From an optimization exercise on the open Yosys and OpenROAD flow, aimed at small area and a short achievable clock period; shortcuts taken in it are not production practice.
Where RTL was checked, it was by simulation tests only, not by an equivalence proof against the original.
The series may have gaps, and a smaller design here may also do less where the tests do not look.
For runs 1 to 4 and 15, only the layout was checked, not whether the RTL still works.
Power is estimated from default activity; no workload was simulated.

==> run_1/io_placement.png <==
Drawn at 1.5 px/µm. Pins as bars across the die edge, other pins in grey.
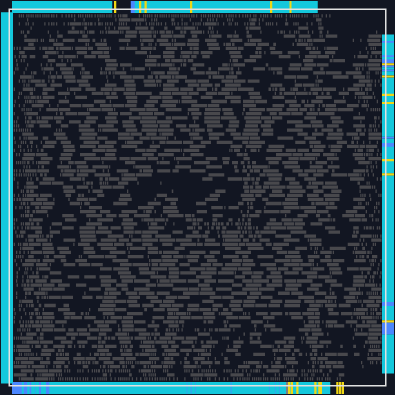
==> run_1/congestion.png <==
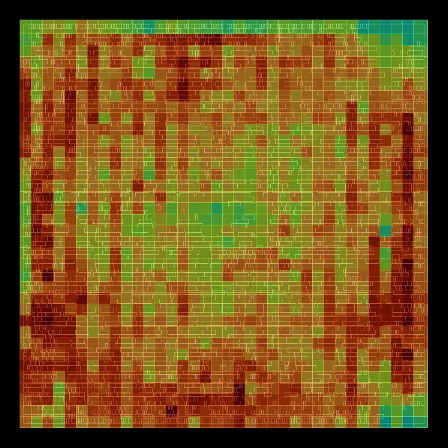
==> run_1/cell_density.png <==
Drawn at 1.5 px/µm. The die is cut into 25 by 25 equal tiles; white is low, dark blue is high, 0 to 100% covered.
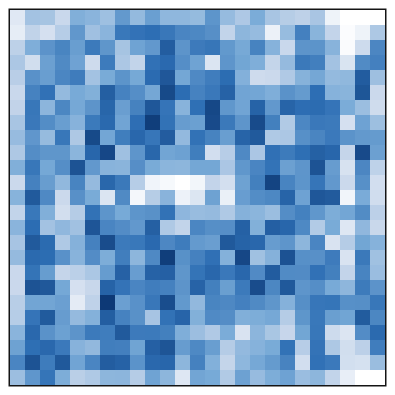
==> flow/design.v, too long to show whole: its modules and the start of the top module <==
// module adder_tree45: 3983 lines
module adder_tree45 (
    input  logic          i_clk,
    input  logic          i_ena,
    input  logic [719:0]  i_data,
    input  logic [44:0]   i_input_enable,
    output logic [21:0]   o_data
);
  // ...
==> flow/flow/run.sh <==
#!/bin/bash
# Own layout flow: the standard synthesis, then a netlist pass that removes the
# inverters Yosys's full-adder extraction leaves between full adders (full adders
# are self-dual, so each can work on true or complemented signals), then the standard flow's
# standard layout from floorplan on. Ports are buffered with buf_1 cells.
set -euo pipefail
W=$PWD
R=$W/orfs/results/${FLOW_PLATFORM:-sky130hd}/adder_tree45/base
export BUFFER_PORTS_ARGS="-buffer_cell sky130_fd_sc_hd__buf_1"
bash standard.sh "$R/1_2_yosys.v" > "$W/synth.log" 2>&1
cp "$R/1_2_yosys.v" "$W/1_2_yosys_standard.v"
python3 flow/fixinv.py "$W/1_2_yosys_standard.v" "$R/1_2_yosys.v" > "$W/fixinv.log" 2>&1
bash standard.sh > "$W/layout.log" 2>&1
==> flow/flow/fixinv.py <==
#!/usr/bin/env python3
"""Remove inverters around full adders in a flat sky130hd netlist from Yosys.

A full adder is self-dual: FA(~a,~b,~c) = (~sum, ~cout). Yosys's extract_fa leaves
inverters between full adders; this pass chooses, for every full adder, whether it
computes on true or complemented signals (and, for some gates, the gate or its
complement: and2<->nand2, or2<->nor2, xor2<->xnor2), so that as few inverters as
possible remain. The logic function of every register input and output port is kept.

usage: fixinv.py IN.v OUT.v
"""
import re, sys, random, collections

src = open(sys.argv[1]).read()
OUTPINS = {'X', 'Y', 'Q', 'Q_N', 'SUM', 'COUT', 'HI', 'LO'}
P = 'sky130_fd_sc_hd__'
COMPL = {'and2_1': 'nand2_1', 'nand2_1': 'and2_1', 'or2_1': 'nor2_1', 'nor2_1': 'or2_1',
         'xor2_1': 'xnor2_1', 'xnor2_1': 'xor2_1', 'and3_1': 'nand3_1', 'nand3_1': 'and3_1',
         'or3_1': 'nor3_1', 'nor3_1': 'or3_1'}
AREA = {'and2_1': 6.256, 'nand2_1': 3.7536, 'or2_1': 6.256, 'nor2_1': 3.7536, 'xor2_1': 8.7584,
        'xnor2_1': 8.7584, 'and3_1': 6.256, 'nand3_1': 5.0048, 'or3_1': 6.256, 'nor3_1': 5.0048}
INV_AREA = 3.7536

m = re.search(r'^\s*module\s+(\w+)', src, re.M)
body_start = src.index(';', m.end()) + 1
end = src.rindex('endmodule')
body = src[body_start:end]

# statements of the module body
stmts = [s.strip() for s in body.split(';') if s.strip()]
decls, cells = [], []
cell_re = re.compile(r'^(\S+)\s+(\\\S+\s|\S+)\s*\((.*)\)$', re.S)
ports_out = set()
ports_in = set()
for s in stmts:
    w = s.split(None, 1)[0]
    if w in ('wire', 'input', 'output', 'inout', 'reg'):
        decls.append(s)
        if w in ('input', 'output'):
            mm = re.match(r'(input|output)\s*(\[(\d+):(\d+)\])?\s*(\S+)', s)
            names = []
            if mm.group(2):
                hi, lo = int(mm.group(3)), int(mm.group(4))
                for k in range(min(hi, lo), max(hi, lo) + 1):
                    names.append('%s[%d]' % (mm.group(5), k))
            else:
                names.append(mm.group(5))
            (ports_out if w == 'output' else ports_in).update(names)
        continue
    if w == 'assign':
        sys.exit('assign statements are not handled: ' + s[:80])
    mc = cell_re.match(s)
    if not mc:
        sys.exit('cannot parse: ' + s[:120])
    typ, name, pins = mc.group(1), mc.group(2).strip(), mc.group(3)
    conns = [(p, n.strip()) for p, n in re.findall(r'\.(\w+)\(\s*([^()]*?)\s*\)', pins)]
    cells.append([typ, name, conns])

def short(t):
    return t[len(P):] if t.startswith(P) else t

def is_inv(c):
    return short(c[0]).startswith('inv_')

def is_fa(c):
    return short(c[0]).startswith('fa_')

def is_net(n):
    return n and not re.match(r"^\d+'[bh]", n)

driver = {}
for ci, c in enumerate(cells):
    for p, n in c[2]:
        if p in OUTPINS and is_net(n):
            driver[n] = (ci, p)

# inverters that can be absorbed: output not a port
alias = {}   # net -> input net (net == ~input)
absorbed = set()
for ci, c in enumerate(cells):
    if is_inv(c):
        d = dict(c[2])
        if d['Y'] not in ports_out and is_net(d['A']):
            alias[d['Y']] = d['A']
            absorbed.add(ci)

def root(n):
    q = 0
    while n in alias:
        n = alias[n]; q ^= 1
    return n, q

# loads: (cell index, pin index, root, parity)
loads = collections.defaultdict(list)
for ci, c in enumerate(cells):
    if ci in absorbed:
        continue
    for pi, (p, n) in enumerate(c[2]):
        if p in OUTPINS or not is_net(n):
            continue
        r, q = root(n)
        loads[r].append((ci, pi, q))
roots = sorted(loads.keys())
for n in ports_out:
    r, q = root(n)
    if n in alias:
        sys.exit('absorbed inverter drives port')

# variables
var_of_cell = {}
nvars = 0
locked = set()
for ci, c in enumerate(cells):
    if ci in absorbed:
        continue
    if is_fa(c) or short(c[0]) in COMPL:
        var_of_cell[ci] = nvars; nvars += 1
        for p, n in c[2]:
            if p in OUTPINS and n in ports_out:
                locked.add(nvars - 1)
val = [0] * nvars
# the value a root net carries physically: root XOR avail
def avail(r):
    d = driver.get(r)
    if d is None:
        return 0
    v = var_of_cell.get(d[0])
    return val[v] if v is not None else 0

def need(ci, q):
    v = var_of_cell.get(ci)
    if v is not None and is_fa(cells[v and ci or ci]):
        return q ^ val[v]
    return q

def root_cost(r):
    a = avail(r)
    for ci, pi, q in loads.get(r, ()):
        if need(ci, q) != a:
            return INV_AREA
    return 0.0

def cell_cost(ci):
    c = cells[ci]; t = short(c[0])
    if t in COMPL:
        return AREA[COMPL[t]] if val[var_of_cell[ci]] else AREA[t]
    return 0.0

# roots touched by each variable: its output roots and its input roots
touch = collections.defaultdict(set)
for ci, v in var_of_cell.items():
    for p, n in cells[ci][2]:
        if not is_net(n):
            continue
        if p in OUTPINS:
            touch[v].add(n)
        elif is_fa(cells[ci]):
            touch[v].add(root(n)[0])

def total():
    return sum(root_cost(r) for r in roots) + sum(cell_cost(ci) for ci in var_of_cell)

cell_of_var = {v: ci for ci, v in var_of_cell.items()}
def local(v):
    return sum(root_cost(r) for r in touch[v]) + cell_cost(cell_of_var[v])

before = total()
# Parity union-find: satisfy as many edge constraints (no inverter) as possible,
# heaviest first; node 'G' stands for every fixed-polarity pin.
parent = {}; par = {}
def find(x):
    if x not in parent:
        parent[x] = x; par[x] = 0
    if parent[x] == x:
        return x, 0
    r, p = find(parent[x])
    parent[x] = r; par[x] ^= p
    return r, par[x]
def union(a, b, q):
    (ra, pa), (rb, pb) = find(a), find(b)
    if ra == rb:
        return (pa ^ pb) == q
    if rb == 'G':
        ra, rb, pa, pb = rb, ra, pb, pa
    parent[rb] = ra; par[rb] = pa ^ pb ^ q
    return True
edges = []
def node(ci):
    v = var_of_cell.get(ci)
    return v if v is not None else 'G'
for r in sorted(roots):
    d = driver.get(r)
    src_node = node(d[0]) if d else 'G'
    for ci, pi, q in loads[r]:
        dst = var_of_cell.get(ci)
        dst_node = dst if (dst is not None and is_fa(cells[ci])) else 'G'
        if src_node == 'G' and dst_node == 'G':
            continue
        edges.append((INV_AREA / max(1, len(loads[r])), src_node, dst_node, q))
for ci, v in var_of_cell.items():
    t = short(cells[ci][0])
    if t in COMPL:
        w = AREA[t] - AREA[COMPL[t]]
        edges.append((abs(w), v, 'G', 1 if w > 0 else 0))
    if v in locked:
        edges.append((1e9, v, 'G', 0))
# 1) join full adders along their connections; 2) give each joined group the
# polarity that its fixed-polarity neighbours (registers, gates, ports) prefer.
gedges = []
for w, a, b, q in edges:
    if a == 'G' or b == 'G':
        gedges.append((w, b if a == 'G' else a, q))
    else:
        union(a, b, q)
comp_cost = collections.defaultdict(lambda: [0.0, 0.0])
for w, v, q in gedges:
    r, p = find(v)
    comp_cost[r][p ^ q ^ 1] += w
for v in range(nvars):
    r, p = find(v)
    cc = comp_cost[r]
    flip = 0 if cc[0] <= cc[1] else 1
    val[v] = p ^ flip
mid = total()
pass
rng = random.Random(1)
order = list(range(nvars))
best = before
for it in range(50):
    rng.shuffle(order)
    improved = False
    for v in order:
        if v in locked:
            continue
        c0 = local(v)
        val[v] ^= 1
        c1 = local(v)
        if c1 < c0 - 1e-9:
            improved = True
        else:
            val[v] ^= 1
    if not improved:
        break
after = total()

# rewrite
new_cells = []
new_wires = []
inv_net = {}
k = 0
def phys(r, t):
    """net carrying root r with polarity t"""
    global k
    if t == avail(r):
        return r
    if r not in inv_net:
        k += 1
        nn = '_fxinvn%d_' % k
        new_wires.append(nn)
        new_cells.append([P + 'inv_1', '_fxinv_%d_' % k, [('A', r), ('Y', nn)]])
        inv_net[r] = nn
    return inv_net[r]

out_cells = []
for ci, c in enumerate(cells):
    if ci in absorbed:
        continue
    typ = c[0]
    v = var_of_cell.get(ci)
    if v is not None and short(typ) in COMPL and val[v]:
        typ = P + COMPL[short(typ)]
    swapped = typ != c[0]
    conns = []
    for pi, (p, n) in enumerate(c[2]):
        if p in OUTPINS or not is_net(n):
            if swapped and p in ('X', 'Y'):
                p = 'Y' if p == 'X' else 'X'
            conns.append((p, n)); continue
        r, q = root(n)
        t = q ^ val[v] if (v is not None and is_fa(c)) else q
        conns.append((p, phys(r, t)))
    out_cells.append([typ, c[1], conns])
out_cells += new_cells

# physical nets of flipped drivers keep their names; they now carry the complement,
# which is accounted for above via avail(). Write the netlist.
o = [src[:body_start]]
for d in decls:
    o.append('  %s;' % d)
for w in new_wires:
    o.append('  wire %s;' % w)
for typ, name, conns in out_cells:
    nm = name if not name.startswith('\\') else name + ' '
    o.append('  %s %s (\n%s\n  );' % (typ, nm, ',\n'.join('    .%s(%s)' % (p, n) for p, n in conns)))
o.append('endmodule\n')
open(sys.argv[2], 'w').write('\n'.join(o))
ninv_before = sum(1 for c in cells if is_inv(c))
ninv_after = sum(1 for c in out_cells if short(c[0]).startswith('inv_'))
print('fixinv: inverters %d -> %d, cost %.1f -> %.1f, flipped %d of %d' %
      (ninv_before, ninv_after, before, after, sum(val), nvars), file=sys.stderr)
==> flow/standard.sh <==
#!/bin/bash
# synth_recipe.tcl (not shown) runs the flow's synth.tcl, then flattens the netlist and writes it again
# the make line also repeats each setting of config.mk as NAME=value (left out here)
make -C /OpenROAD-flow-scripts/flow DESIGN_CONFIG=/design/flow/config.mk WORK_HOME=/design/flow/orfs CLKGATE_MAP_FILE= SYNTH_SCRIPT=/design/flow/synth_recipe.tcl "${@:-finish}"
==> flow/config.mk <==
export PLATFORM = sky130hd
export DESIGN_NAME = adder_tree45
export DESIGN_NICKNAME = adder_tree45
export VERILOG_FILES = /design/flow/design.v
export SDC_FILE = /design/flow/constraint.sdc
export NUM_CORES = 4
export LEC_CHECK = 0
export CAP_MARGIN = 20
export CORE_MARGIN = 2
export CORE_UTILIZATION = 40
export SETUP_SLACK_MARGIN = 2.5
export SLEW_MARGIN = 20
==> flow/constraint.sdc <==
create_clock -name core_clock -period 5.5 [get_ports {i_clk}]
set_input_delay 1.1000 -clock core_clock [delete_from_list [all_inputs] [get_ports {i_clk}]]
set_output_delay 1.1000 -clock core_clock [all_outputs]
set_load 0.01 [all_outputs]
==> impl_metrics.toml, run 1 <==
[flow_run]
drv_cap = 0

[global_route]
antenna_found_initial = 15
grt_usage = 0.402
grt_max_degree = 136
grt_overflow_total = 0
grt_pass1_vias = 22037

[placement]
place_congestion = 1.01

[sta]
fin_crit_sh = 0.617
final-max-slew-violation-count = 0
whs_ns = 0.425
finalHoldViolCount = 0
rsz0062_at_grt = "true"
setup_tns_ns = 0
fmax_mhz = 295
setup_viol = 0
layout_min_cycle_time_ns = 3.39
skew_ns = 0.0153

[worst_setup_path]
end_kind = "register"
crit_type = "input pin to register"
crit_required_ns = 5.76
crit_fanout = 5
regToRegSetupSlack_ns = 2.60
critPathLaunchType = "input pin"
cpPeakStageDelay_ns = 0.62
cp_slowest_cell = "fa_2"
r2r_cells = 8
crit_chain = "clkbuf_16 > buf_12 > buf_6 > nand2_2 > fa_2 > fa_2 > fa_2 > fa_2"
cp_common_cell = "fa_2"

[yosys]
syn_area_um2 = 24200
yosys_warnings = 1
postSynthAreaPerCell_um2 = 13.3

[worst_hold_path]
hold_path.class = "register to register"

[cells_and_area]
multi_input_area_um2 = 20100
nNetsFinal = 4210
n_fill_cell = 5015
drive_above_1_share = 0.389
seq_area_um2 = 6310
syn2layout_area_growth_pct = 42.8

[power]
leakagePower_uw = 0.0118
ir_drop_v = 0.000278
p_per_area_nw_per_um2 = 444

[floorplan]
start_util = 0.403
pin_count = 789
core-area_um2 = 60100
dieArea_um2 = 62500
num_rows = 90

[routing]
via_per_inst = 5.50
ant_nets = 0
drcViolationCount = 0
drt_iter0_drc = 1856
wl_mm = 125
post_drt_wl_per_cell_um = 35.5

[cts]
cts-root-buf = "clkbuf_16"
cts_buffers = 24
cts_tree = "yes"
cts_hold_buffers = 0
cts_num_sinks = 210
cts_buffer_depth = 3
cts-htree-levels = 1

[run_status]
status = "complete, no violations"
## Picture notes: io_placement.png
Yellow stands for o_data, pins 22, direction output, edge 9 south, 7 east, 6 north. Cyan stands for i_data, pins 720, direction input, edge 199 north, 197 south, 182 west, 142 east. Blue stands for i_input_enable, pins 45, direction input, edge 25 south, 17 east, 3 north.
Die Wd: 250 µm
Port Buffers: 788

## Picture notes: congestion.png
met2 Usage GRT: 0.635
gr busiest metal: met2
GRT met1 Usage: 0.518

## Picture notes: cell_density.png
1.1% of the tiles are nearly empty. The emptiest ninth of the die: north-east. The mean over all tiles is 54%. The fullest tile reaches 96%.

## run 1: layout make-up
| type | count | area share |
|---|---|---|
| Antenna cell | 11 | 0.000796 |
| Clock buffer | 31 | 0.0187 |
| Clock inverter | 11 | 0.00163 |
| Inverter | 34 | 0.00369 |
| Multi-Input combinational cell | 1512 | 0.582 |
| Sequential cell | 210 | 0.182 |
| Tap cell | 782 | 0.0283 |
| Timing Repair Buffer | 943 | 0.182 |
## run 1: metal layers
metal	track usage	up-vias	wire, µm
met4	0.230	2	9030
met1	0.518	10250	46900
met5	0	-	10
met2	0.635	1329	57900
met3	0.0883	319	11600
li1	-	7548	-
## run 1: layout by cell type, fill, tap and decap left out, drive strengths merged, types with 2 or more instances in the layout
master	n
buf	889
a21o	5
edfxtp	210
diode	11
nand2	681
xnor2	7
a21oi	10
and2	45
a311oi	2
xor2	6
fa	684
a311o	2
nand4	2
ha	34
o21a	3
a31oi	3
inv	35
nor2	4
clkinv	10
o21bai	2
nand3	2
clkbuf	85
o21ai	6
## run 1: where the power goes
group | internal, µW | switching, µW
Clock | 829 | 664
Combinational | 4610 | 5290
Sequential | 3500 | 438
Total | 8940 | 6400
## run 1: critical path, delay by kind of cell
family / cells / cell delay (ns)
adders and majority gates: 4 / 2.04
buffers and inverters: 3 / 0.45
and+or+nand+nor: 1 / 0.05
## run 1: repair_timing
item	CTS	global route
gates resized for setup	441	93
buffers inserted	84	11
setup endpoints to repair	148	121
pin swaps	267	156
gates cloned	15	2
## run 1: through the flow
stage | power, µW | worst slack (ns) | std cells | instance area [µm²]
2_1_floorplan | 10000 | 1.93 | 1825 | 26900
3_3_place_gp | 13200 | 0.944 | 3369 | 30200
3_5_place_dp | 13400 | 0.890 | 3369 | 30200
4_1_cts | 15400 | 2.13 | 3510 | 34100
5_1_grt | 16600 | 2.11 | 3534 | 34600
6_report | 15300 | 2.11 | 3534 | 34600
==> run_1/io_fan.png <==
Drawn at 2 px/µm.
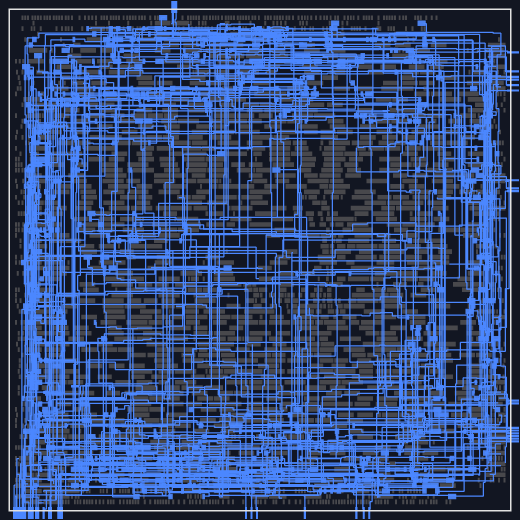

==> run 2: too many edits to list; what changed since run 1 <==
flow/design.v: 3983 -> 4224 lines; modules unchanged: 0
  adder_tree45: edited, 3983 -> 4224 lines
--- a/flow/flow/fixinv.py
+++ b/flow/flow/fixinv.py
@@ -287,10 +287,10 @@
 o = [src[:body_start]]
 for d in decls:
-    o.append('  %s;' % d)
+    o.append('  %s ;' % d)
 for w in new_wires:
     o.append('  wire %s;' % w)
 for typ, name, conns in out_cells:
     nm = name if not name.startswith('\\') else name + ' '
-    o.append('  %s %s (\n%s\n  );' % (typ, nm, ',\n'.join('    .%s(%s)' % (p, n) for p, n in conns)))
+    o.append('  %s %s (\n%s\n  );' % (typ, nm, ',\n'.join('    .%s(%s)' % (p, n + ' ' if n.startswith('\\') else n) for p, n in conns)))
 o.append('endmodule\n')
 open(sys.argv[2], 'w').write('\n'.join(o))
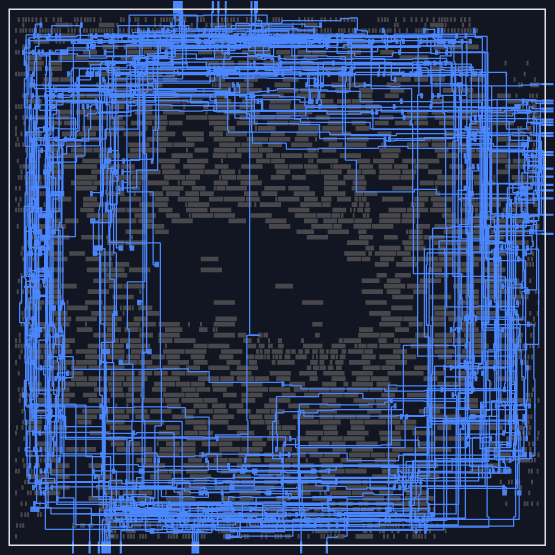
(run_2/io_fan.png)
Drawn at 2 px/µm.
Blue stands for i_input_enable, direction input, edge 19 east, 15 south, 11 north, end cells 720, buffers 58, wire 37.9 mm.

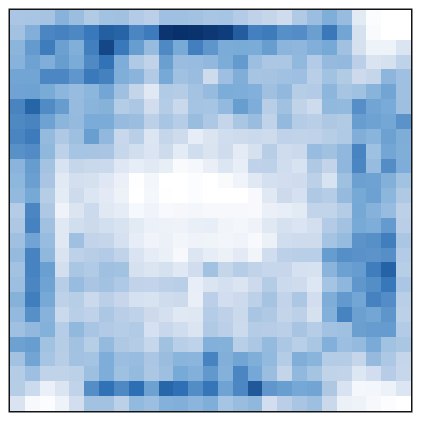
(run_2/metal_density.png)
Drawn at 1.5 px/µm. The die is cut into 27 by 27 equal tiles; white is low, dark blue is high, scaled to the fullest tile. Values are wire area over tile area, all layers added.
The fullest tile reaches 0.84. The mean over all tiles is 0.29. 2.7% of the tiles are nearly empty. The emptiest ninth of the die: centre.
total wire length: 121 mm
routed vias: 20140

==> impl_metrics.toml, run 2 <==
[run_status]
status = "complete, no violations"

[floorplan]
core-area_um2 = 68600
num_rows = 96
dieArea_um2 = 71400
pin_count = 789
start_util = 0.404
die_h_um = 267
die_x_um = 267

[yosys]
yosys_warnings = 1
syn_area_um2 = 27700
postSynthAreaPerCell_um2 = 14.3

[worst_setup_path]
crit_family = "adder cells"
crit_fanout = 3
cp_common_cell = "fa_1"
cp_slowest_cell = "fa_1"
cp_num_cells = 9
cpPeakStageDelay_ns = 0.57
critPathLaunchType = "register"
end_kind = "register"
crit_chain = "fa_1 > fa_1 > ha_1 > ha_2 > fa_2 > a21o_1 > a2111oi_4 > a21oi_2 > xor2_2"
crit_type = "register to register"
crit_required_ns = 5.78
regToRegSetupSlack_ns = 2.15
r2r_cells = 9
path_buf_inv = 0

[worst_hold_path]
hold_path.class = "register to register"

[cts]
cts_buffer_depth = 3
cts_buffers = 39
path_clk_slew_ns = 0.06
cts_num_sinks = 328
cts_hold_buffers = 0
cts-root-buf = "clkbuf_16"
cts-htree-levels = 2
cts_tree = "yes"

[global_route]
grt_overflow_total = 0
antenna_found_initial = 12
grt_pass1_vias = 22946
grt_usage = 0.345
grt_max_degree = 125

[placement]
place_congestion = 0.980
io_buffers = 788
pre_cts_ws_ns = 1.33

[routing]
highest_layer = "met5"
drcViolationCount = 0
drt_iter0_drc = 1877
ant_nets = 0
routedLengthMet1_mm = 44.2
via_per_inst = 5.44
met3_wirelength_mm = 13.6
post_drt_wl_per_cell_um = 32.8
route.met2.wl_mm = 56.1
firstDrtPassIters = 5

[power]
ir_drop_v = 0.000802
p_per_area_nw_per_um2 = 563
leakagePower_uw = 0.0114

[sta]
rsz0062_at_grt = "true"
skew_ns = 0.00978
fin_crit_sh = 0.608
setup_tns_ns = 0
final-max-slew-violation-count = 0
setup_viol = 0
fmax_mhz = 299
finalHoldViolCount = 0

[flow_run]
drv_cap = 0

[cells_and_area]
syn2layout_area_growth_pct = 21.8
mostFrequentLayoutCells = "buf_1, nand2_1, fa_1"
drive_above_1_share = 0.0913
nNetsFinal = 4220
final_common_cell = "buf_1"
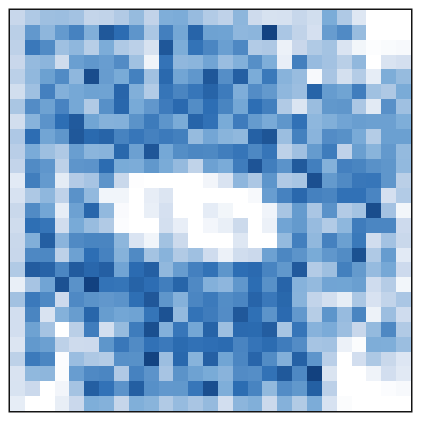
(run_2/cell_density.png)
Drawn at 1.5 px/µm. The die is cut into 27 by 27 equal tiles; white is low, dark blue is high, 0 to 100% covered.
The mean over all tiles is 46%. The emptiest ninth of the die: centre. The fullest tile reaches 93%.

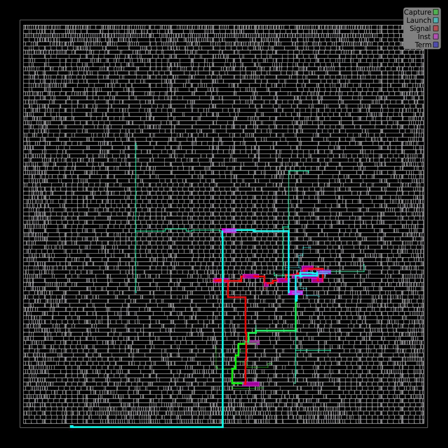
(run_2/worst_path.png)
Post-Layout Cell Count: 3699
min cycle time layout: 3.35 ns
Setup WS post-layout: 2.15 ns
final design utilization: 0.492

-- run 2: cell types whose count changed in the layout (fill, tap and decap cells not counted), moves of 28 or more --
cell	change
fa_2	-440
edfxtp_1	+118
buf_12	-58
fa_1	+442
nand2_1	+264
nand2_4	-111
clkbuf_16	-28
nand2_2	-153
-- run 2: layer usage --
| metal | vias to the layer above | track usage |
|---|---|---|
| met2 | 1493 | 0.540 |
| li1 | 7789 | - |
| met5 | - | 0.00554 |
| met3 | 332 | 0.0959 |
| met4 | 4 | 0.176 |
| met1 | 10522 | 0.442 |
-- run 2: repair_timing --
action / CTS / global route
gates resized for setup: 90 / 36
setup endpoints to repair: 189 / 49
pin swaps: 18 / 8
setup buffers: 7 / 4
-- run 2: layout make-up --
| class | instances | area [µm²] |
|---|---|---|
| antenna | 7 | 17.5 |
| clock buffer | 51 | 1060 |
| clock inverter | 18 | 183 |
| fill | 6106 | 34800 |
| inverter | 36 | 135 |
| multi-input combinational | 1513 | 17900 |
| sequential | 328 | 9850 |
| tap | 931 | 1160 |
| timing repair buffer | 815 | 3460 |
-- run 2: worst register-to-register path: cells and delay by family, from the launching register on --
kind | cells | cell delay [ns]
adder cells (fa/ha/maj) | 5 | 1.81
flip-flops | 1 | 0.39
XOR/XNOR | 1 | 0.18
AO/OA/AOI/OAI | 3 | 0.71
-- run 2: through the flow --
stage / util / total power (µW) / cells / hold slack (ns) / area, µm²
after floorplan: - / 11500 / 1936 / 0.487 / 28100
after CTS: 0.491 / 19100 / 3688 / 0.510 / 33600
after global placement: 0.467 / 15500 / 3612 / 0.491 / 32000
final: 0.492 / 19000 / 3699 / 0.507 / 33800
after global routing: 0.492 / 20600 / 3697 / 0.528 / 33800
after detailed placement: 0.467 / 15700 / 3612 / 0.497 / 32000
-- run 2: report_power, final --
group          internal, µW  switching [µW]  total, µW
Sequential             4610             514       5120
Clock                  1540            1040       2590
Combinational          5090            6230      11300
Total                 11200            7780      19000
==> run_2/io_placement.png <==
Drawn at 1.5 px/µm. Pins as bars across the die edge, other pins in grey.
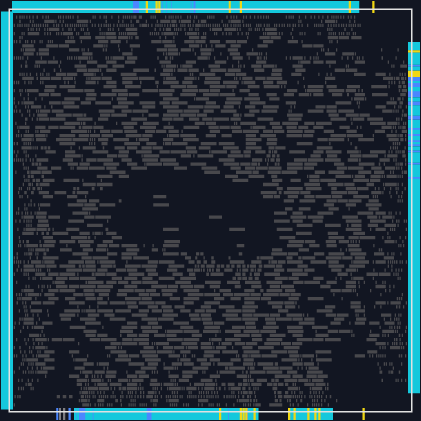

==> run 3: too many edits to list; what changed since run 2 <==
flow/design.v: 4224 -> 4109 lines; modules unchanged: 0
  adder_tree45: edited, 4224 -> 4109 lines
--- a/flow/flow/fixinv.py
+++ b/flow/flow/fixinv.py
@@ -287,10 +287,10 @@
 o = [src[:body_start]]
 for d in decls:
-    o.append('  %s ;' % d)
+    o.append('  %s;' % d)
 for w in new_wires:
     o.append('  wire %s;' % w)
 for typ, name, conns in out_cells:
     nm = name if not name.startswith('\\') else name + ' '
-    o.append('  %s %s (\n%s\n  );' % (typ, nm, ',\n'.join('    .%s(%s)' % (p, n + ' ' if n.startswith('\\') else n) for p, n in conns)))
+    o.append('  %s %s (\n%s\n  );' % (typ, nm, ',\n'.join('    .%s(%s)' % (p, n) for p, n in conns)))
 o.append('endmodule\n')
 open(sys.argv[2], 'w').write('\n'.join(o))
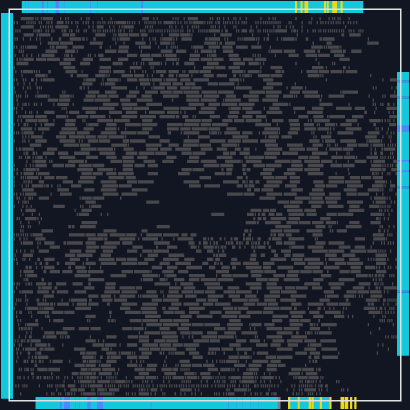
(run_3/io_placement.png)
Drawn at 1.5 px/µm. Pins as bars across the die edge, other pins in grey.
Cyan stands for i_data, pins 720, direction input, edge 224 north, 189 west, 177 south, 130 east. Yellow stands for o_data, pins 22, direction output, edge 12 south, 10 north. Blue stands for i_input_enable, pins 45, direction input, edge 23 south, 13 north, 9 east.

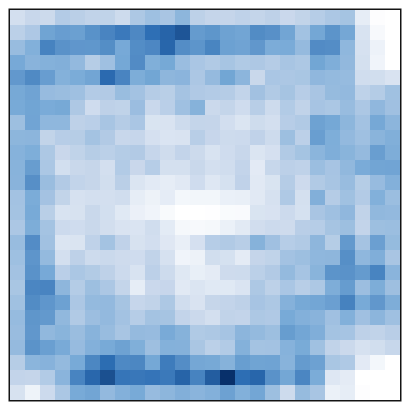
(run_3/metal_density.png)
Drawn at 1.5 px/µm. The die is cut into 26 by 26 equal tiles; white is low, dark blue is high, scaled to the fullest tile. Values are wire area over tile area, all layers added.
2.2% of the tiles are nearly empty. The fullest tile reaches 0.83. The mean over all tiles is 0.30.

==> impl_metrics.toml, run 3 <==
[run_status]
status = "complete, no violations"

[sta]
final-max-slew-violation-count = 0
tightest_slew_ns = 0.903
max_slew_margin = 0.398
rsz0062_at_grt = "true"
setup_viol = 0
fmax_mhz = 307
fin_crit_sh = 0.592
skew_ns = 0.0146
finalHoldViolCount = 0
fin_ws_ns = 2.24
layout_min_cycle_time_ns = 3.26
setup_tns_ns = 0

[worst_setup_path]
regToRegSetupSlack_ns = 2.24
cp.arrival_ns = 3.56
cp_common_cell = "fa_2"
crit_type = "register to register"
crit_required_ns = 5.80
crit_chain = "fa_2 > fa_2 > fa_2 > fa_2 > fa_1"
r2r_cells = 5
end_kind = "register"
crit_fanout = 1
critPathLaunchType = "register"
cpPeakStageDelay_ns = 0.61
cp_slowest_cell = "fa_2"

[floorplan]
dieArea_um2 = 67600
core-area_um2 = 64700
start_util = 0.405
die_h_um = 260
die_x_um = 260
num_rows = 93

[placement]
place_congestion = 0.953
hpwlAfterDp_mm = 96.0
io_buffers = 788
pre_cts_ws_ns = 1.22
dp_cells = 3493
dpl-instance-area_um2 = 30900

[worst_hold_path]
min_path_cells = 1
hold_path.class = "register to register"

[yosys]
yosys_warnings = 1
syn_area_um2 = 26200
syn_nets = 3392
postSynthCellCount = 1907
postSynthAreaPerCell_um2 = 13.8

[cells_and_area]
nNetsFinal = 4160
utilization = 0.506
syn2layout_area_growth_pct = 24.9
finalNonFillerCells = 3553
n_fill_cell = 5805
multi_input_area_um2 = 18600
mostFrequentLayoutCells = "buf_1, nand2_1, fa_1"
fin_area_um2 = 32800
seq_area_um2 = 8200
drive_above_1_share = 0.184
final_common_cell = "buf_1"

[cts]
cts_tree = "yes"
path_clk_slew_ns = 0.06
cts_num_sinks = 273
cts-htree-levels = 1
clk_latency_ns = 0.57
cts-root-buf = "clkbuf_16"
cts_buffers = 31
cts_buffer_depth = 3

[power]
leakagePower_uw = 0.0109
ir_drop_v = 0.000389
p_per_area_nw_per_um2 = 551

[routing]
firstDrtPassIters = 6
drt_iter0_drc = 1795
drcViolationCount = 0
ant_nets = 0
via_per_inst = 5.49
post_drt_wl_per_cell_um = 33.7
vias = 19516
wl_mm = 120

[global_route]
antenna_found_initial = 4
grt_pass1_wl_mm = 163
grt_overflow_total = 0
grt_max_degree = 136
grt_usage = 0.355
grt_pass1_vias = 22339

[flow_run]
drv_cap = 0
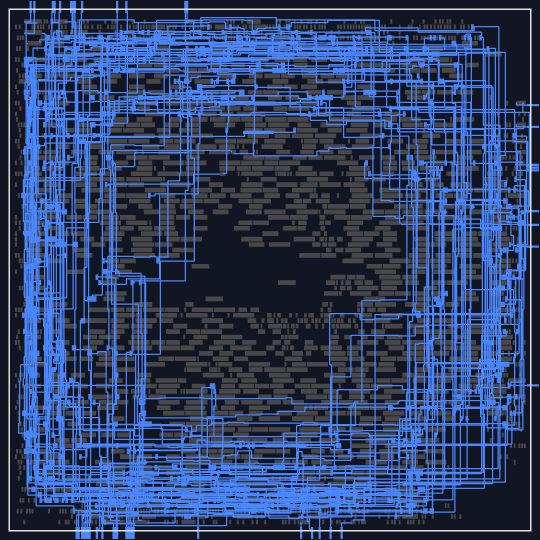
(run_3/io_fan.png)
Drawn at 2 px/µm.
Blue stands for i_input_enable, direction input, edge 23 south, 13 north, 9 east, end cells 720, buffers 61, wire 38.0 mm.
I/O pin cnt: 789

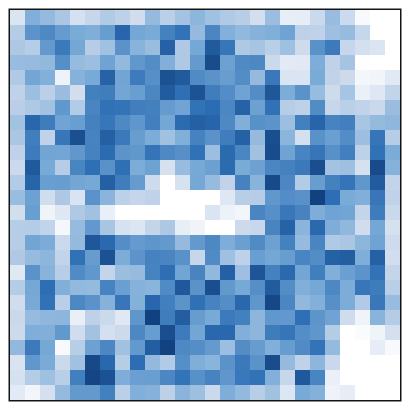
(run_3/cell_density.png)
Drawn at 1.5 px/µm. The die is cut into 26 by 26 equal tiles; white is low, dark blue is high, 0 to 100% covered.
The fullest tile reaches 93%. The mean over all tiles is 47%. 9.8% of the tiles are over 75% full. The emptiest ninth of the die: north-east. 5.2% of the tiles are nearly empty.

run 3: through the flow:
stage | power (µW) | hold WS (ns)
after floorplan | 11400 | 0.487
after global routing | 19800 | 0.540
after global placement | 15100 | 0.495
final | 18100 | 0.516
after detailed placement | 15400 | 0.501
after CTS | 18000 | 0.515
run 3: final cells by class:
cell class | count | area share
multi-input combinational | 1527 | 0.568
clock inverter | 17 | 0.00378
timing repair buffer | 808 | 0.117
sequential | 273 | 0.250
tap | 855 | 0.0326
inverter | 34 | 0.00389
antenna | 3 | 0.000229
clock buffer | 36 | 0.0242
run 3: where the power goes:
part           internal, µW  total [µW]  switching [µW]
combinational          5230       11500            6220
sequential             4180        4650             468
clock                  1110        1960             854
run 3: metal layers:
layer	track usage	share of wire	vias up
met5	0	0.00033	-
li1	-	-	7582
met1	0.465	0.38	10349
met2	0.572	0.48	1316
met4	0.135	0.046	6
met3	0.0893	0.096	263
run 3: critical path: cells and delay by family, from the launching register on:
family     cells  cell delay (ns)
flops          1             0.57
fa+ha+maj      5             2.42
run 3: repair_timing:
| action | 4_1_cts | 5_1_grt |
|---|---|---|
| hold buffers | 0 | 0 |
| setup endpoints to repair | 233 | 34 |
| gates resized for setup | 172 | 47 |
| pin swaps | 30 | 39 |
| buffers inserted | 0 | 4 |
| gates cloned | 0 | 0 |
| endpoints found under the hold margin | 0 | 0 |
==> run_3/worst_path.png <==
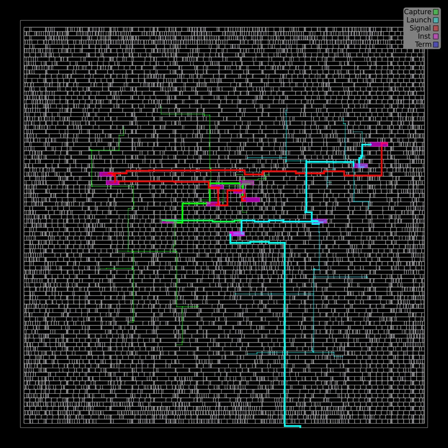

## Run 4: large edit since run 3, in outline
flow/design.v: 4109 -> 4137 lines; modules unchanged: 0
  adder_tree45: edited, 4109 -> 4137 lines
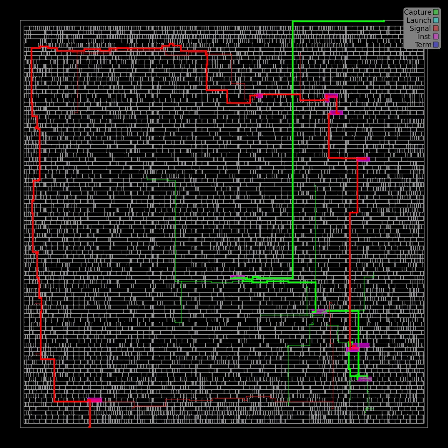
(run_4/worst_path.png)
TNS Setup: 0 ns
final design utilization: 0.515
min cycle time layout: 3.05 ns
Setup WS post-layout: 2.45 ns

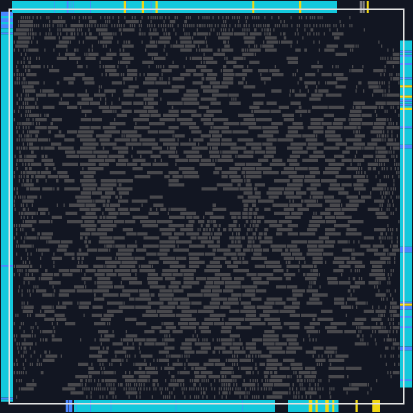
(run_4/io_placement.png)
Drawn at 1.5 px/µm. Pins as bars across the die edge, other pins in grey.
Die Span Y: 262 µm
Die Wd: 262 µm

==> impl_metrics.toml, run 4 <==
[flow_run]
drv_cap = 0

[yosys]
postSynthCellCount = 1916
syn_nets = 3401
syn_area_um2 = 26600
yosys_warnings = 1
postSynthAreaPerCell_um2 = 13.9

[sta]
finalHoldViolCount = 0
fin_crit_sh = 0.554
rsz0062_at_grt = "true"
skew_ns = 0.0435
whs_ns = 0.521
final-max-slew-violation-count = 0
setup_viol = 0
tightest_slew_ns = 0.972
max_slew_margin = 0.352
fmax_mhz = 328

[cts]
cts_tree = "yes"
cts_buffer_depth = 3
cts_buffers = 35
path_clk_slew_ns = 0.06
cts-root-buf = "clkbuf_16"
clk_latency_ns = 0.55
cts-htree-levels = 2
cts_num_sinks = 287

[global_route]
grt_usage = 0.360
grt_pass1_wl_mm = 165
grt_max_degree = 159
grt_pass1_vias = 22491
grt_overflow_total = 0
antenna_found_initial = 9

[worst_setup_path]
crit_fanout = 13
end_kind = "register"
crit_type = "input pin to register"
cp.arrival_ns = 3.33
critPathLaunchType = "input pin"
regToRegSetupSlack_ns = 2.52
r2r_cells = 9
crit_required_ns = 5.79

[worst_hold_path]
min_path_cells = 1
hold_path.class = "register to register"

[cells_and_area]
final_common_cell = "buf_1"
drive_above_1_share = 0.183
finalNonFillerCells = 3598
nNetsFinal = 4187
syn2layout_area_growth_pct = 27.3
mostFrequentLayoutCells = "buf_1, nand2_1, fa_1"

[routing]
post_drt_wl_per_cell_um = 34.1
vias = 19713
drcViolationCount = 0
wl_mm = 123
ant_nets = 0
drt_iter0_drc = 1975
via_per_inst = 5.48
firstDrtPassIters = 6

[power]
p_per_area_nw_per_um2 = 602
ir_drop_v = 0.000809
leakagePower_uw = 0.0114
power.internal_uw = 11500
sequentialPowerShare = 0.230
sw_frac_of_total = 0.435
clockPowerShare = 0.115
p_sw_uw = 8880
combPwrFrac = 0.655

[run_status]
status = "complete, no violations"

[placement]
io_buffers = 788
dp_cells = 3504
hpwlAfterDp_mm = 96.9
place_congestion = 0.982

[floorplan]
pin_count = 789
start_util = 0.405
num_rows = 94
dieArea_um2 = 68700
core-area_um2 = 65900
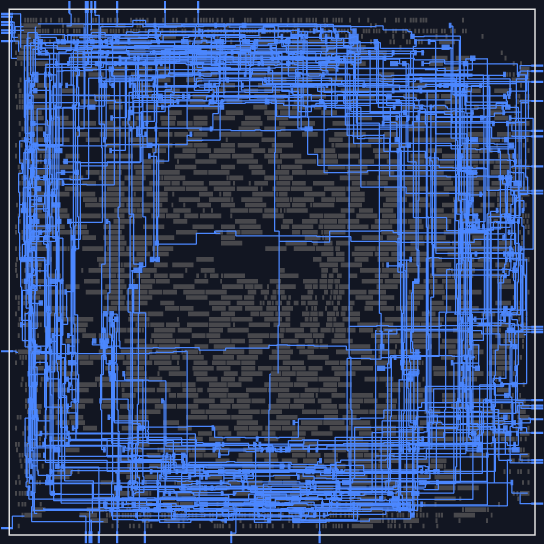
(run_4/io_fan.png)
Drawn at 2 px/µm.
Blue stands for i_input_enable, direction input, edge 20 east, 9 west, 8 north, 8 south, end cells 720, buffers 66, wire 38.9 mm.

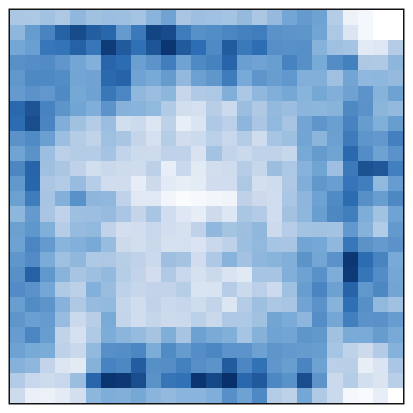
(run_4/metal_density.png)
Drawn at 1.5 px/µm. The die is cut into 26 by 26 equal tiles; white is low, dark blue is high, scaled to the fullest tile. Values are wire area over tile area, all layers added.
The emptiest ninth of the die: centre. 0.70% of the tiles are nearly empty. The fullest tile reaches 0.67. The densest ninth of the die: north-west.

-- run 4: critical path, cell delays in order --
cell and delay [ns]:
clkbuf_16 0.21, buf_6 0.21, nand2_2 0.08, fa_2 0.40, fa_2 0.38, fa_2 0.44, fa_2 0.48
-- run 4: layout make-up --
class	count	area [µm²]
antenna	5	12.5
clock buffer	43	927
clock inverter	21	224
fill	5890	32000
inverter	36	135
multi-input combinational	1519	18800
sequential	287	8620
tap	864	1080
timing repair buffer	823	4110
-- run 4: what timing repair did --
action	in CTS	in global routing
pin swaps	23	21
hold buffers	0	0
setup buffers	5	20
setup endpoints to repair	218	25
resized for setup	172	35
-- run 4: routing by layer --
layer,track usage,wire (µm),up-vias
met4,0.140,5610,6
met5,0,39,-
met2,0.596,59600,1361
met1,0.471,45800,10415
li1,-,-,7664
met3,0.0726,11600,267
-- run 4: through the flow --
stage | instance area [µm²] | util | worst slack (ns) | total power, µW
after floorplan | 28100 | - | 2.35 | 11600
after global placement | 31400 | 0.476 | 1.27 | 15900
after detailed placement | 31400 | 0.476 | 1.23 | 16000
after CTS | 33500 | 0.509 | 2.46 | 20000
after global routing | 33900 | 0.515 | 2.41 | 21900
final | 33900 | 0.515 | 2.45 | 20400
-- run 4: power by group through the flow --
stage	sequential (µW)	clock, µW	combinational [µW]
3_5_place_dp	4760	0	11300
6_report	4710	2350	13400
3_3_place_gp	4740	0	11100
2_1_floorplan	4570	0	7050
5_1_grt	4800	2470	14700
4_1_cts	4730	2390	12900
==> run_4/cell_density.png <==
Drawn at 1.5 px/µm. The die is cut into 26 by 26 equal tiles; white is low, dark blue is high, 0 to 100% covered.
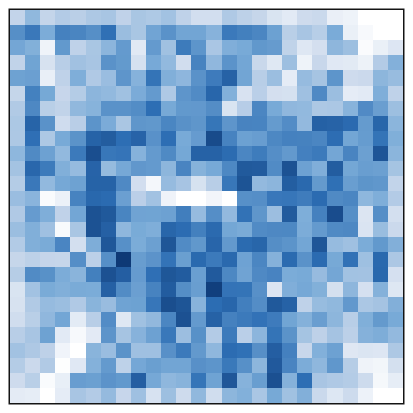

--- run 5: outline of the changes from run 4 ---
flow/design.v: 4137 -> 4165 lines; modules unchanged: 0
  adder_tree45: edited, 4137 -> 4165 lines
--- a/flow/config.mk
+++ b/flow/config.mk
@@ -9,4 +9,3 @@
 export CORE_MARGIN = 2
 export CORE_UTILIZATION = 40
-export SETUP_SLACK_MARGIN = 2.5
 export SLEW_MARGIN = 20
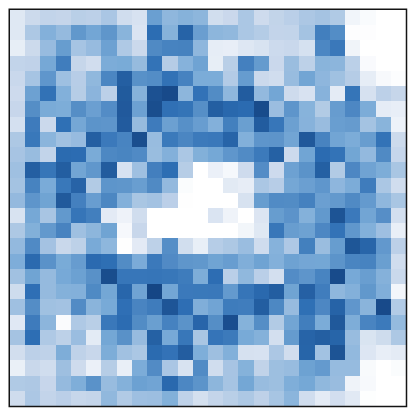
(run_5/cell_density.png)
Drawn at 1.5 px/µm. The die is cut into 26 by 26 equal tiles; white is low, dark blue is high, 0 to 100% covered.
final design utilization: 0.479
Starting Density: 0.403
core region area: 67000 µm²

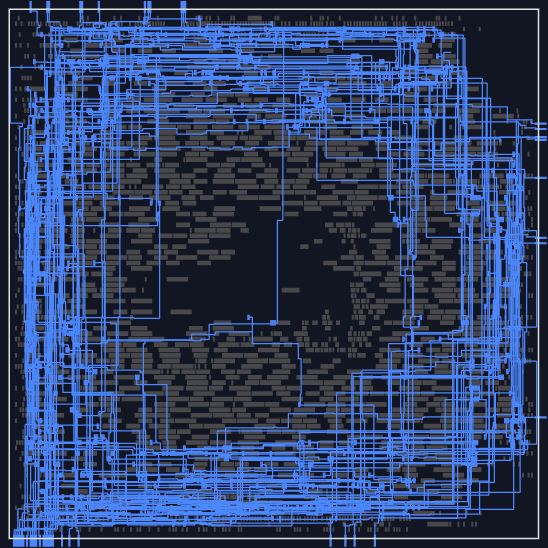
(run_5/io_fan.png)
Drawn at 2 px/µm.
Blue stands for i_input_enable, direction input, edge 25 south, 12 north, 8 east, end cells 720, buffers 48, wire 38.7 mm.

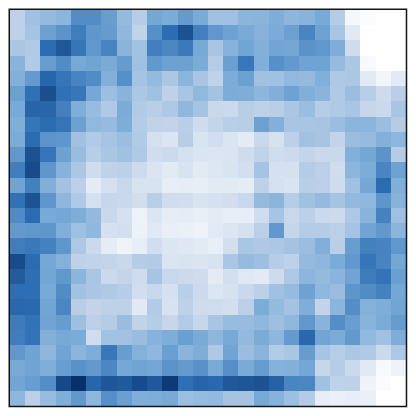
(run_5/metal_density.png)
Drawn at 1.5 px/µm. The die is cut into 26 by 26 equal tiles; white is low, dark blue is high, scaled to the fullest tile. Values are wire area over tile area, all layers added.
The mean over all tiles is 0.30. 1.9% of the tiles are nearly empty. The emptiest ninth of the die: centre. The fullest tile reaches 0.73. 30% of the tiles are over half the peak.
routed vias: 19872
GRT Total Usage: 0.351

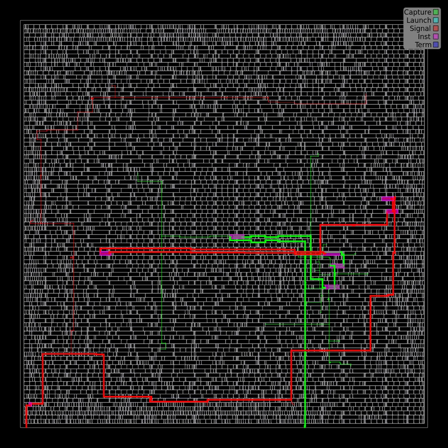
(run_5/worst_path.png)
min cycle time layout: 3.68 ns
Post-Layout Cell Count: 3600
Setup WS post-layout: 1.82 ns

==> impl_metrics.toml, run 5 <==
[run_status]
status = "complete, no violations"

[power]
combPwrFrac = 0.592
ir_drop_v = 0.000514
power.internal_uw = 10300
p_total_uw = 17900
p_per_area_nw_per_um2 = 558
sw_frac_of_total = 0.427
clockPowerShare = 0.140
leakagePower_uw = 0.0109
p_sw_uw = 7640
sequentialPowerShare = 0.268

[worst_setup_path]
regToRegSetupSlack_ns = 1.91
r2r_cells = 8
path_buf_inv = 1
crit_required_ns = 5.74
cp_slowest_cell = "clkbuf_2"
end_kind = "register"
cp.arrival_ns = 3.92
cp_num_cells = 5
critPathLaunchType = "input pin"
crit_family = "adder cells"
cp_common_cell = "fa_1"
cpPeakStageDelay_ns = 0.80
crit_chain = "clkbuf_2 > nand2_1 > fa_1 > fa_1 > fa_1"
crit_type = "input pin to register"
crit_fanout = 16

[sta]
skew_ns = 0.0132
rsz0062_at_grt = "false"
fin_crit_sh = 0.670
fmax_mhz = 272
tightest_slew_ns = 1.17
final-max-slew-violation-count = 0
setup_viol = 0
max_slew_margin = 0.223
finalHoldViolCount = 0
setup_tns_ns = 0

[routing]
post_drt_wl_per_cell_um = 33.4
route.met2.wl_mm = 53.9
routedLengthMet1_mm = 47.0
drcViolationCount = 0
via_per_inst = 5.52
highest_layer = "met5"
met3_wirelength_mm = 12.3
firstDrtPassIters = 6
ant_nets = 0
wl_mm = 120
drt_iter0_drc = 2206

[placement]
io_buffers = 788
hpwlAfterDp_mm = 94.8
place_congestion = 0.944
dp_cells = 3521

[cts]
cts-resized-gates = 0
cts_hold_buffers = 0
cts-htree-levels = 2
cts-root-buf = "clkbuf_16"
clk_latency_ns = 0.54
path_clk_slew_ns = 0.06
cts_buffer_depth = 3
cts_num_sinks = 301
cts_tree = "yes"
post_cts_buffers = 0
cts_buffers = 37

[cells_and_area]
final_common_cell = "buf_1"
nNetsFinal = 4172
mostFrequentLayoutCells = "buf_1, fa_1, nand2_1"
drive_above_1_share = 0.0391
syn2layout_area_growth_pct = 18.8
n_fill_cell = 6138

[yosys]
syn_area_um2 = 27000
yosys_warnings = 1
postSynthCellCount = 1927
syn_nets = 3412
postSynthAreaPerCell_um2 = 14.0

[global_route]
grt_pass1_wl_mm = 166
grt_overflow_total = 0
grt_max_degree = 151
grt_pass1_vias = 22496
antenna_found_initial = 12

[floorplan]
num_rows = 95
die_x_um = 264
pin_count = 789
dieArea_um2 = 69600
die_h_um = 264

[worst_hold_path]
hold_path.class = "register to register"
min_path_cells = 1

[flow_run]
drv_cap = 0
## run 5: power groups by stage
stage / logic [µW] / clock network [µW] / registers [µW]
after floorplan: 6700 / 0 / 4650
after global placement: 10500 / 0 / 4830
after detailed placement: 10600 / 0 / 4840
after CTS: 10700 / 2560 / 4810
after global routing: 11900 / 2650 / 4880
final: 10600 / 2510 / 4790
## run 5: through the flow
stage	hold slack, ns	worst slack [ns]	area, µm²
after detailed placement	0.502	1.35	30800
after floorplan	0.487	2.07	27000
after global routing	0.538	1.79	32100
final	0.512	1.82	32100
after global placement	0.490	1.35	30800
after CTS	0.516	1.88	32100
## run 5: routing by layer
| layer | GRT usage | vias up |
|---|---|---|
| met5 | 0 | - |
| met4 | 0.171 | 6 |
| met3 | 0.0894 | 343 |
| met2 | 0.536 | 1470 |
| met1 | 0.473 | 10373 |
| li1 | - | 7680 |
## run 5: layout make-up
class / count / area (µm²) / area share
sequential: 301 / 9040 / 0.282
timing repair buffer: 793 / 3080 / 0.0960
inverter: 32 / 120 / 0.00374
clock inverter: 21 / 238 / 0.00741
antenna: 13 / 32.5 / 0.00101
tap: 873 / 1090 / 0.0340
clock buffer: 45 / 998 / 0.0311
multi-input combinational: 1522 / 17500 / 0.545
## run 5: worst register-to-register path, delay by kind of cell, from the launching register on
| kind | cells | cell delay [ns] |
|---|---|---|
| and+or+nand+nor | 1 | 0.32 |
| DFF | 1 | 0.40 |
| AOI/OAI and AO/OA | 4 | 1.24 |
| adders and majority gates | 3 | 1.34 |
==> run_5/io_placement.png <==
Drawn at 1.5 px/µm. Pins as bars across the die edge, other pins in grey.
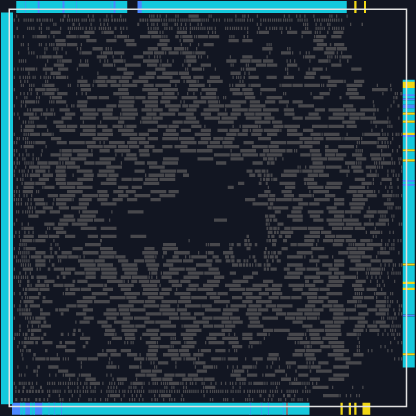

## Run 6: what changed since run 5
--- a/flow/config.mk
+++ b/flow/config.mk
@@ -9,3 +9,4 @@
 export CORE_MARGIN = 2
 export CORE_UTILIZATION = 40
+export SETUP_SLACK_MARGIN = 2.3
 export SLEW_MARGIN = 20
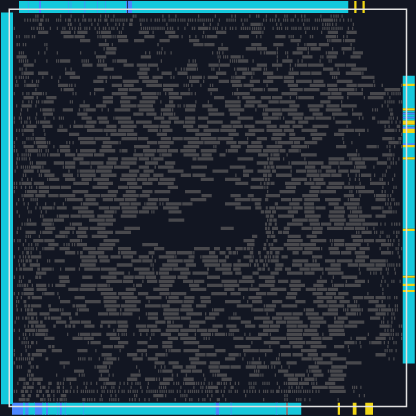
(run_6/io_placement.png)
Drawn at 1.5 px/µm. Pins as bars across the die edge, other pins in grey.
Die Wd: 264 µm
Die Span Y: 264 µm

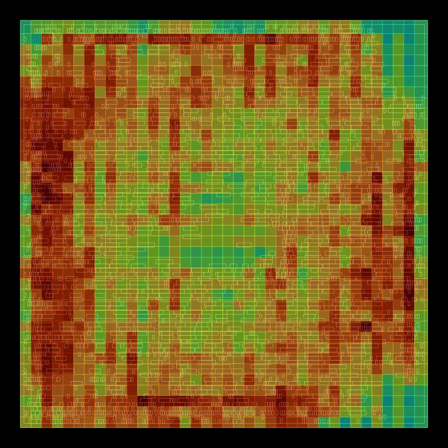
(run_6/congestion.png)
global routing usage on met3: 0.0757
GRT met1 Usage: 0.469
GRT Total Usage: 0.356
met2 Usage GRT: 0.569

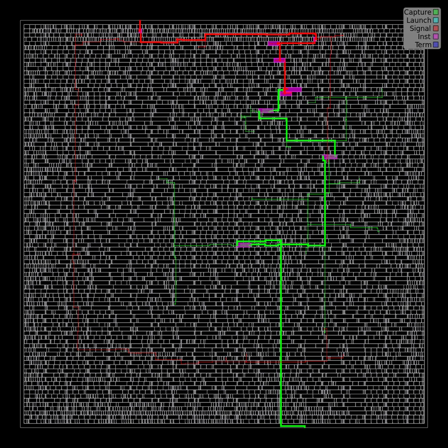
(run_6/worst_path.png)
Setup WS post-layout: 2.26 ns
final design utilization: 0.483
Post-Layout Cell Count: 3595
min cycle time layout: 3.24 ns

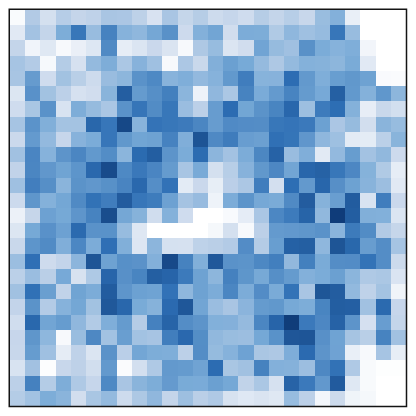
(run_6/cell_density.png)
Drawn at 1.5 px/µm. The die is cut into 26 by 26 equal tiles; white is low, dark blue is high, 0 to 100% covered.
The fullest tile reaches 95%. 8.7% of the tiles are over 75% full. 3.4% of the tiles are nearly empty.

==> impl_metrics.toml, run 6 <==
[run_status]
status = "complete, no violations"

[yosys]
postSynthCellCount = 1927
syn_area_um2 = 27000
syn_nets = 3412
yosys_warnings = 1
postSynthAreaPerCell_um2 = 14.0

[routing]
post_drt_wl_per_cell_um = 34.0
vias = 19941
drt_iter0_drc = 1991
drcViolationCount = 0
firstDrtPassIters = 5
via_per_inst = 5.55
ant_nets = 0
wl_mm = 122

[global_route]
antenna_found_initial = 13
grt_pass1_wl_mm = 168
grt_max_degree = 149
grt_pass1_vias = 22628
grt_overflow_total = 0

[sta]
fmax_mhz = 309
finalHoldViolCount = 0
rsz0062_at_grt = "true"
skew_ns = 0.0333
tightest_slew_ns = 0.872
fin_crit_sh = 0.588
setup_tns_ns = 0
max_slew_margin = 0.418
final-max-slew-violation-count = 0
setup_viol = 0

[floorplan]
dieArea_um2 = 69600
core-area_um2 = 67000
num_rows = 95
pin_count = 789
start_util = 0.403

[placement]
hpwlAfterDp_mm = 96.1
io_buffers = 788
place_congestion = 0.979

[worst_hold_path]
hold_path.class = "register to register"
min_path_cells = 1

[cts]
clk_latency_ns = 0.57
cts_hold_buffers = 0
cts-htree-levels = 2
cts-root-buf = "clkbuf_16"
cts_tree = "yes"
path_clk_slew_ns = 0.06
cts_buffers = 38
cts_buffer_depth = 3
cts_num_sinks = 301

[worst_setup_path]
end_kind = "register"
regToRegSetupSlack_ns = 2.36
crit_fanout = 16
cp.arrival_ns = 3.54
cp_common_cell = "fa_1"
cp_slowest_cell = "buf_2"
cp_num_cells = 5
crit_required_ns = 5.80
cpPeakStageDelay_ns = 0.60
crit_chain = "buf_2 > nand2_1 > fa_1 > fa_1 > fa_1"
critPathLaunchType = "input pin"
crit_family = "adder cells"
r2r_cells = 8
path_buf_inv = 1
crit_type = "input pin to register"

[cells_and_area]
final_common_cell = "buf_1"
mostFrequentLayoutCells = "buf_1, fa_1, nand2_1"
n_fill_cell = 6189
syn2layout_area_growth_pct = 20.0
nNetsFinal = 4171
drive_above_1_share = 0.0464

[power]
leakagePower_uw = 0.0110
ir_drop_v = 0.000653
p_per_area_nw_per_um2 = 578
p_total_uw = 18700

[flow_run]
drv_cap = 0
## run 6: final cells by class
cell class                 instances  area (µm²)  area share
multi-input combinational       1522       17700       0.545
sequential                       301        9040       0.279
timing repair buffer             791        3190      0.0983
tap                              873        1090      0.0337
clock buffer                      44         995      0.0307
clock inverter                    23         292     0.00900
inverter                          32         120     0.00371
antenna                            9        22.5    0.000695
## run 6: where the power goes
group	switching, µW	internal (µW)
registers	461	4340
logic	6440	4890
clock network	1020	1580
total	7920	10800
## run 6: what timing repair did
| action | CTS | global route |
|---|---|---|
| cloned | 0 | 0 |
| endpoints found under the setup margin | 164 | 18 |
| setup buffers | 0 | 1 |
| pin swaps | 2 | 6 |
| resized for setup | 52 | 23 |
## run 6: per-stage QoR
stage | setup WS [ns] | hold slack, ns | instance area [µm²] | util | std cells
floorplan | 2.31 | 0.487 | 27100 | - | 1927
CTS | 2.19 | 0.512 | 32300 | 0.482 | 3585
global route | 2.27 | 0.535 | 32400 | 0.483 | 3589
detailed placement | 1.28 | 0.499 | 30800 | 0.459 | 3518
global placement | 1.29 | 0.497 | 30800 | 0.459 | 3518
finish | 2.26 | 0.509 | 32400 | 0.483 | 3595
## run 6: metal layers
metal	part of all wire	vias to the layer above	track usage
met5	0.0012	-	0.0104
met4	0.053	10	0.161
met3	0.096	283	0.0757
met2	0.47	1418	0.569
met1	0.38	10553	0.469
li1	-	7677	-
==> run_6/metal_density.png <==
Drawn at 1.5 px/µm. The die is cut into 26 by 26 equal tiles; white is low, dark blue is high, scaled to the fullest tile. Values are wire area over tile area, all layers added.
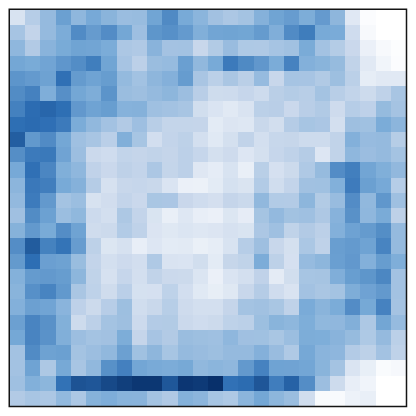

## Run 7: what changed since run 6
--- a/flow/config.mk
+++ b/flow/config.mk
@@ -9,4 +9,4 @@
 export CORE_MARGIN = 2
 export CORE_UTILIZATION = 40
-export SETUP_SLACK_MARGIN = 2.3
+export SETUP_SLACK_MARGIN = 2.7
 export SLEW_MARGIN = 20
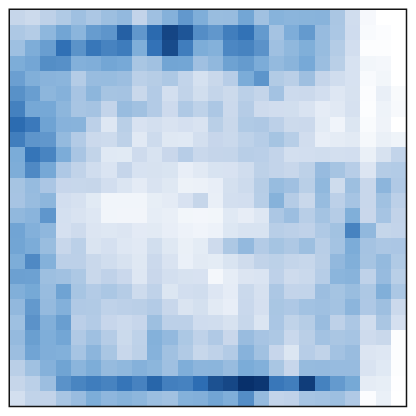
(run_7/metal_density.png)
Drawn at 1.5 px/µm. The die is cut into 26 by 26 equal tiles; white is low, dark blue is high, scaled to the fullest tile. Values are wire area over tile area, all layers added.
GRT Total Usage: 0.354
routed vias: 20064
total wire length: 122 mm
WL/cell: 33.8 µm

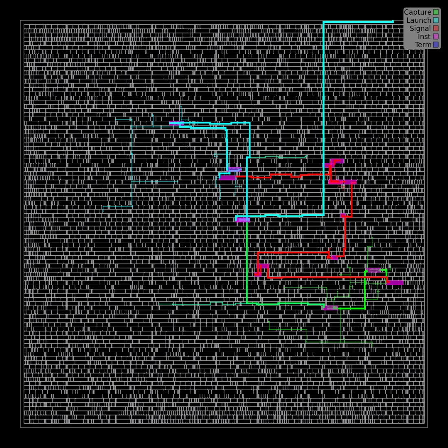
(run_7/worst_path.png)
min cycle time layout: 3.07 ns
Post-Layout Cell Count: 3612
final design utilization: 0.521
Setup WS post-layout: 2.43 ns

==> impl_metrics.toml, run 7 <==
[global_route]
grt_max_degree = 128
grt_pass1_vias = 23194
antenna_found_initial = 11
grt_pass1_wl_mm = 167
grt_overflow_total = 0

[sta]
fin_crit_sh = 0.557
finalHoldViolCount = 0
tightest_slew_ns = 0.964
rsz0062_at_grt = "true"
setup_tns_ns = 0
setup_viol = 0
skew_ns = 0.0111
fmax_mhz = 326
whs_ns = 0.515
final-max-slew-violation-count = 0
max_slew_margin = 0.357

[cts]
cts_buffer_depth = 3
cts_tree = "yes"
cts-root-buf = "clkbuf_16"
clk_latency_ns = 0.55
cts-htree-levels = 2
path_clk_slew_ns = 0.06
cts_buffers = 37
cts_num_sinks = 301
cts_hold_buffers = 0

[cells_and_area]
drive_above_1_share = 0.250
mostFrequentLayoutCells = "buf_1, nand2_1, fa_2"
n_fill_cell = 5824
syn2layout_area_growth_pct = 29.2
fin_area_um2 = 34900
nNetsFinal = 4194
final_common_cell = "buf_1"

[yosys]
yosys_warnings = 1
postSynthCellCount = 1927
postSynthAreaPerCell_um2 = 14.0
syn_nets = 3412
syn_area_um2 = 27000

[worst_setup_path]
critPathLaunchType = "register"
end_kind = "register"
cp.arrival_ns = 3.43
r2r_cells = 8
crit_type = "register to register"
crit_fanout = 4
regToRegSetupSlack_ns = 2.43
crit_required_ns = 5.87

[placement]
place_congestion = 0.982
dpl-instance-area_um2 = 32200
hpwlAfterDp_mm = 96.5
io_buffers = 788
dp_cells = 3525

[power]
leakagePower_uw = 0.0116
p_per_area_nw_per_um2 = 584
ir_drop_v = 0.000593

[floorplan]
pin_count = 789
dieArea_um2 = 69600
core-area_um2 = 67000
num_rows = 95
die_x_um = 264
start_util = 0.403
die_h_um = 264

[routing]
via_per_inst = 5.55
ant_nets = 0
firstDrtPassIters = 5
drt_iter0_drc = 2032
drcViolationCount = 0

[worst_hold_path]
min_path_cells = 1
hold_path.class = "register to register"

[flow_run]
drv_cap = 0

[run_status]
status = "complete, no violations"
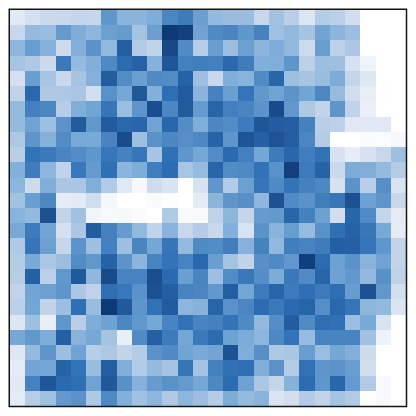
(run_7/cell_density.png)
Drawn at 1.5 px/µm. The die is cut into 26 by 26 equal tiles; white is low, dark blue is high, 0 to 100% covered.

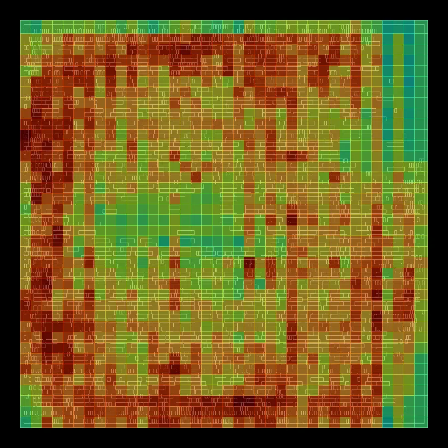
(run_7/congestion.png)
global routing usage on met3: 0.107
GRT met1 Usage: 0.454
met2 Usage GRT: 0.562

[run 7: per-layer routing]
layer,track usage,vias up,share of wire
met3,0.107,362,0.11
met2,0.562,1439,0.47
met1,0.454,10537,0.38
met5,0.00832,-,0.00094
met4,0.150,8,0.053
li1,-,7718,-
[run 7: worst max-delay path: stages, from the launching register on]
cell      delay, ns
edfxtp_1       0.45
fa_1           0.48
fa_2           0.38
ha_4           0.32
a31oi_4        0.10
a22o_1         0.23
a32o_2         0.34
or3_4          0.35
a31oi_4        0.23
[run 7: through the flow]
| stage | util | setup slack, ns | power, µW |
|---|---|---|---|
| after detailed placement | 0.481 | 1.28 | 15700 |
| after global routing | 0.520 | 2.41 | 21900 |
| after CTS | 0.518 | 2.45 | 19900 |
| after floorplan | - | 2.38 | 11600 |
| after global placement | 0.481 | 1.25 | 15400 |
| final | 0.521 | 2.43 | 20400 |
[run 7: power breakdown]
part	switching (µW)	leakage [µW]	internal, µW
logic	7090	0.00805	6070
registers	488	0.00296	4340
clock network	973	0.000552	1420
total	8550	0.0116	11800
[run 7: layout make-up]
| cell class | instances | area (µm²) | share of cell area |
|---|---|---|---|
| Multi-Input combinational cell | 1522 | 19400 | 0.556 |
| Sequential cell | 301 | 9040 | 0.259 |
| Timing Repair Buffer | 815 | 4070 | 0.117 |
| Tap cell | 873 | 1090 | 0.0313 |
| Clock buffer | 43 | 948 | 0.0272 |
| Clock inverter | 20 | 209 | 0.00599 |
| Inverter | 32 | 120 | 0.00344 |
| Antenna cell | 6 | 15.0 | 0.000430 |
[run 7: timing repair]
item | in CTS | in global routing
pin swaps | 38 | 29
gates cloned | 1 | 1
setup endpoints to repair | 231 | 36
resized for setup | 234 | 30
buffers inserted | 11 | 5
==> run_7/io_fan.png <==
Drawn at 2 px/µm.
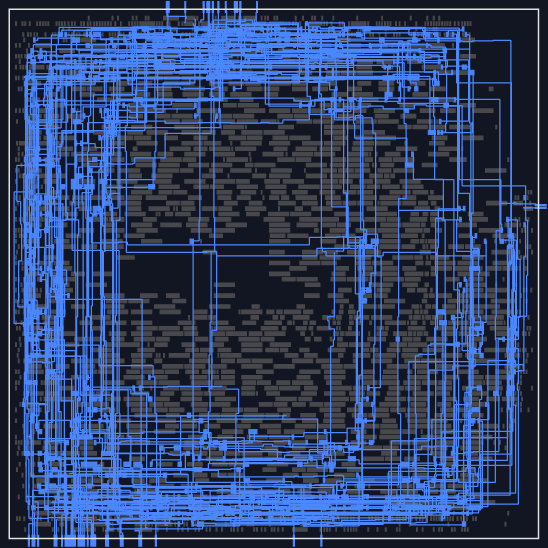

## Run 8: what changed since run 7
--- a/flow/config.mk
+++ b/flow/config.mk
@@ -9,4 +9,4 @@
 export CORE_MARGIN = 2
 export CORE_UTILIZATION = 40
-export SETUP_SLACK_MARGIN = 2.7
+export SETUP_SLACK_MARGIN = 2.5
 export SLEW_MARGIN = 20
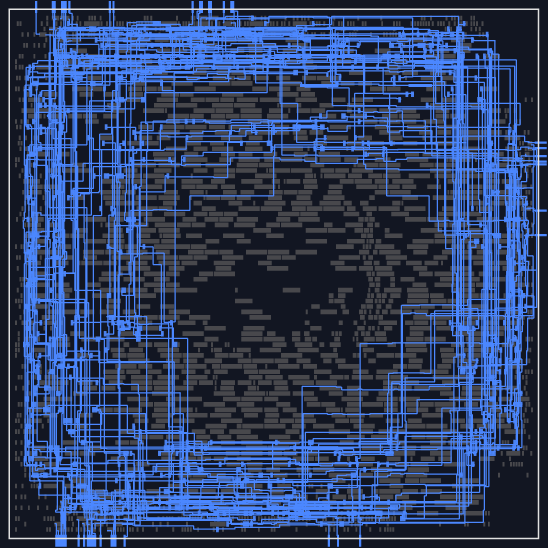
(run_8/io_fan.png)
Drawn at 2 px/µm.
Blue stands for i_input_enable, direction input, edge 21 south, 17 north, 7 east, end cells 720, buffers 48, wire 37.3 mm.

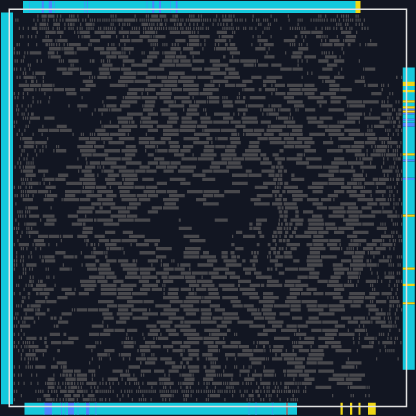
(run_8/io_placement.png)
Drawn at 1.5 px/µm. Pins as bars across the die edge, other pins in grey.
Yellow stands for o_data, pins 22, direction output, edge 11 east, 8 south, 3 north. Blue stands for i_input_enable, pins 45, direction input, edge 21 south, 17 north, 7 east. Cyan stands for i_data, pins 720, direction input, edge 224 north, 192 west, 174 south, 130 east.
All pins by edge: 244 north, 205 south, 192 west, 148 east.

==> impl_metrics.toml, run 8 <==
[sta]
finalHoldViolCount = 0
setup_viol = 0
whs_ns = 0.515
max_slew_margin = 0.266
fmax_mhz = 322
rsz0062_at_grt = "true"
final-max-slew-violation-count = 0
skew_ns = 0.0258
setup_tns_ns = 0
layout_min_cycle_time_ns = 3.10
fin_crit_sh = 0.564
tightest_slew_ns = 1.10

[floorplan]
num_rows = 95
die_x_um = 264
dieArea_um2 = 69600
pin_count = 789
die_h_um = 264
core-area_um2 = 67000
start_util = 0.403

[worst_setup_path]
cp_slowest_cell = "fa_1"
regToRegSetupSlack_ns = 2.40
cp.arrival_ns = 3.44
r2r_cells = 8
critPathLaunchType = "register"
cpPeakStageDelay_ns = 0.54
crit_chain = "fa_1 > fa_2 > ha_4 > a31oi_2 > a22o_1 > a32o_2 > or3_4 > a31oi_4"
crit_type = "register to register"
crit_fanout = 4
crit_required_ns = 5.84
end_kind = "register"

[cells_and_area]
utilization = 0.492
multi_input_area_um2 = 18100
seq_area_um2 = 9040
final_common_cell = "buf_1"
drive_above_1_share = 0.0946
syn2layout_area_growth_pct = 22.1
nNetsFinal = 4189
n_fill_cell = 6152
mostFrequentLayoutCells = "buf_1, nand2_1, fa_1"

[flow_run]
drv_cap = 0

[global_route]
grt_pass1_wl_mm = 168
grt_pass1_vias = 22664
grt_usage = 0.356
grt_max_degree = 93
antenna_found_initial = 12
grt_overflow_total = 0

[cts]
cts_buffers = 37
cts_num_sinks = 301
cts_tree = "yes"
cts-root-buf = "clkbuf_16"
cts_buffer_depth = 3
path_clk_slew_ns = 0.06
cts-htree-levels = 2
clk_latency_ns = 0.55

[routing]
firstDrtPassIters = 6
drt_iter0_drc = 2330
ant_nets = 0
drcViolationCount = 0
post_drt_wl_per_cell_um = 34.0
via_per_inst = 5.51
vias = 19857
wl_mm = 123

[placement]
place_congestion = 0.978
io_buffers = 788
hpwlAfterDp_mm = 98.3

[yosys]
postSynthAreaPerCell_um2 = 14.0
syn_area_um2 = 27000
postSynthCellCount = 1927
syn_nets = 3412
yosys_warnings = 1

[worst_hold_path]
min_path_cells = 1
hold_path.class = "register to register"

[run_status]
status = "complete, no violations"

[power]
p_per_area_nw_per_um2 = 598
leakagePower_uw = 0.0111
ir_drop_v = 0.000609
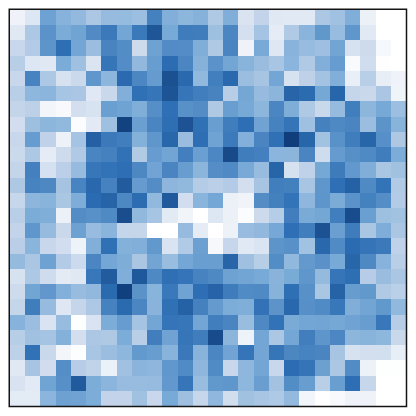
(run_8/cell_density.png)
Drawn at 1.5 px/µm. The die is cut into 26 by 26 equal tiles; white is low, dark blue is high, 0 to 100% covered.
6.8% of the tiles are over 75% full. The mean over all tiles is 46%. 3.3% of the tiles are nearly empty. The fullest tile reaches 94%.

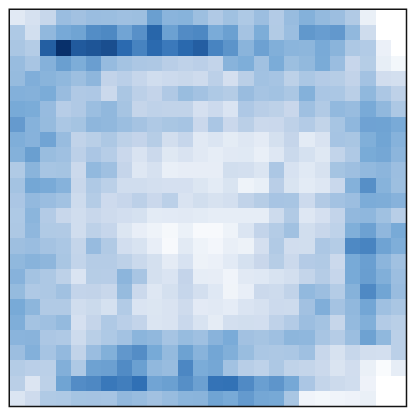
(run_8/metal_density.png)
Drawn at 1.5 px/µm. The die is cut into 26 by 26 equal tiles; white is low, dark blue is high, scaled to the fullest tile. Values are wire area over tile area, all layers added.
1.3% of the tiles are nearly empty. The emptiest ninth of the die: centre. 13% of the tiles are over half the peak. The densest ninth of the die: north-west. The fullest tile reaches 0.91.

[run 8: through the flow]
stage                     total power, µW  setup WS, ns  area (µm²)  std cells
after global routing                21300          2.35       33000       3600
after detailed placement            15600          1.34       31100       3525
after global placement              15400          1.42       31100       3525
final                               19700          2.40       33000       3604
after floorplan                     11400          2.38       27600       1927
after CTS                           19400          2.40       32800       3593
[run 8: final cells by class]
class                      count  share of cell area
timing repair buffer         810               0.106
antenna                        5            0.000379
sequential                   301               0.274
inverter                      32             0.00364
tap                          873              0.0331
clock inverter                14             0.00334
multi-input combinational   1522               0.549
clock buffer                  47              0.0305
[run 8: where the power goes]
group	total, µW	switching, µW	internal (µW)
Sequential	4810	472	4340
Clock	2310	967	1340
Combinational	12600	6930	5690
Total	19700	8370	11400
[run 8: routing by layer]
layer,part of all wire,vias up,track usage
met4,0.052,14,0.152
li1,-,7697,-
met1,0.37,10444,0.460
met3,0.10,332,0.0914
met5,0.0016,-,0
met2,0.47,1370,0.574
[run 8: worst max-delay path: cells and delay by family, from the launching register on]
kind / cells / cell delay (ns)
compound gates: 4 / 0.94
fa+ha+maj: 3 / 1.22
flops: 1 / 0.39
simple gates: 1 / 0.34
[run 8: repair_timing]
| action | 4_1_cts | 5_1_grt |
|---|---|---|
| endpoints found under the setup margin | 206 | 26 |
| buffers inserted | 7 | 6 |
| resized for setup | 119 | 39 |
| pin swaps | 17 | 23 |
| hold buffers | 0 | 0 |
==> run_8/congestion.png <==
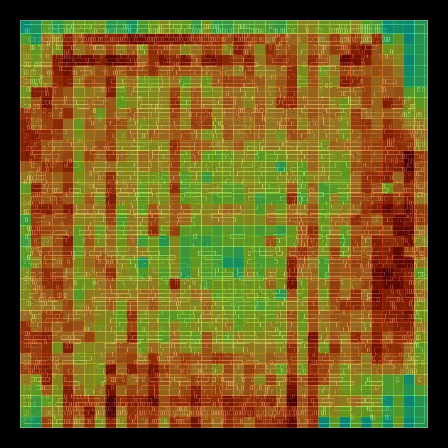

## Run 9: what changed since run 8
--- a/flow/config.mk
+++ b/flow/config.mk
@@ -9,4 +9,5 @@
 export CORE_MARGIN = 2
 export CORE_UTILIZATION = 40
+export CTS_BUF_LIST = sky130_fd_sc_hd__clkbuf_4 sky130_fd_sc_hd__clkbuf_8
 export SETUP_SLACK_MARGIN = 2.5
 export SLEW_MARGIN = 20
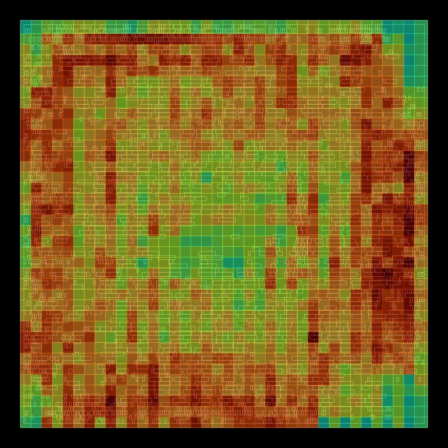
(run_9/congestion.png)
WL/cell: 33.8 µm
GRT met1 Usage: 0.465
global routing usage on met3: 0.0868
GRT Total Usage: 0.357

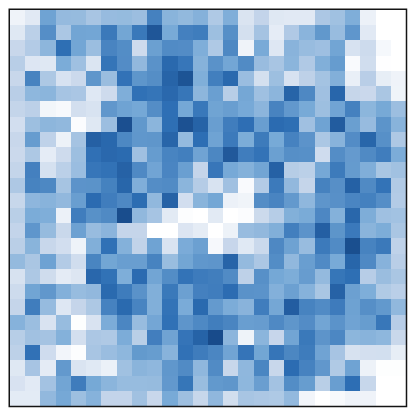
(run_9/cell_density.png)
Drawn at 1.5 px/µm. The die is cut into 26 by 26 equal tiles; white is low, dark blue is high, 0 to 100% covered.
final design utilization: 0.487

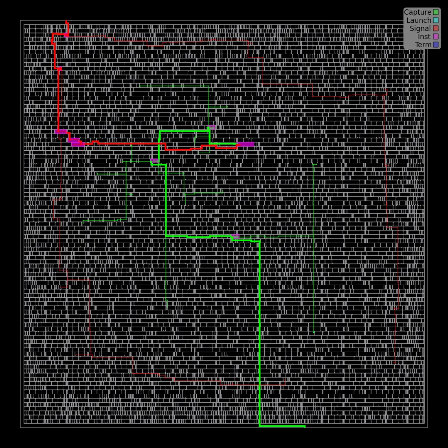
(run_9/worst_path.png)
Post-Layout Cell Count: 3640
Setup WS post-layout: 2.41 ns

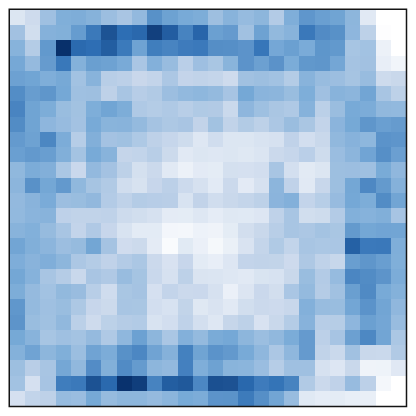
(run_9/metal_density.png)
Drawn at 1.5 px/µm. The die is cut into 26 by 26 equal tiles; white is low, dark blue is high, scaled to the fullest tile. Values are wire area over tile area, all layers added.
The emptiest ninth of the die: centre. The fullest tile reaches 0.78. The densest ninth of the die: north-west. 24% of the tiles are over half the peak. 1.2% of the tiles are nearly empty. The mean over all tiles is 0.30.

==> impl_metrics.toml, run 9 <==
[worst_setup_path]
crit_required_ns = 5.86
path_buf_inv = 1
r2r_cells = 8
cpPeakStageDelay_ns = 0.59
crit_type = "input pin to register"
critPathLaunchType = "input pin"
cp.arrival_ns = 3.46
cp_num_cells = 5
cp_slowest_cell = "fa_1"
regToRegSetupSlack_ns = 2.43
crit_chain = "clkbuf_4 > nand2_1 > fa_1 > fa_1 > fa_2"
crit_family = "adder cells"
end_kind = "register"
crit_fanout = 16
cp_common_cell = "fa_1"

[worst_hold_path]
hold_path.class = "register to register"
min_path_cells = 1

[cts]
clk_latency_ns = 0.65
cts_hold_buffers = 0
path_clk_slew_ns = 0.07
cts_num_sinks = 301
cts-htree-levels = 2
cts_tree = "yes"
cts-root-buf = "clkbuf_8"
cts_buffer_depth = 3
cts_buffers = 55

[sta]
layout_min_cycle_time_ns = 3.09
fin_crit_sh = 0.562
max_slew_margin = 0.274
fmax_mhz = 324
finalHoldViolCount = 0
rsz0062_at_grt = "true"
setup_viol = 0
final-max-slew-violation-count = 0
setup_tns_ns = 0
skew_ns = 0.0469
whs_ns = 0.506
tightest_slew_ns = 1.09

[run_status]
status = "complete, no violations"

[routing]
via_per_inst = 5.49
ant_nets = 0
vias = 19982
drcViolationCount = 0
drt_iter0_drc = 1930
wl_mm = 123
firstDrtPassIters = 6

[yosys]
syn_nets = 3412
postSynthAreaPerCell_um2 = 14.0
yosys_warnings = 1
postSynthCellCount = 1927
syn_area_um2 = 27000

[floorplan]
dieArea_um2 = 69600
start_util = 0.403
num_rows = 95
die_x_um = 264
die_h_um = 264
pin_count = 789
core-area_um2 = 67000

[cells_and_area]
multi_input_area_um2 = 18000
syn2layout_area_growth_pct = 20.8
mostFrequentLayoutCells = "buf_1, nand2_1, fa_1"
fin_area_um2 = 32600
seq_area_um2 = 9040
drive_above_1_share = 0.0992
final_common_cell = "buf_1"
n_fill_cell = 6226
nNetsFinal = 4204

[placement]
dp_cells = 3525
dpl-instance-area_um2 = 31100
place_congestion = 0.978
hpwlAfterDp_mm = 98.3
io_buffers = 788

[power]
ir_drop_v = 0.000593
p_per_area_nw_per_um2 = 592
leakagePower_uw = 0.0110

[global_route]
grt_overflow_total = 0
grt_pass1_wl_mm = 169
grt_pass1_vias = 22683
antenna_found_initial = 10
grt_max_degree = 93

[flow_run]
drv_cap = 0
==> run 9: final cells by class <==
class / count / share of cell area
Clock inverter: 35 / 0.00506
Sequential cell: 301 / 0.277
Multi-Input combinational cell: 1522 / 0.553
Timing Repair Buffer: 807 / 0.102
Antenna cell: 5 / 0.000384
Inverter: 32 / 0.00368
Clock buffer: 65 / 0.0255
Tap cell: 873 / 0.0335
==> run 9: metal layers <==
metal | up-vias | global-route usage | share of wire
li1 | 7752 | - | -
met3 | 302 | 0.0868 | 0.10
met2 | 1386 | 0.577 | 0.47
met4 | 16 | 0.150 | 0.049
met1 | 10526 | 0.465 | 0.37
met5 | - | 0 | 0.00085
==> run 9: power breakdown <==
part / leakage [µW] / internal (µW) / switching (µW)
combinational: 0.00751 / 5590 / 6920
sequential: 0.00296 / 4340 / 472
clock: 0.000537 / 1010 / 1000
total: 0.0110 / 10900 / 8390
==> run 9: repair_timing <==
action / CTS / global route
setup buffers: 4 / 6
gates resized for setup: 84 / 37
pin swaps: 12 / 17
setup endpoints to repair: 204 / 38
==> run 9: per-stage QoR <==
stage | utilization | power, µW | setup WS [ns]
2_1_floorplan | - | 11400 | 2.38
6_report | 0.487 | 19300 | 2.41
3_3_place_gp | 0.463 | 15400 | 1.42
5_1_grt | 0.487 | 20800 | 2.37
4_1_cts | 0.484 | 18900 | 2.36
3_5_place_dp | 0.463 | 15600 | 1.34
==> run_9/io_fan.png <==
Drawn at 2 px/µm.
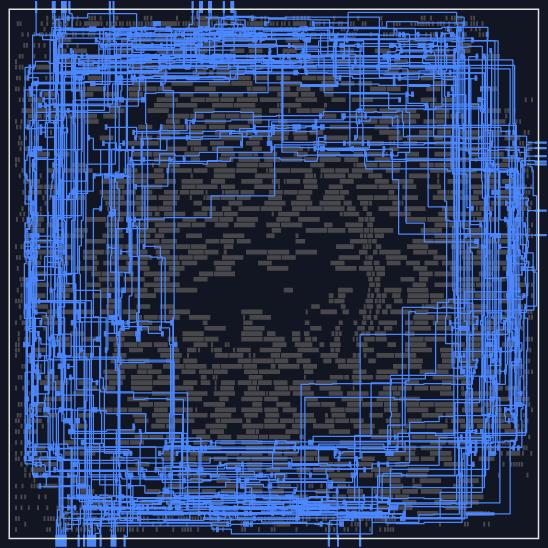

## Run 10: what changed since run 9
--- a/flow/flow/fixinv.py
+++ b/flow/flow/fixinv.py
@@ -287,10 +287,10 @@
 o = [src[:body_start]]
 for d in decls:
-    o.append('  %s;' % d)
+    o.append('  %s ;' % d)
 for w in new_wires:
     o.append('  wire %s;' % w)
 for typ, name, conns in out_cells:
     nm = name if not name.startswith('\\') else name + ' '
-    o.append('  %s %s (\n%s\n  );' % (typ, nm, ',\n'.join('    .%s(%s)' % (p, n) for p, n in conns)))
+    o.append('  %s %s (\n%s\n  );' % (typ, nm, ',\n'.join('    .%s(%s)' % (p, n + ' ' if n.startswith('\\') else n) for p, n in conns)))
 o.append('endmodule\n')
 open(sys.argv[2], 'w').write('\n'.join(o))
--- a/flow/config.mk
+++ b/flow/config.mk
@@ -9,5 +9,5 @@
 export CORE_MARGIN = 2
 export CORE_UTILIZATION = 40
-export CTS_BUF_LIST = sky130_fd_sc_hd__clkbuf_4 sky130_fd_sc_hd__clkbuf_8
-export SETUP_SLACK_MARGIN = 2.5
+export SETUP_SLACK_MARGIN = 2.6
 export SLEW_MARGIN = 20
+export TNS_END_PERCENT = 10
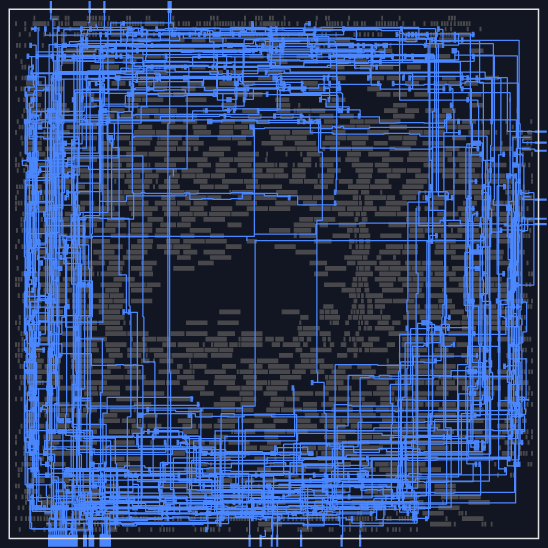
(run_10/io_fan.png)
Drawn at 2 px/µm.
Blue stands for i_input_enable, direction input, edge 34 south, 6 east, 5 north, end cells 720, buffers 53, wire 39.2 mm.

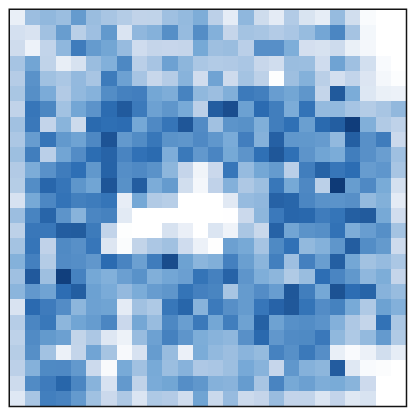
(run_10/cell_density.png)
Drawn at 1.5 px/µm. The die is cut into 26 by 26 equal tiles; white is low, dark blue is high, 0 to 100% covered.
The fullest tile reaches 96%. 8.4% of the tiles are over 75% full. 4.4% of the tiles are nearly empty. The mean over all tiles is 46%.
final design utilization: 0.494

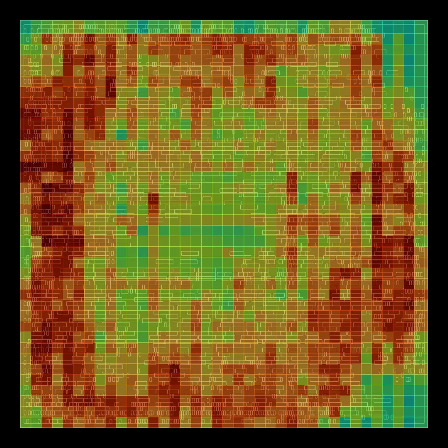
(run_10/congestion.png)
global routing usage on met3: 0.0927
GRT met1 Usage: 0.459
WL/cell: 34.1 µm
GRT Total Usage: 0.358

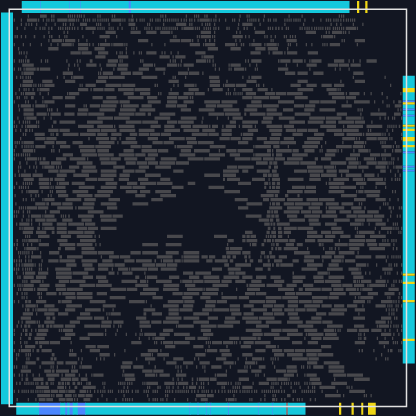
(run_10/io_placement.png)
Drawn at 1.5 px/µm. Pins as bars across the die edge, other pins in grey.
Yellow stands for o_data, pins 22, direction output, edge 12 east, 8 south, 2 north. Blue stands for i_input_enable, pins 45, direction input, edge 34 south, 6 east, 5 north. Cyan stands for i_data, pins 720, direction input, edge 232 north, 192 west, 173 south, 123 east.
All pins by edge: 239 north, 217 south, 192 west, 141 east.

==> impl_metrics.toml, run 10 <==
[routing]
firstDrtPassIters = 6
ant_nets = 0
drcViolationCount = 0
via_per_inst = 5.55
wl_mm = 123
drt_iter0_drc = 1905
vias = 20023

[cells_and_area]
final_common_cell = "buf_1"
syn2layout_area_growth_pct = 22.7
mostFrequentLayoutCells = "buf_1, nand2_1, fa_1"
n_fill_cell = 6066
nNetsFinal = 4190
drive_above_1_share = 0.0776

[worst_setup_path]
crit_fanout = 6
end_kind = "register"
crit_type = "register to register"
cp.arrival_ns = 3.33
crit_required_ns = 5.76
regToRegSetupSlack_ns = 2.43
r2r_cells = 7
critPathLaunchType = "register"

[sta]
fmax_mhz = 326
setup_viol = 0
finalHoldViolCount = 0
max_slew_margin = 0.458
fin_crit_sh = 0.558
rsz0062_at_grt = "true"
skew_ns = 0.0243
final-max-slew-violation-count = 0
layout_min_cycle_time_ns = 3.07
setup_tns_ns = 0
tightest_slew_ns = 0.812

[power]
sequentialPowerShare = 0.238
power.internal_uw = 11600
combPwrFrac = 0.644
p_per_area_nw_per_um2 = 609
sw_frac_of_total = 0.425
clockPowerShare = 0.119
leakagePower_uw = 0.0112
p_sw_uw = 8580
ir_drop_v = 0.000732

[global_route]
grt_max_degree = 94
grt_pass1_wl_mm = 169
grt_overflow_total = 0
antenna_found_initial = 15
grt_pass1_vias = 22927

[cts]
cts_tree = "yes"
path_clk_slew_ns = 0.05
cts_hold_buffers = 0
cts_num_sinks = 301
cts-htree-levels = 2
cts_buffers = 37
cts-root-buf = "clkbuf_16"
cts_buffer_depth = 3
clk_latency_ns = 0.55

[worst_hold_path]
hold_path.class = "register to register"
min_path_cells = 1

[yosys]
syn_area_um2 = 27000
yosys_warnings = 1
postSynthAreaPerCell_um2 = 14.0
syn_nets = 3412
postSynthCellCount = 1927

[floorplan]
core-area_um2 = 67000
die_h_um = 264
die_x_um = 264
dieArea_um2 = 69600
pin_count = 789
num_rows = 95
start_util = 0.403

[flow_run]
drv_cap = 0

[placement]
io_buffers = 788
hpwlAfterDp_mm = 98.0
place_congestion = 0.985

[run_status]
status = "complete, no violations"
==> run 10: power by group through the flow <==
stage / Clock, µW / Sequential, µW / Combinational (µW)
detailed placement: 0 / 4840 / 10800
global placement: 0 / 4830 / 10600
floorplan: 0 / 4650 / 6730
CTS: 2440 / 4800 / 12700
global route: 2530 / 4880 / 14300
finish: 2400 / 4800 / 13000
==> run 10: critical path: stages, from the launching register on <==
cell      delay, ns
edfxtp_1       0.39
fa_1           0.53
fa_1           0.42
ha_2           0.43
nand4_1        0.19
or3_1          0.44
o22ai_2        0.22
xnor2_4        0.16
==> run 10: through the flow <==
step	instances	hold slack, ns	setup WS, ns	total power (µW)	instance area (µm²)
detailed placement	3527	0.504	1.36	15600	31000
global placement	3527	0.501	1.39	15400	31000
floorplan	1927	0.487	2.38	11400	27300
finish	3611	0.518	2.43	20200	33100
CTS	3602	0.517	2.46	19900	33000
global route	3611	0.530	2.36	21700	33100
==> run 10: repair_timing <==
action / 4_1_cts / 5_1_grt
setup buffers: 10 / 2
pin swaps: 27 / 5
setup endpoints to repair: 220 / 101
hold endpoints to repair: 0 / 0
resized for setup: 154 / 31
==> run 10: cell type report <==
| type | instances | area, µm² | area share |
|---|---|---|---|
| multi-input combinational | 1522 | 18000 | 0.544 |
| sequential | 301 | 9040 | 0.273 |
| timing repair buffer | 811 | 3700 | 0.112 |
| tap | 873 | 1090 | 0.0330 |
| clock buffer | 45 | 956 | 0.0288 |
| clock inverter | 20 | 200 | 0.00604 |
| inverter | 32 | 120 | 0.00362 |
| antenna | 7 | 17.5 | 0.000528 |
==> run 10: metal layers <==
metal | part of all wire | vias to the layer above | global-route usage
met4 | 0.067 | 8 | 0.202
met3 | 0.10 | 346 | 0.0927
met5 | 0.00045 | - | 0
met2 | 0.46 | 1416 | 0.556
li1 | - | 7710 | -
met1 | 0.38 | 10543 | 0.459
## Run 11: what changed since run 10
--- a/flow/design.v
+++ b/flow/design.v
@@ -1708,5 +1708,6 @@
     logic hs19_12, hc19_12;
     logic [21:0] fa_a, fa_b;
-    logic [21:0] fsum;
+    logic [11:0] flo;
+    logic [10:0] fhi;
     logic r3_o0;
     logic r3_o1;
@@ -1720,15 +1721,17 @@
     logic r3_o9;
     logic r3_o10;
-    logic r3_o11;
-    logic r3_o12;
-    logic r3_o13;
-    logic r3_o14;
-    logic r3_o15;
-    logic r3_o16;
-    logic r3_o17;
-    logic r3_o18;
-    logic r3_o19;
-    logic r3_o20;
-    logic r3_o21;
+    logic r3_h0;
+    logic r3_h1;
+    logic r3_h2;
+    logic r3_h3;
+    logic r3_h4;
+    logic r3_h5;
+    logic r3_h6;
+    logic r3_h7;
+    logic r3_h8;
+    logic r3_h9;
+    logic r3_h10;
+    logic r3_cy;
+    logic [10:0] r3_hi, o_hi;
     assign m0_0 = ~(i_input_enable[0] & i_data[0]);
     assign m0_1 = ~(i_input_enable[0] & i_data[1]);
@@ -3855,5 +3858,8 @@
     assign fa_a = {r2_c21_0, r2_c20_0, hs19_12, c17_688, hc16_11, hs16_11, hc14_10, hc13_9, hc12_8, hc11_7, hc10_6, hc9_5, hc8_4, hc7_3, hs7_3, s6_675, s5_673, hs4_1, s3_672, r2_c2_0, r2_c1_0, r2_c0_0};
     assign fa_b = {1'b0, hc19_12, c18_689, s18_689, s17_688, c15_685, s15_685, hs14_10, hs13_9, hs12_8, hs11_7, hs10_6, hs9_5, hs8_4, c6_675, 1'b0, hs5_2, c3_672, 1'b0, 1'b0, 1'b0, 1'b0};
-    assign fsum = fa_a + fa_b;
+    assign flo = {1'b0, fa_a[10:0]} + {1'b0, fa_b[10:0]};
+    assign fhi = fa_a[21:11] + fa_b[21:11];
+    assign r3_hi = {r3_h10, r3_h9, r3_h8, r3_h7, r3_h6, r3_h5, r3_h4, r3_h3, r3_h2, r3_h1, r3_h0};
+    assign o_hi = ~(r3_hi + {10'd0, r3_cy});
     always_ff @(posedge i_clk) begin
         if (i_ena) begin
@@ -4138,28 +4144,29 @@
             r2_c20_0 <= c19_671;
             r2_c21_0 <= 1'b1;
-            r3_o0 <= ~fsum[0];
-            r3_o1 <= ~fsum[1];
-            r3_o2 <= ~fsum[2];
-            r3_o3 <= ~fsum[3];
-            r3_o4 <= ~fsum[4];
-            r3_o5 <= ~fsum[5];
-            r3_o6 <= ~fsum[6];
-            r3_o7 <= ~fsum[7];
-            r3_o8 <= ~fsum[8];
-            r3_o9 <= ~fsum[9];
-            r3_o10 <= ~fsum[10];
-            r3_o11 <= ~fsum[11];
-            r3_o12 <= ~fsum[12];
-            r3_o13 <= ~fsum[13];
-            r3_o14 <= ~fsum[14];
-            r3_o15 <= ~fsum[15];
-            r3_o16 <= ~fsum[16];
-            r3_o17 <= ~fsum[17];
-            r3_o18 <= ~fsum[18];
-            r3_o19 <= ~fsum[19];
-            r3_o20 <= ~fsum[20];
-            r3_o21 <= ~fsum[21];
+            r3_o0 <= ~flo[0];
+            r3_o1 <= ~flo[1];
+            r3_o2 <= ~flo[2];
+            r3_o3 <= ~flo[3];
+            r3_o4 <= ~flo[4];
+            r3_o5 <= ~flo[5];
+            r3_o6 <= ~flo[6];
+            r3_o7 <= ~flo[7];
+            r3_o8 <= ~flo[8];
+            r3_o9 <= ~flo[9];
+            r3_o10 <= ~flo[10];
+            r3_h0 <= fhi[0];
+            r3_h1 <= fhi[1];
+            r3_h2 <= fhi[2];
+            r3_h3 <= fhi[3];
+            r3_h4 <= fhi[4];
+            r3_h5 <= fhi[5];
+            r3_h6 <= fhi[6];
+            r3_h7 <= fhi[7];
+            r3_h8 <= fhi[8];
+            r3_h9 <= fhi[9];
+            r3_h10 <= fhi[10];
+            r3_cy <= flo[11];
         end
     end
-    assign o_data = {r3_o21, r3_o20, r3_o19, r3_o18, r3_o17, r3_o16, r3_o15, r3_o14, r3_o13, r3_o12, r3_o11, r3_o10, r3_o9, r3_o8, r3_o7, r3_o6, r3_o5, r3_o4, r3_o3, r3_o2, r3_o1, r3_o0};
+    assign o_data = {o_hi, r3_o10, r3_o9, r3_o8, r3_o7, r3_o6, r3_o5, r3_o4, r3_o3, r3_o2, r3_o1, r3_o0};
 endmodule
--- a/flow/flow/fixinv.py
+++ b/flow/flow/fixinv.py
@@ -287,10 +287,10 @@
 o = [src[:body_start]]
 for d in decls:
-    o.append('  %s ;' % d)
+    o.append('  %s;' % d)
 for w in new_wires:
     o.append('  wire %s;' % w)
 for typ, name, conns in out_cells:
     nm = name if not name.startswith('\\') else name + ' '
-    o.append('  %s %s (\n%s\n  );' % (typ, nm, ',\n'.join('    .%s(%s)' % (p, n + ' ' if n.startswith('\\') else n) for p, n in conns)))
+    o.append('  %s %s (\n%s\n  );' % (typ, nm, ',\n'.join('    .%s(%s)' % (p, n) for p, n in conns)))
 o.append('endmodule\n')
 open(sys.argv[2], 'w').write('\n'.join(o))
--- a/flow/config.mk
+++ b/flow/config.mk
@@ -9,5 +9,4 @@
 export CORE_MARGIN = 2
 export CORE_UTILIZATION = 40
-export SETUP_SLACK_MARGIN = 2.6
+export SETUP_SLACK_MARGIN = 2.5
 export SLEW_MARGIN = 20
-export TNS_END_PERCENT = 10
==> impl_metrics.toml, run 11 <==
[run_status]
status = "aborted with a tool error"
stop_stage = "netlist read-in after synthesis (1_synth)"
error_line = "[ERROR STA-0171] /design/flow/orfs/results/sky130hd/adder_tree45/base/1_2_yosys.v line 2815, syntax error"

[yosys]
yosys_warnings = 1
## Run 12: what changed since run 11
--- a/flow/flow/fixinv.py
+++ b/flow/flow/fixinv.py
@@ -287,10 +287,10 @@
 o = [src[:body_start]]
 for d in decls:
-    o.append('  %s;' % d)
+    o.append('  %s ;' % d)
 for w in new_wires:
     o.append('  wire %s;' % w)
 for typ, name, conns in out_cells:
     nm = name if not name.startswith('\\') else name + ' '
-    o.append('  %s %s (\n%s\n  );' % (typ, nm, ',\n'.join('    .%s(%s)' % (p, n) for p, n in conns)))
+    o.append('  %s %s (\n%s\n  );' % (typ, nm, ',\n'.join('    .%s(%s)' % (p, n + ' ' if n.startswith('\\') else n) for p, n in conns)))
 o.append('endmodule\n')
 open(sys.argv[2], 'w').write('\n'.join(o))
--- a/flow/config.mk
+++ b/flow/config.mk
@@ -9,4 +9,5 @@
 export CORE_MARGIN = 2
 export CORE_UTILIZATION = 40
+export PLACE_DENSITY = 0.75
 export SETUP_SLACK_MARGIN = 2.5
 export SLEW_MARGIN = 20
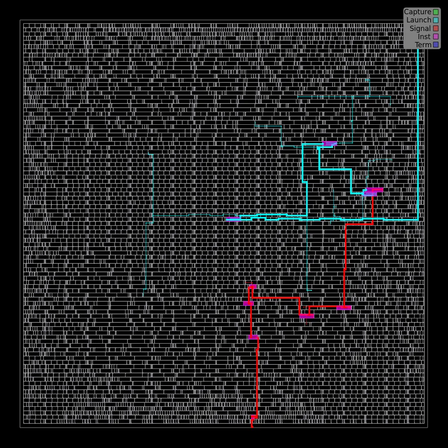
(run_12/worst_path.png)
min cycle time layout: 3.13 ns
Setup WS post-layout: 2.37 ns

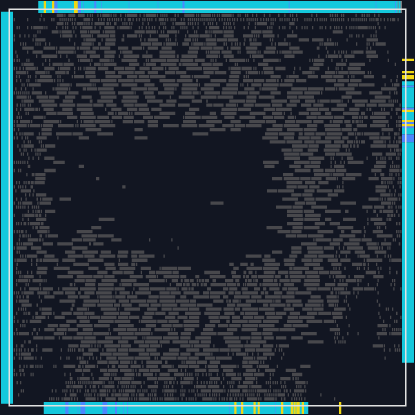
(run_12/io_placement.png)
Drawn at 1.5 px/µm. Pins as bars across the die edge, other pins in grey.
Die Wd: 263 µm
Die Span Y: 263 µm

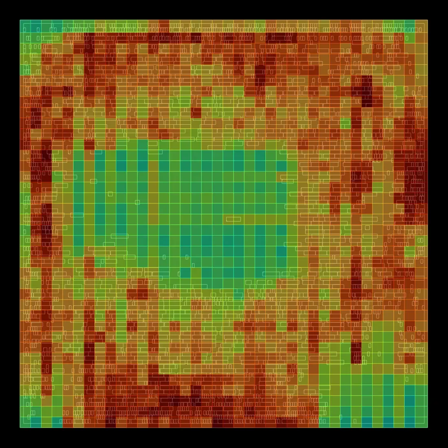
(run_12/congestion.png)
met2 Usage GRT: 0.518
GRT met1 Usage: 0.437
GRT Total Usage: 0.347

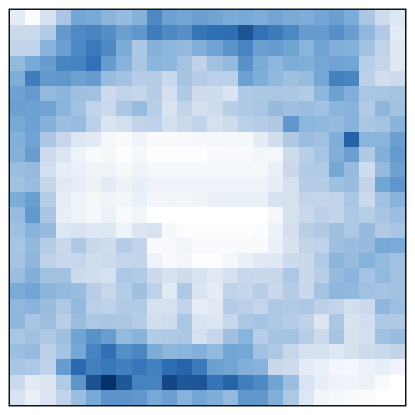
(run_12/metal_density.png)
Drawn at 1.5 px/µm. The die is cut into 26 by 26 equal tiles; white is low, dark blue is high, scaled to the fullest tile. Values are wire area over tile area, all layers added.
19% of the tiles are over half the peak. 3.6% of the tiles are nearly empty. The mean over all tiles is 0.31. The emptiest ninth of the die: centre.

==> impl_metrics.toml, run 12 <==
[run_status]
status = "complete, no violations"

[sta]
final-max-slew-violation-count = 0
setup_viol = 0
rsz0062_at_grt = "true"
tightest_slew_ns = 0.745
fin_crit_sh = 0.570
setup_tns_ns = 0
fmax_mhz = 319
finalHoldViolCount = 0
skew_ns = 0.0259
max_slew_margin = 0.503

[routing]
ant_nets = 0
drcViolationCount = 0
via_per_inst = 5.59
firstDrtPassIters = 5
vias = 20166
drt_iter0_drc = 2366
post_drt_wl_per_cell_um = 33.1
wl_mm = 119

[cells_and_area]
nNetsFinal = 4192
mostFrequentLayoutCells = "buf_1, nand2_1, fa_1"
final_common_cell = "buf_1"
syn2layout_area_growth_pct = 22.2
finalNonFillerCells = 3605
fin_area_um2 = 32900
drive_above_1_share = 0.0887

[flow_run]
drv_cap = 0

[worst_hold_path]
min_path_cells = 1
hold_path.class = "register to register"

[global_route]
grt_overflow_total = 0
grt_pass1_vias = 22651
grt_max_degree = 111
grt_pass1_wl_mm = 163
antenna_found_initial = 14

[floorplan]
dieArea_um2 = 69400
core-area_um2 = 66900
start_util = 0.402
num_rows = 95
pin_count = 789

[cts]
cts-htree-levels = 2
cts_num_sinks = 302
cts_buffer_depth = 3
cts-root-buf = "clkbuf_16"
path_clk_slew_ns = 0.06
cts_buffers = 37
clk_latency_ns = 0.56
cts_hold_buffers = 0
cts_tree = "yes"

[placement]
io_buffers = 788
pre_cts_ws_ns = 1.32
place_congestion = 0.969
dpl-instance-area_um2 = 31100
dp_cells = 3529
hpwlAfterDp_mm = 93.5

[worst_setup_path]
crit_chain = "ha_4 > ha_4 > buf_6 > nand3_4 > xor2_2 > buf_2"
cpPeakStageDelay_ns = 0.49
crit_type = "register to primary output"
crit_family = "flip-flops"
path_buf_inv = 2
crit_required_ns = 4.40
r2r_cells = 10
cp_common_cell = "ha_4"
cp_num_cells = 6
regToRegSetupSlack_ns = 2.49
crit_fanout = 5
cp_slowest_cell = "edfxtp_1"
cp.arrival_ns = 2.03
end_kind = "primary output"
critPathLaunchType = "register"

[yosys]
postSynthAreaPerCell_um2 = 14.1
syn_area_um2 = 26900
yosys_warnings = 1
syn_nets = 3399
postSynthCellCount = 1911

[power]
ir_drop_v = 0.000388
leakagePower_uw = 0.0111
p_total_uw = 16900
p_per_area_nw_per_um2 = 515
[run 12: final cells by class]
cell class,instances,area (µm²)
Timing Repair Buffer,813,3540
Multi-Input combinational cell,1515,17900
Inverter,35,131
Antenna cell,4,10.0
Sequential cell,302,9070
Fill cell,5904,34000
Tap cell,873,1090
Clock inverter,21,208
Clock buffer,42,945
[run 12: metrics by stage]
stage | hold WS, ns | util
CTS | 0.538 | 0.489
global route | 0.557 | 0.491
floorplan | 0.487 | -
global placement | 0.512 | 0.464
detailed placement | 0.527 | 0.464
finish | 0.537 | 0.492
[run 12: power breakdown]
group,total (µW),internal (µW),switching [µW]
clock,2400,1380,1020
sequential,4860,4350,513
combinational,9670,4360,5310
[run 12: layer usage]
metal | track usage | up-vias | routed length (µm)
li1 | - | 7653 | -
met1 | 0.437 | 10396 | 43000
met2 | 0.518 | 1712 | 52600
met3 | 0.148 | 389 | 16500
met4 | 0.169 | 16 | 6940
met5 | 0.00208 | - | 95
[run 12: what timing repair did]
item                       in CTS  in global routing
hold endpoints to repair        0                  0
gates resized for setup       120                 37
setup endpoints to repair     219                 43
pin swaps                      11                  9
buffers inserted                5                  4
==> run_12/io_fan.png <==
Drawn at 2 px/µm.
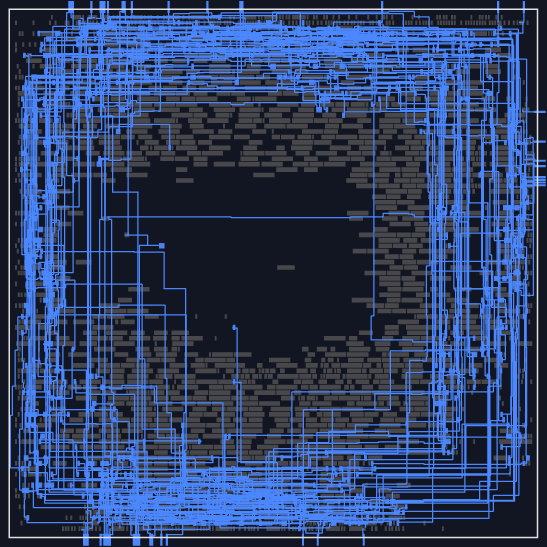

## Run 13: what changed since run 12
--- a/flow/config.mk
+++ b/flow/config.mk
@@ -9,5 +9,4 @@
 export CORE_MARGIN = 2
 export CORE_UTILIZATION = 40
-export PLACE_DENSITY = 0.75
 export SETUP_SLACK_MARGIN = 2.5
 export SLEW_MARGIN = 20
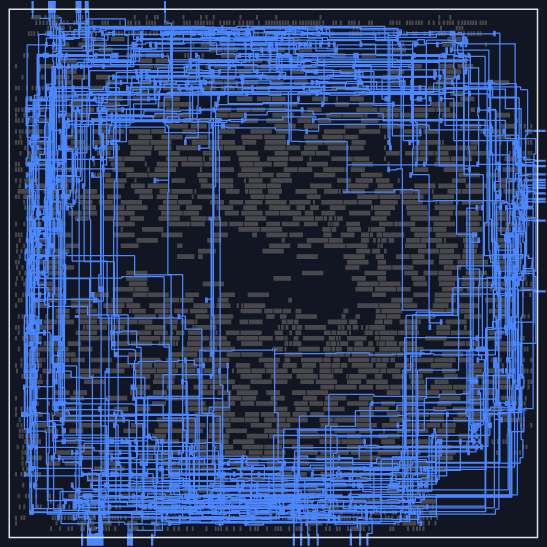
(run_13/io_fan.png)
Drawn at 2 px/µm.
Blue stands for i_input_enable, direction input, edge 21 south, 13 east, 11 north, end cells 720, buffers 50, wire 38.2 mm.

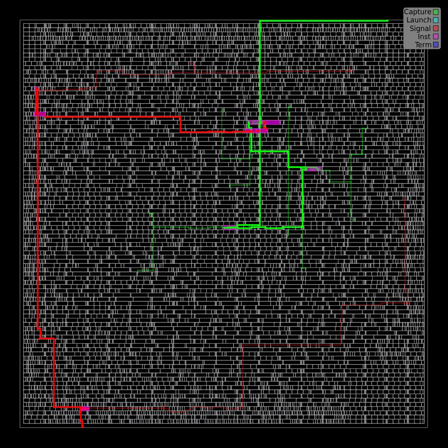
(run_13/worst_path.png)
final design utilization: 0.490
Setup WS post-layout: 2.46 ns
Post-Layout Cell Count: 3599
min cycle time layout: 3.04 ns

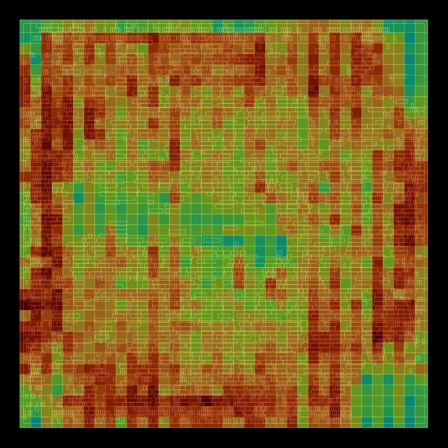
(run_13/congestion.png)
GRT Total Usage: 0.356
met2 Usage GRT: 0.561

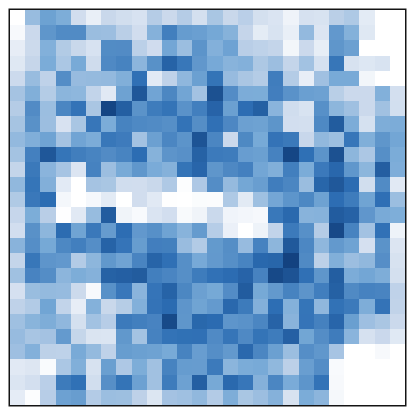
(run_13/cell_density.png)
Drawn at 1.5 px/µm. The die is cut into 26 by 26 equal tiles; white is low, dark blue is high, 0 to 100% covered.
The fullest tile reaches 93%. 8.6% of the tiles are over 75% full. The emptiest ninth of the die: north-east.

==> impl_metrics.toml, run 13 <==
[worst_setup_path]
path_buf_inv = 1
cp_common_cell = "fa_1"
critPathLaunchType = "input pin"
crit_fanout = 16
crit_type = "input pin to register"
cpPeakStageDelay_ns = 0.75
crit_family = "adder cells"
r2r_cells = 10
cp_num_cells = 5
cp.arrival_ns = 3.31
cp_slowest_cell = "fa_1"
end_kind = "register"
crit_chain = "clkbuf_8 > nand2_1 > fa_1 > fa_1 > fa_1"
regToRegSetupSlack_ns = 2.55
crit_required_ns = 5.77

[floorplan]
start_util = 0.402
core-area_um2 = 66900
dieArea_um2 = 69400
die_h_um = 263
die_x_um = 263
num_rows = 95
pin_count = 789

[routing]
ant_nets = 0
via_per_inst = 5.51
drcViolationCount = 0
firstDrtPassIters = 5
post_drt_wl_per_cell_um = 33.8
vias = 19845
drt_iter0_drc = 2000
wl_mm = 122

[sta]
fmax_mhz = 329
fin_crit_sh = 0.553
final-max-slew-violation-count = 0
tightest_slew_ns = 0.741
rsz0062_at_grt = "true"
setup_viol = 0
finalHoldViolCount = 0
whs_ns = 0.507
max_slew_margin = 0.506
skew_ns = 0.0140
setup_tns_ns = 0

[flow_run]
drv_cap = 0

[cts]
clk_latency_ns = 0.53
cts_tree = "yes"
path_clk_slew_ns = 0.06
cts_buffers = 35
cts-root-buf = "clkbuf_16"
cts_buffer_depth = 3
cts_num_sinks = 302
cts-htree-levels = 2

[yosys]
syn_nets = 3399
postSynthAreaPerCell_um2 = 14.1
postSynthCellCount = 1911
syn_area_um2 = 26900
yosys_warnings = 1

[power]
leakagePower_uw = 0.0111
ir_drop_v = 0.000375
p_per_area_nw_per_um2 = 506

[placement]
hpwlAfterDp_mm = 96.9
dp_cells = 3521
dpl-instance-area_um2 = 31000
io_buffers = 788
place_congestion = 0.967

[worst_hold_path]
hold_path.class = "register to register"
min_path_cells = 1

[run_status]
status = "complete, no violations"

[cells_and_area]
nNetsFinal = 4183
mostFrequentLayoutCells = "buf_1, nand2_1, fa_1"
drive_above_1_share = 0.0847
fin_area_um2 = 32800
final_common_cell = "buf_1"
syn2layout_area_growth_pct = 21.7

[global_route]
grt_overflow_total = 0
grt_max_degree = 113
grt_pass1_wl_mm = 167
antenna_found_initial = 10
grt_pass1_vias = 22626
## run 13: repair_timing
action                                  4_1_cts  5_1_grt
setup buffers                                 6        4
gates cloned                                  0        0
hold endpoints to repair                      0        0
hold buffers                                  0        0
resized for setup                           113       43
pin swaps                                    13       13
endpoints found under the setup margin      208       29
## run 13: final cells by class
class                      count  area, µm²
sequential                   302       9070
timing repair buffer         806       3530
fill                        6109      34200
antenna                        9       22.5
tap                          873       1090
inverter                      35        131
clock buffer                  42        902
multi-input combinational   1515      17900
clock inverter                17        144
## run 13: routing by layer
| metal | vias up | part of all wire | global-route usage |
|---|---|---|---|
| met2 | 1373 | 0.47 | 0.561 |
| met5 | - | 0.00011 | 0.00624 |
| met3 | 298 | 0.094 | 0.0768 |
| met1 | 10521 | 0.39 | 0.479 |
| li1 | 7651 | - | - |
| met4 | 2 | 0.050 | 0.156 |
## run 13: power breakdown
| part | switching (µW) | total (µW) | internal (µW) |
|---|---|---|---|
| Clock | 931 | 2190 | 1260 |
| Sequential | 473 | 4820 | 4340 |
| Combinational | 5290 | 9580 | 4290 |
| Total | 6690 | 16600 | 9900 |
## run 13: per-stage QoR
stage | setup WS [ns] | total power, µW | util
final | 2.46 | 16600 | 0.490
after global placement | 1.04 | 13900 | 0.464
after global routing | 2.45 | 18100 | 0.490
after CTS | 2.44 | 16600 | 0.487
after floorplan | 2.38 | 10600 | -
after detailed placement | 1.34 | 14100 | 0.464
## run 13: worst register-to-register path, delay by kind of cell, from the launching register on
family	cells	cell delay [ns]
AOI/OAI and AO/OA	3	0.74
DFF	1	0.41
xor gates and xnor gates	1	0.12
and+or+nand+nor	1	0.04
buffers and inverters	1	0.06
adders and majority gates	4	1.34
==> run_13/io_placement.png <==
Drawn at 1.5 px/µm. Pins as bars across the die edge, other pins in grey.
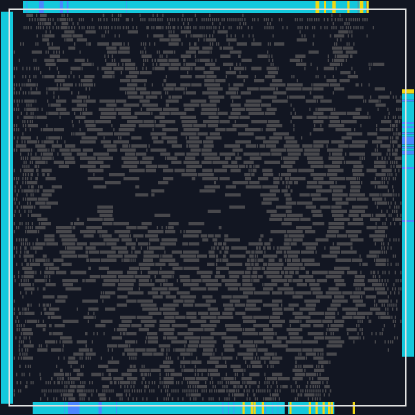

## Run 14: what changed since run 13
--- a/flow/config.mk
+++ b/flow/config.mk
@@ -9,4 +9,6 @@
 export CORE_MARGIN = 2
 export CORE_UTILIZATION = 40
+export CTS_BUF_LIST = sky130_fd_sc_hd__clkbuf_8
+export CTS_CLUSTER_SIZE = 30
 export SETUP_SLACK_MARGIN = 2.5
 export SLEW_MARGIN = 20
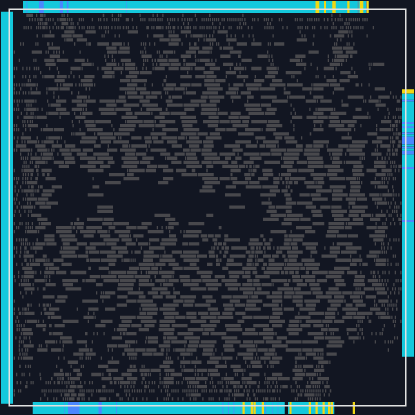
(run_14/io_placement.png)
Drawn at 1.5 px/µm. Pins as bars across the die edge, other pins in grey.
Blue stands for i_input_enable, pins 45, direction input, edge 21 south, 13 east, 11 north. Cyan stands for i_data, pins 720, direction input, edge 228 north, 192 west, 184 south, 116 east. Yellow stands for o_data, pins 22, direction output, edge 11 south, 9 north, 2 east.
All pins by edge: 250 north, 216 south, 192 west, 131 east.

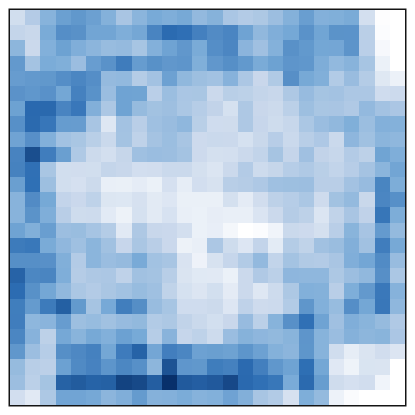
(run_14/metal_density.png)
Drawn at 1.5 px/µm. The die is cut into 26 by 26 equal tiles; white is low, dark blue is high, scaled to the fullest tile. Values are wire area over tile area, all layers added.
The emptiest ninth of the die: centre. 1.9% of the tiles are nearly empty. The mean over all tiles is 0.30.
routed vias: 19873
WL/cell: 33.6 µm

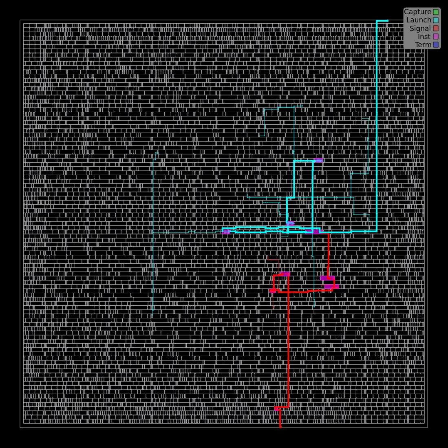
(run_14/worst_path.png)
Setup WS post-layout: 2.41 ns
final design utilization: 0.486
min cycle time layout: 3.09 ns

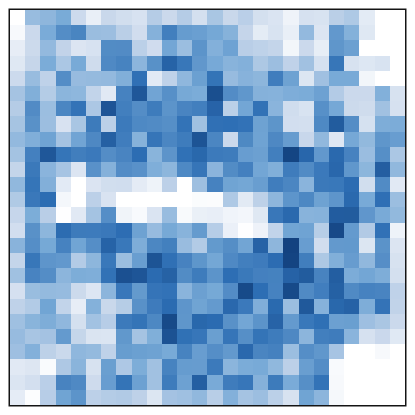
(run_14/cell_density.png)
Drawn at 1.5 px/µm. The die is cut into 26 by 26 equal tiles; white is low, dark blue is high, 0 to 100% covered.
The emptiest ninth of the die: north-east. The mean over all tiles is 45%. 8.0% of the tiles are over 75% full. The fullest tile reaches 93%.

==> impl_metrics.toml, run 14 <==
[worst_setup_path]
critPathLaunchType = "register"
cp_common_cell = "ha_4"
crit_type = "register to primary output"
cp_slowest_cell = "edfxtp_1"
crit_chain = "ha_4 > ha_4 > nand3_2 > xor2_2 > buf_2"
cpPeakStageDelay_ns = 0.43
r2r_cells = 5
crit_required_ns = 4.40
end_kind = "primary output"
regToRegSetupSlack_ns = 2.55
cp.arrival_ns = 1.99
crit_fanout = 5

[power]
p_per_area_nw_per_um2 = 500
leakagePower_uw = 0.0110
ir_drop_v = 0.000385

[cts]
clk_latency_ns = 0.62
cts_buffer_depth = 3
cts-htree-levels = 2
cts_buffers = 52
cts_tree = "yes"
cts_hold_buffers = 0
cts-root-buf = "clkbuf_8"
path_clk_slew_ns = 0.06
cts_num_sinks = 302

[routing]
wl_mm = 122
drt_iter0_drc = 1923
via_per_inst = 5.48
ant_nets = 0
firstDrtPassIters = 5
drcViolationCount = 0

[yosys]
postSynthCellCount = 1911
syn_area_um2 = 26900
syn_nets = 3399
yosys_warnings = 1
postSynthAreaPerCell_um2 = 14.1

[sta]
tightest_slew_ns = 0.750
max_slew_margin = 0.500
skew_ns = 0.0302
fin_crit_sh = 0.562
fmax_mhz = 323
finalHoldViolCount = 0
rsz0062_at_grt = "true"
setup_tns_ns = 0
setup_viol = 0
final-max-slew-violation-count = 0

[cells_and_area]
multi_input_area_um2 = 17900
nNetsFinal = 4200
n_fill_cell = 6154
fin_area_um2 = 32500
seq_area_um2 = 9070
drive_above_1_share = 0.0874
syn2layout_area_growth_pct = 20.8
mostFrequentLayoutCells = "buf_1, nand2_1, fa_1"
final_common_cell = "buf_1"

[placement]
hpwlAfterDp_mm = 96.9
place_congestion = 0.967
io_buffers = 788
pre_cts_ws_ns = 1.34
dpl-instance-area_um2 = 31000

[global_route]
grt_overflow_total = 0
antenna_found_initial = 12
grt_usage = 0.357
grt_max_degree = 113
grt_pass1_vias = 22607
grt_pass1_wl_mm = 167

[worst_hold_path]
hold_path.class = "register to register"
min_path_cells = 1

[floorplan]
core-area_um2 = 66900
start_util = 0.402
num_rows = 95
die_h_um = 263
pin_count = 789
die_x_um = 263
dieArea_um2 = 69400

[flow_run]
drv_cap = 0

[run_status]
status = "complete, no violations"
[run 14: cell types whose count changed in the layout (fill, tap and decap cells not counted), moves of 3 or more]
cell / before / now
clkinv_1: 6 / 17
buf_6: 7 / 11
fa_2: 59 / 55
buf_8: 4 / 0
clkbuf_8: 26 / 62
inv_1: 34 / 49
clkbuf_16: 35 / 0
fa_1: 626 / 630
inv_6: 3 / 0
clkbuf_1: 7 / 0
clkbuf_4: 5 / 23
[run 14: critical path: cells and delay by family (launching register included)]
kind,cells,cell delay (ns)
XOR/XNOR,1,0.25
adder cells (fa/ha/maj),2,0.40
buffers and inverters,1,0.19
flip-flops,1,0.43
AND/OR/NAND/NOR,1,0.09
[run 14: metrics by stage]
step / hold slack (ns) / power, µW / cells
floorplan: 0.487 / 10600 / 1911
global placement: 0.496 / 13900 / 3521
detailed placement: 0.496 / 14100 / 3521
CTS: 0.509 / 16300 / 3616
global route: 0.532 / 17800 / 3627
finish: 0.504 / 16300 / 3629
[run 14: repair_timing]
action	in CTS	in global routing
resized for setup	99	39
setup buffers	6	4
pin swaps	15	14
endpoints found under the setup margin	207	33
[run 14: report_power, final]
group / switching, µW / leakage [µW] / internal [µW]
Clock: 926 / 0.000514 / 930
Combinational: 5290 / 0.00755 / 4290
Sequential: 481 / 0.00297 / 4350
[run 14: layout make-up]
| type | count | share of cell area |
|---|---|---|
| inverters | 35 | 0.00404 |
| clock inverters | 36 | 0.00508 |
| well taps | 873 | 0.0336 |
| flip-flops and latches | 302 | 0.279 |
| repair buffers | 806 | 0.105 |
| clock buffers | 53 | 0.0224 |
| multi-input cells | 1515 | 0.551 |
| diodes | 9 | 0.000693 |
[run 14: metal layers]
layer,track usage,share of wire,up-vias
met5,0.00624,0.00038,-
met4,0.156,0.052,6
met3,0.0806,0.098,303
met2,0.563,0.46,1420
met1,0.476,0.39,10458
li1,-,-,7686
==> run_14/io_fan.png <==
Drawn at 2 px/µm.
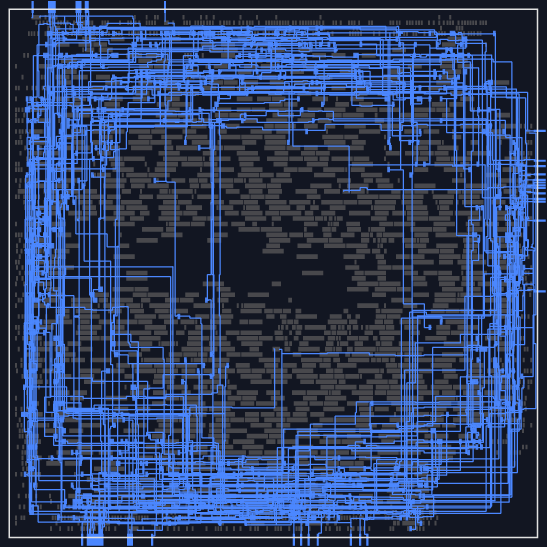

## Run 15: what changed since run 14
--- a/flow/design.v
+++ b/flow/design.v
@@ -1708,6 +1708,6 @@
     logic hs19_12, hc19_12;
     logic [21:0] fa_a, fa_b;
-    logic [11:0] flo;
-    logic [10:0] fhi;
+    logic [8:0] flo;
+    logic [13:0] fhi;
     logic r3_o0;
     logic r3_o1;
@@ -1718,7 +1718,4 @@
     logic r3_o6;
     logic r3_o7;
-    logic r3_o8;
-    logic r3_o9;
-    logic r3_o10;
     logic r3_h0;
     logic r3_h1;
@@ -1732,6 +1729,9 @@
     logic r3_h9;
     logic r3_h10;
+    logic r3_h11;
+    logic r3_h12;
+    logic r3_h13;
     logic r3_cy;
-    logic [10:0] r3_hi, o_hi;
+    logic [13:0] r3_hi, o_hi;
     assign m0_0 = ~(i_input_enable[0] & i_data[0]);
     assign m0_1 = ~(i_input_enable[0] & i_data[1]);
@@ -3858,8 +3858,8 @@
     assign fa_a = {r2_c21_0, r2_c20_0, hs19_12, c17_688, hc16_11, hs16_11, hc14_10, hc13_9, hc12_8, hc11_7, hc10_6, hc9_5, hc8_4, hc7_3, hs7_3, s6_675, s5_673, hs4_1, s3_672, r2_c2_0, r2_c1_0, r2_c0_0};
     assign fa_b = {1'b0, hc19_12, c18_689, s18_689, s17_688, c15_685, s15_685, hs14_10, hs13_9, hs12_8, hs11_7, hs10_6, hs9_5, hs8_4, c6_675, 1'b0, hs5_2, c3_672, 1'b0, 1'b0, 1'b0, 1'b0};
-    assign flo = {1'b0, fa_a[10:0]} + {1'b0, fa_b[10:0]};
-    assign fhi = fa_a[21:11] + fa_b[21:11];
-    assign r3_hi = {r3_h10, r3_h9, r3_h8, r3_h7, r3_h6, r3_h5, r3_h4, r3_h3, r3_h2, r3_h1, r3_h0};
-    assign o_hi = ~(r3_hi + {10'd0, r3_cy});
+    assign flo = {1'b0, fa_a[7:0]} + {1'b0, fa_b[7:0]};
+    assign fhi = fa_a[21:8] + fa_b[21:8];
+    assign r3_hi = {r3_h13, r3_h12, r3_h11, r3_h10, r3_h9, r3_h8, r3_h7, r3_h6, r3_h5, r3_h4, r3_h3, r3_h2, r3_h1, r3_h0};
+    assign o_hi = ~(r3_hi + {13'd0, r3_cy});
     always_ff @(posedge i_clk) begin
         if (i_ena) begin
@@ -4152,7 +4152,4 @@
             r3_o6 <= ~flo[6];
             r3_o7 <= ~flo[7];
-            r3_o8 <= ~flo[8];
-            r3_o9 <= ~flo[9];
-            r3_o10 <= ~flo[10];
             r3_h0 <= fhi[0];
             r3_h1 <= fhi[1];
@@ -4166,7 +4163,10 @@
             r3_h9 <= fhi[9];
             r3_h10 <= fhi[10];
-            r3_cy <= flo[11];
+            r3_h11 <= fhi[11];
+            r3_h12 <= fhi[12];
+            r3_h13 <= fhi[13];
+            r3_cy <= flo[8];
         end
     end
-    assign o_data = {o_hi, r3_o10, r3_o9, r3_o8, r3_o7, r3_o6, r3_o5, r3_o4, r3_o3, r3_o2, r3_o1, r3_o0};
+    assign o_data = {o_hi, r3_o7, r3_o6, r3_o5, r3_o4, r3_o3, r3_o2, r3_o1, r3_o0};
 endmodule
--- a/flow/config.mk
+++ b/flow/config.mk
@@ -9,6 +9,4 @@
 export CORE_MARGIN = 2
 export CORE_UTILIZATION = 40
-export CTS_BUF_LIST = sky130_fd_sc_hd__clkbuf_8
-export CTS_CLUSTER_SIZE = 30
 export SETUP_SLACK_MARGIN = 2.5
 export SLEW_MARGIN = 20
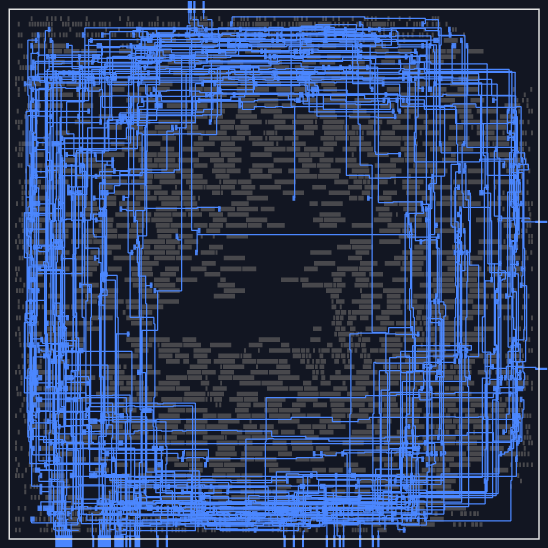
(run_15/io_fan.png)
Drawn at 2 px/µm.
Blue stands for i_input_enable, direction input, edge 39 south, 4 north, 2 east, end cells 720, buffers 45, wire 36.9 mm.

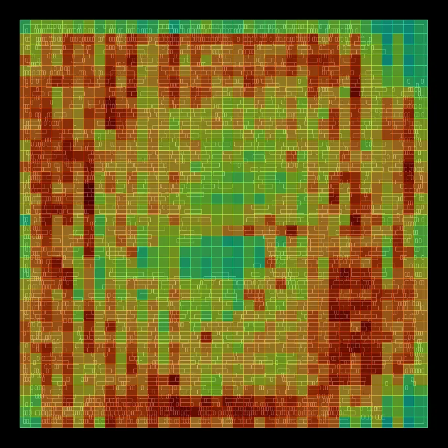
(run_15/congestion.png)
global routing usage on met3: 0.0960
GRT met1 Usage: 0.452
final design utilization: 0.493

==> impl_metrics.toml, run 15 <==
[run_status]
status = "complete, no violations"

[worst_hold_path]
hold_path.class = "register to register"
min_path_cells = 1

[global_route]
grt_pass1_vias = 22885
grt_usage = 0.349
grt_max_degree = 132
use_met2 = 0.552
antenna_found_initial = 11
grt.busiest_layer = "met2"
grt_overflow_total = 0
grt_pass1_wl_mm = 166

[worst_setup_path]
crit_family = "flip-flops"
cpPeakStageDelay_ns = 0.43
cp_slowest_cell = "edfxtp_1"
cp.arrival_ns = 2.04
cp_num_cells = 6
crit_required_ns = 4.40
crit_fanout = 4
regToRegSetupSlack_ns = 2.55
critPathLaunchType = "register"
cp_common_cell = "ha_4"
crit_type = "register to primary output"
crit_chain = "ha_4 > ha_4 > and3_4 > nand4_1 > xor2_1 > buf_2"
path_buf_inv = 1
end_kind = "primary output"
r2r_cells = 5

[cts]
cts_buffer_depth = 3
clk_latency_ns = 0.56
path_clk_slew_ns = 0.05
cts_tree = "yes"
cts-htree-levels = 2
cts_buffers = 40
cts-root-buf = "clkbuf_16"
cts_num_sinks = 302

[cells_and_area]
syn2layout_area_growth_pct = 22.2
final_common_cell = "buf_1"
nNetsFinal = 4203
mostFrequentLayoutCells = "buf_1, nand2_1, fa_1"
drive_above_1_share = 0.0900
fin_area_um2 = 33100

[power]
ir_drop_v = 0.000486
leakagePower_uw = 0.0112
p_total_uw = 17600
p_per_area_nw_per_um2 = 532

[routing]
drt_iter0_drc = 1964
drcViolationCount = 0
ant_nets = 0
post_drt_wl_per_cell_um = 33.2
vias = 20067
via_per_inst = 5.54
wl_mm = 120
firstDrtPassIters = 5

[sta]
whs_ns = 0.505
rsz0062_at_grt = "true"
final-max-slew-violation-count = 0
max_slew_margin = 0.454
setup_tns_ns = 0
finalHoldViolCount = 0
tightest_slew_ns = 0.820
fmax_mhz = 318
setup_viol = 0
skew_ns = 0.0241
fin_crit_sh = 0.571

[yosys]
syn_nets = 3419
postSynthAreaPerCell_um2 = 14.0
syn_area_um2 = 27100
postSynthCellCount = 1931
yosys_warnings = 1

[floorplan]
pin_count = 789
dieArea_um2 = 69700
start_util = 0.404
num_rows = 95
core-area_um2 = 67000

[placement]
place_congestion = 0.967
io_buffers = 788
hpwlAfterDp_mm = 95.2
dpl-instance-area_um2 = 31200

[flow_run]
drv_cap = 0
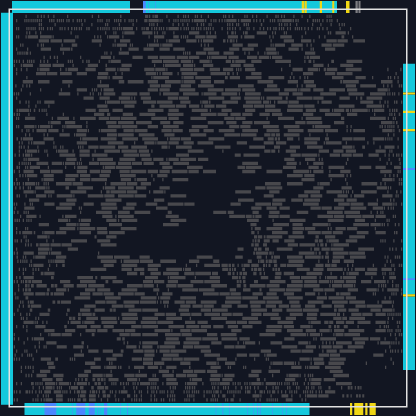
(run_15/io_placement.png)
Drawn at 1.5 px/µm. Pins as bars across the die edge, other pins in grey.
Yellow stands for o_data, pins 22, direction output, edge 12 south, 6 north, 4 east. Cyan stands for i_data, pins 720, direction input, edge 217 north, 192 west, 167 south, 144 east. Blue stands for i_input_enable, pins 45, direction input, edge 39 south, 4 north, 2 east.
All pins by edge: 229 north, 218 south, 192 west, 150 east.
Die Span Y: 264 µm
Die Wd: 264 µm

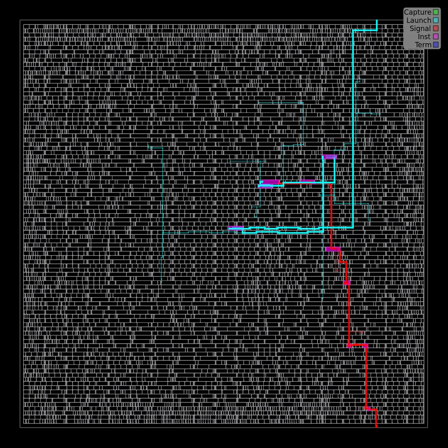
(run_15/worst_path.png)
min cycle time layout: 3.14 ns
Setup WS post-layout: 2.36 ns
Post-Layout Cell Count: 3624

[run 15: routing by layer]
metal  vias to the layer above  routed length, µm  share of wire
li1                       7742                  -              -
met3                       324              12800           0.11
met1                     10522              45200           0.38
met2                      1473              55700           0.46
met4                         6               6460          0.054
met5                         -                 40        0.00033
[run 15: per-stage QoR]
step                instances  setup slack [ns]
global placement         3539              1.40
finish                   3624              2.36
floorplan                1931              2.38
detailed placement       3539              1.39
CTS                      3615              2.33
global route             3621              2.31
[run 15: where the power goes]
part / internal, µW / leakage, µW / switching [µW] / total (µW)
registers: 4340 / 0.00297 / 514 / 4850
clock network: 1640 / 0.000645 / 1040 / 2680
logic: 4500 / 0.00757 / 5560 / 10100
[run 15: repair_timing]
| item | 4_1_cts | 5_1_grt |
|---|---|---|
| setup buffers | 5 | 2 |
| setup endpoints to repair | 213 | 36 |
| pin swaps | 10 | 13 |
| resized for setup | 109 | 32 |
| hold buffers | 0 | 0 |
[run 15: final cells by class]
type | count | area [µm²]
Fill cell | 6145 | 34000
Multi-Input combinational cell | 1537 | 18000
Sequential cell | 302 | 9070
Timing Repair Buffer | 798 | 3390
Tap cell | 873 | 1090
Clock buffer | 44 | 1040
Clock inverter | 27 | 298
Inverter | 36 | 135
Antenna cell | 7 | 17.5
[run 15: worst reg2reg max path, cell delays in order, from the launching register on]
cell and delay [ns]:
edfxtp_1 0.42, fa_1 0.52, fa_2 0.45, fa_1 0.44, fa_1 0.43, fa_1 0.44

[what the ideal ports hide]
No port has a modelled driver above. Below, the same layouts with a new extraction and two added sets of constraints. Step 1, drivers: a clkbuf_16 drives i_clk and a buf_2 each remaining input, both assumed. Step 2, shift: input delay + t, output delay - t, t = (earliest + latest rising clock arrival at the registers) / 2. This alone moves slack from input paths to output paths. a / b / c = ideal ports / drivers / drivers and shift; a / b = the first two.
| run | shift t [ns] | slack for setup (ns) | pins driven straight from the clock port |
|---|---|---|---|
| run 1 | 0.570 | 2.105 / 1.973 / 1.403 | 1 |
| run 2 | 0.595 | 2.154 / 2.154 / 1.858 | 1 |
| run 3 | 0.619 | 2.242 / 2.242 / 1.858 | 1 |
| run 4 | 0.601 | 2.450 / 2.453 / 1.852 | 1 |
| run 5 | 0.587 | 1.817 / 1.839 / 1.252 | 1 |
| run 6 | 0.609 | 2.264 / 2.294 / 1.685 | 1 |
| run 7 | 0.603 | 2.435 / 2.435 / 2.038 | 1 |
| run 8 | 0.585 | 2.398 / 2.398 / 1.910 | 1 |
| run 9 | 0.673 | 2.409 / 2.425 / 1.752 | 1 |
| run 10 | 0.585 | 2.433 / 2.433 / 1.900 | 1 |
| run 12 | 0.613 | 2.367 / 2.301 / 1.868 | 1 |
| run 13 | 0.588 | 2.459 / 2.436 / 1.893 | 1 |
| run 14 | 0.665 | 2.408 / 2.346 / 1.816 | 1 |
| run 15 | 0.607 | 2.359 / 2.295 / 1.892 | 1 |
After both steps every run listed still meets setup and hold. For run 1, which loses most, drivers alone change the setup slack by -0.132 ns; drivers and shift together by -0.702 ns.
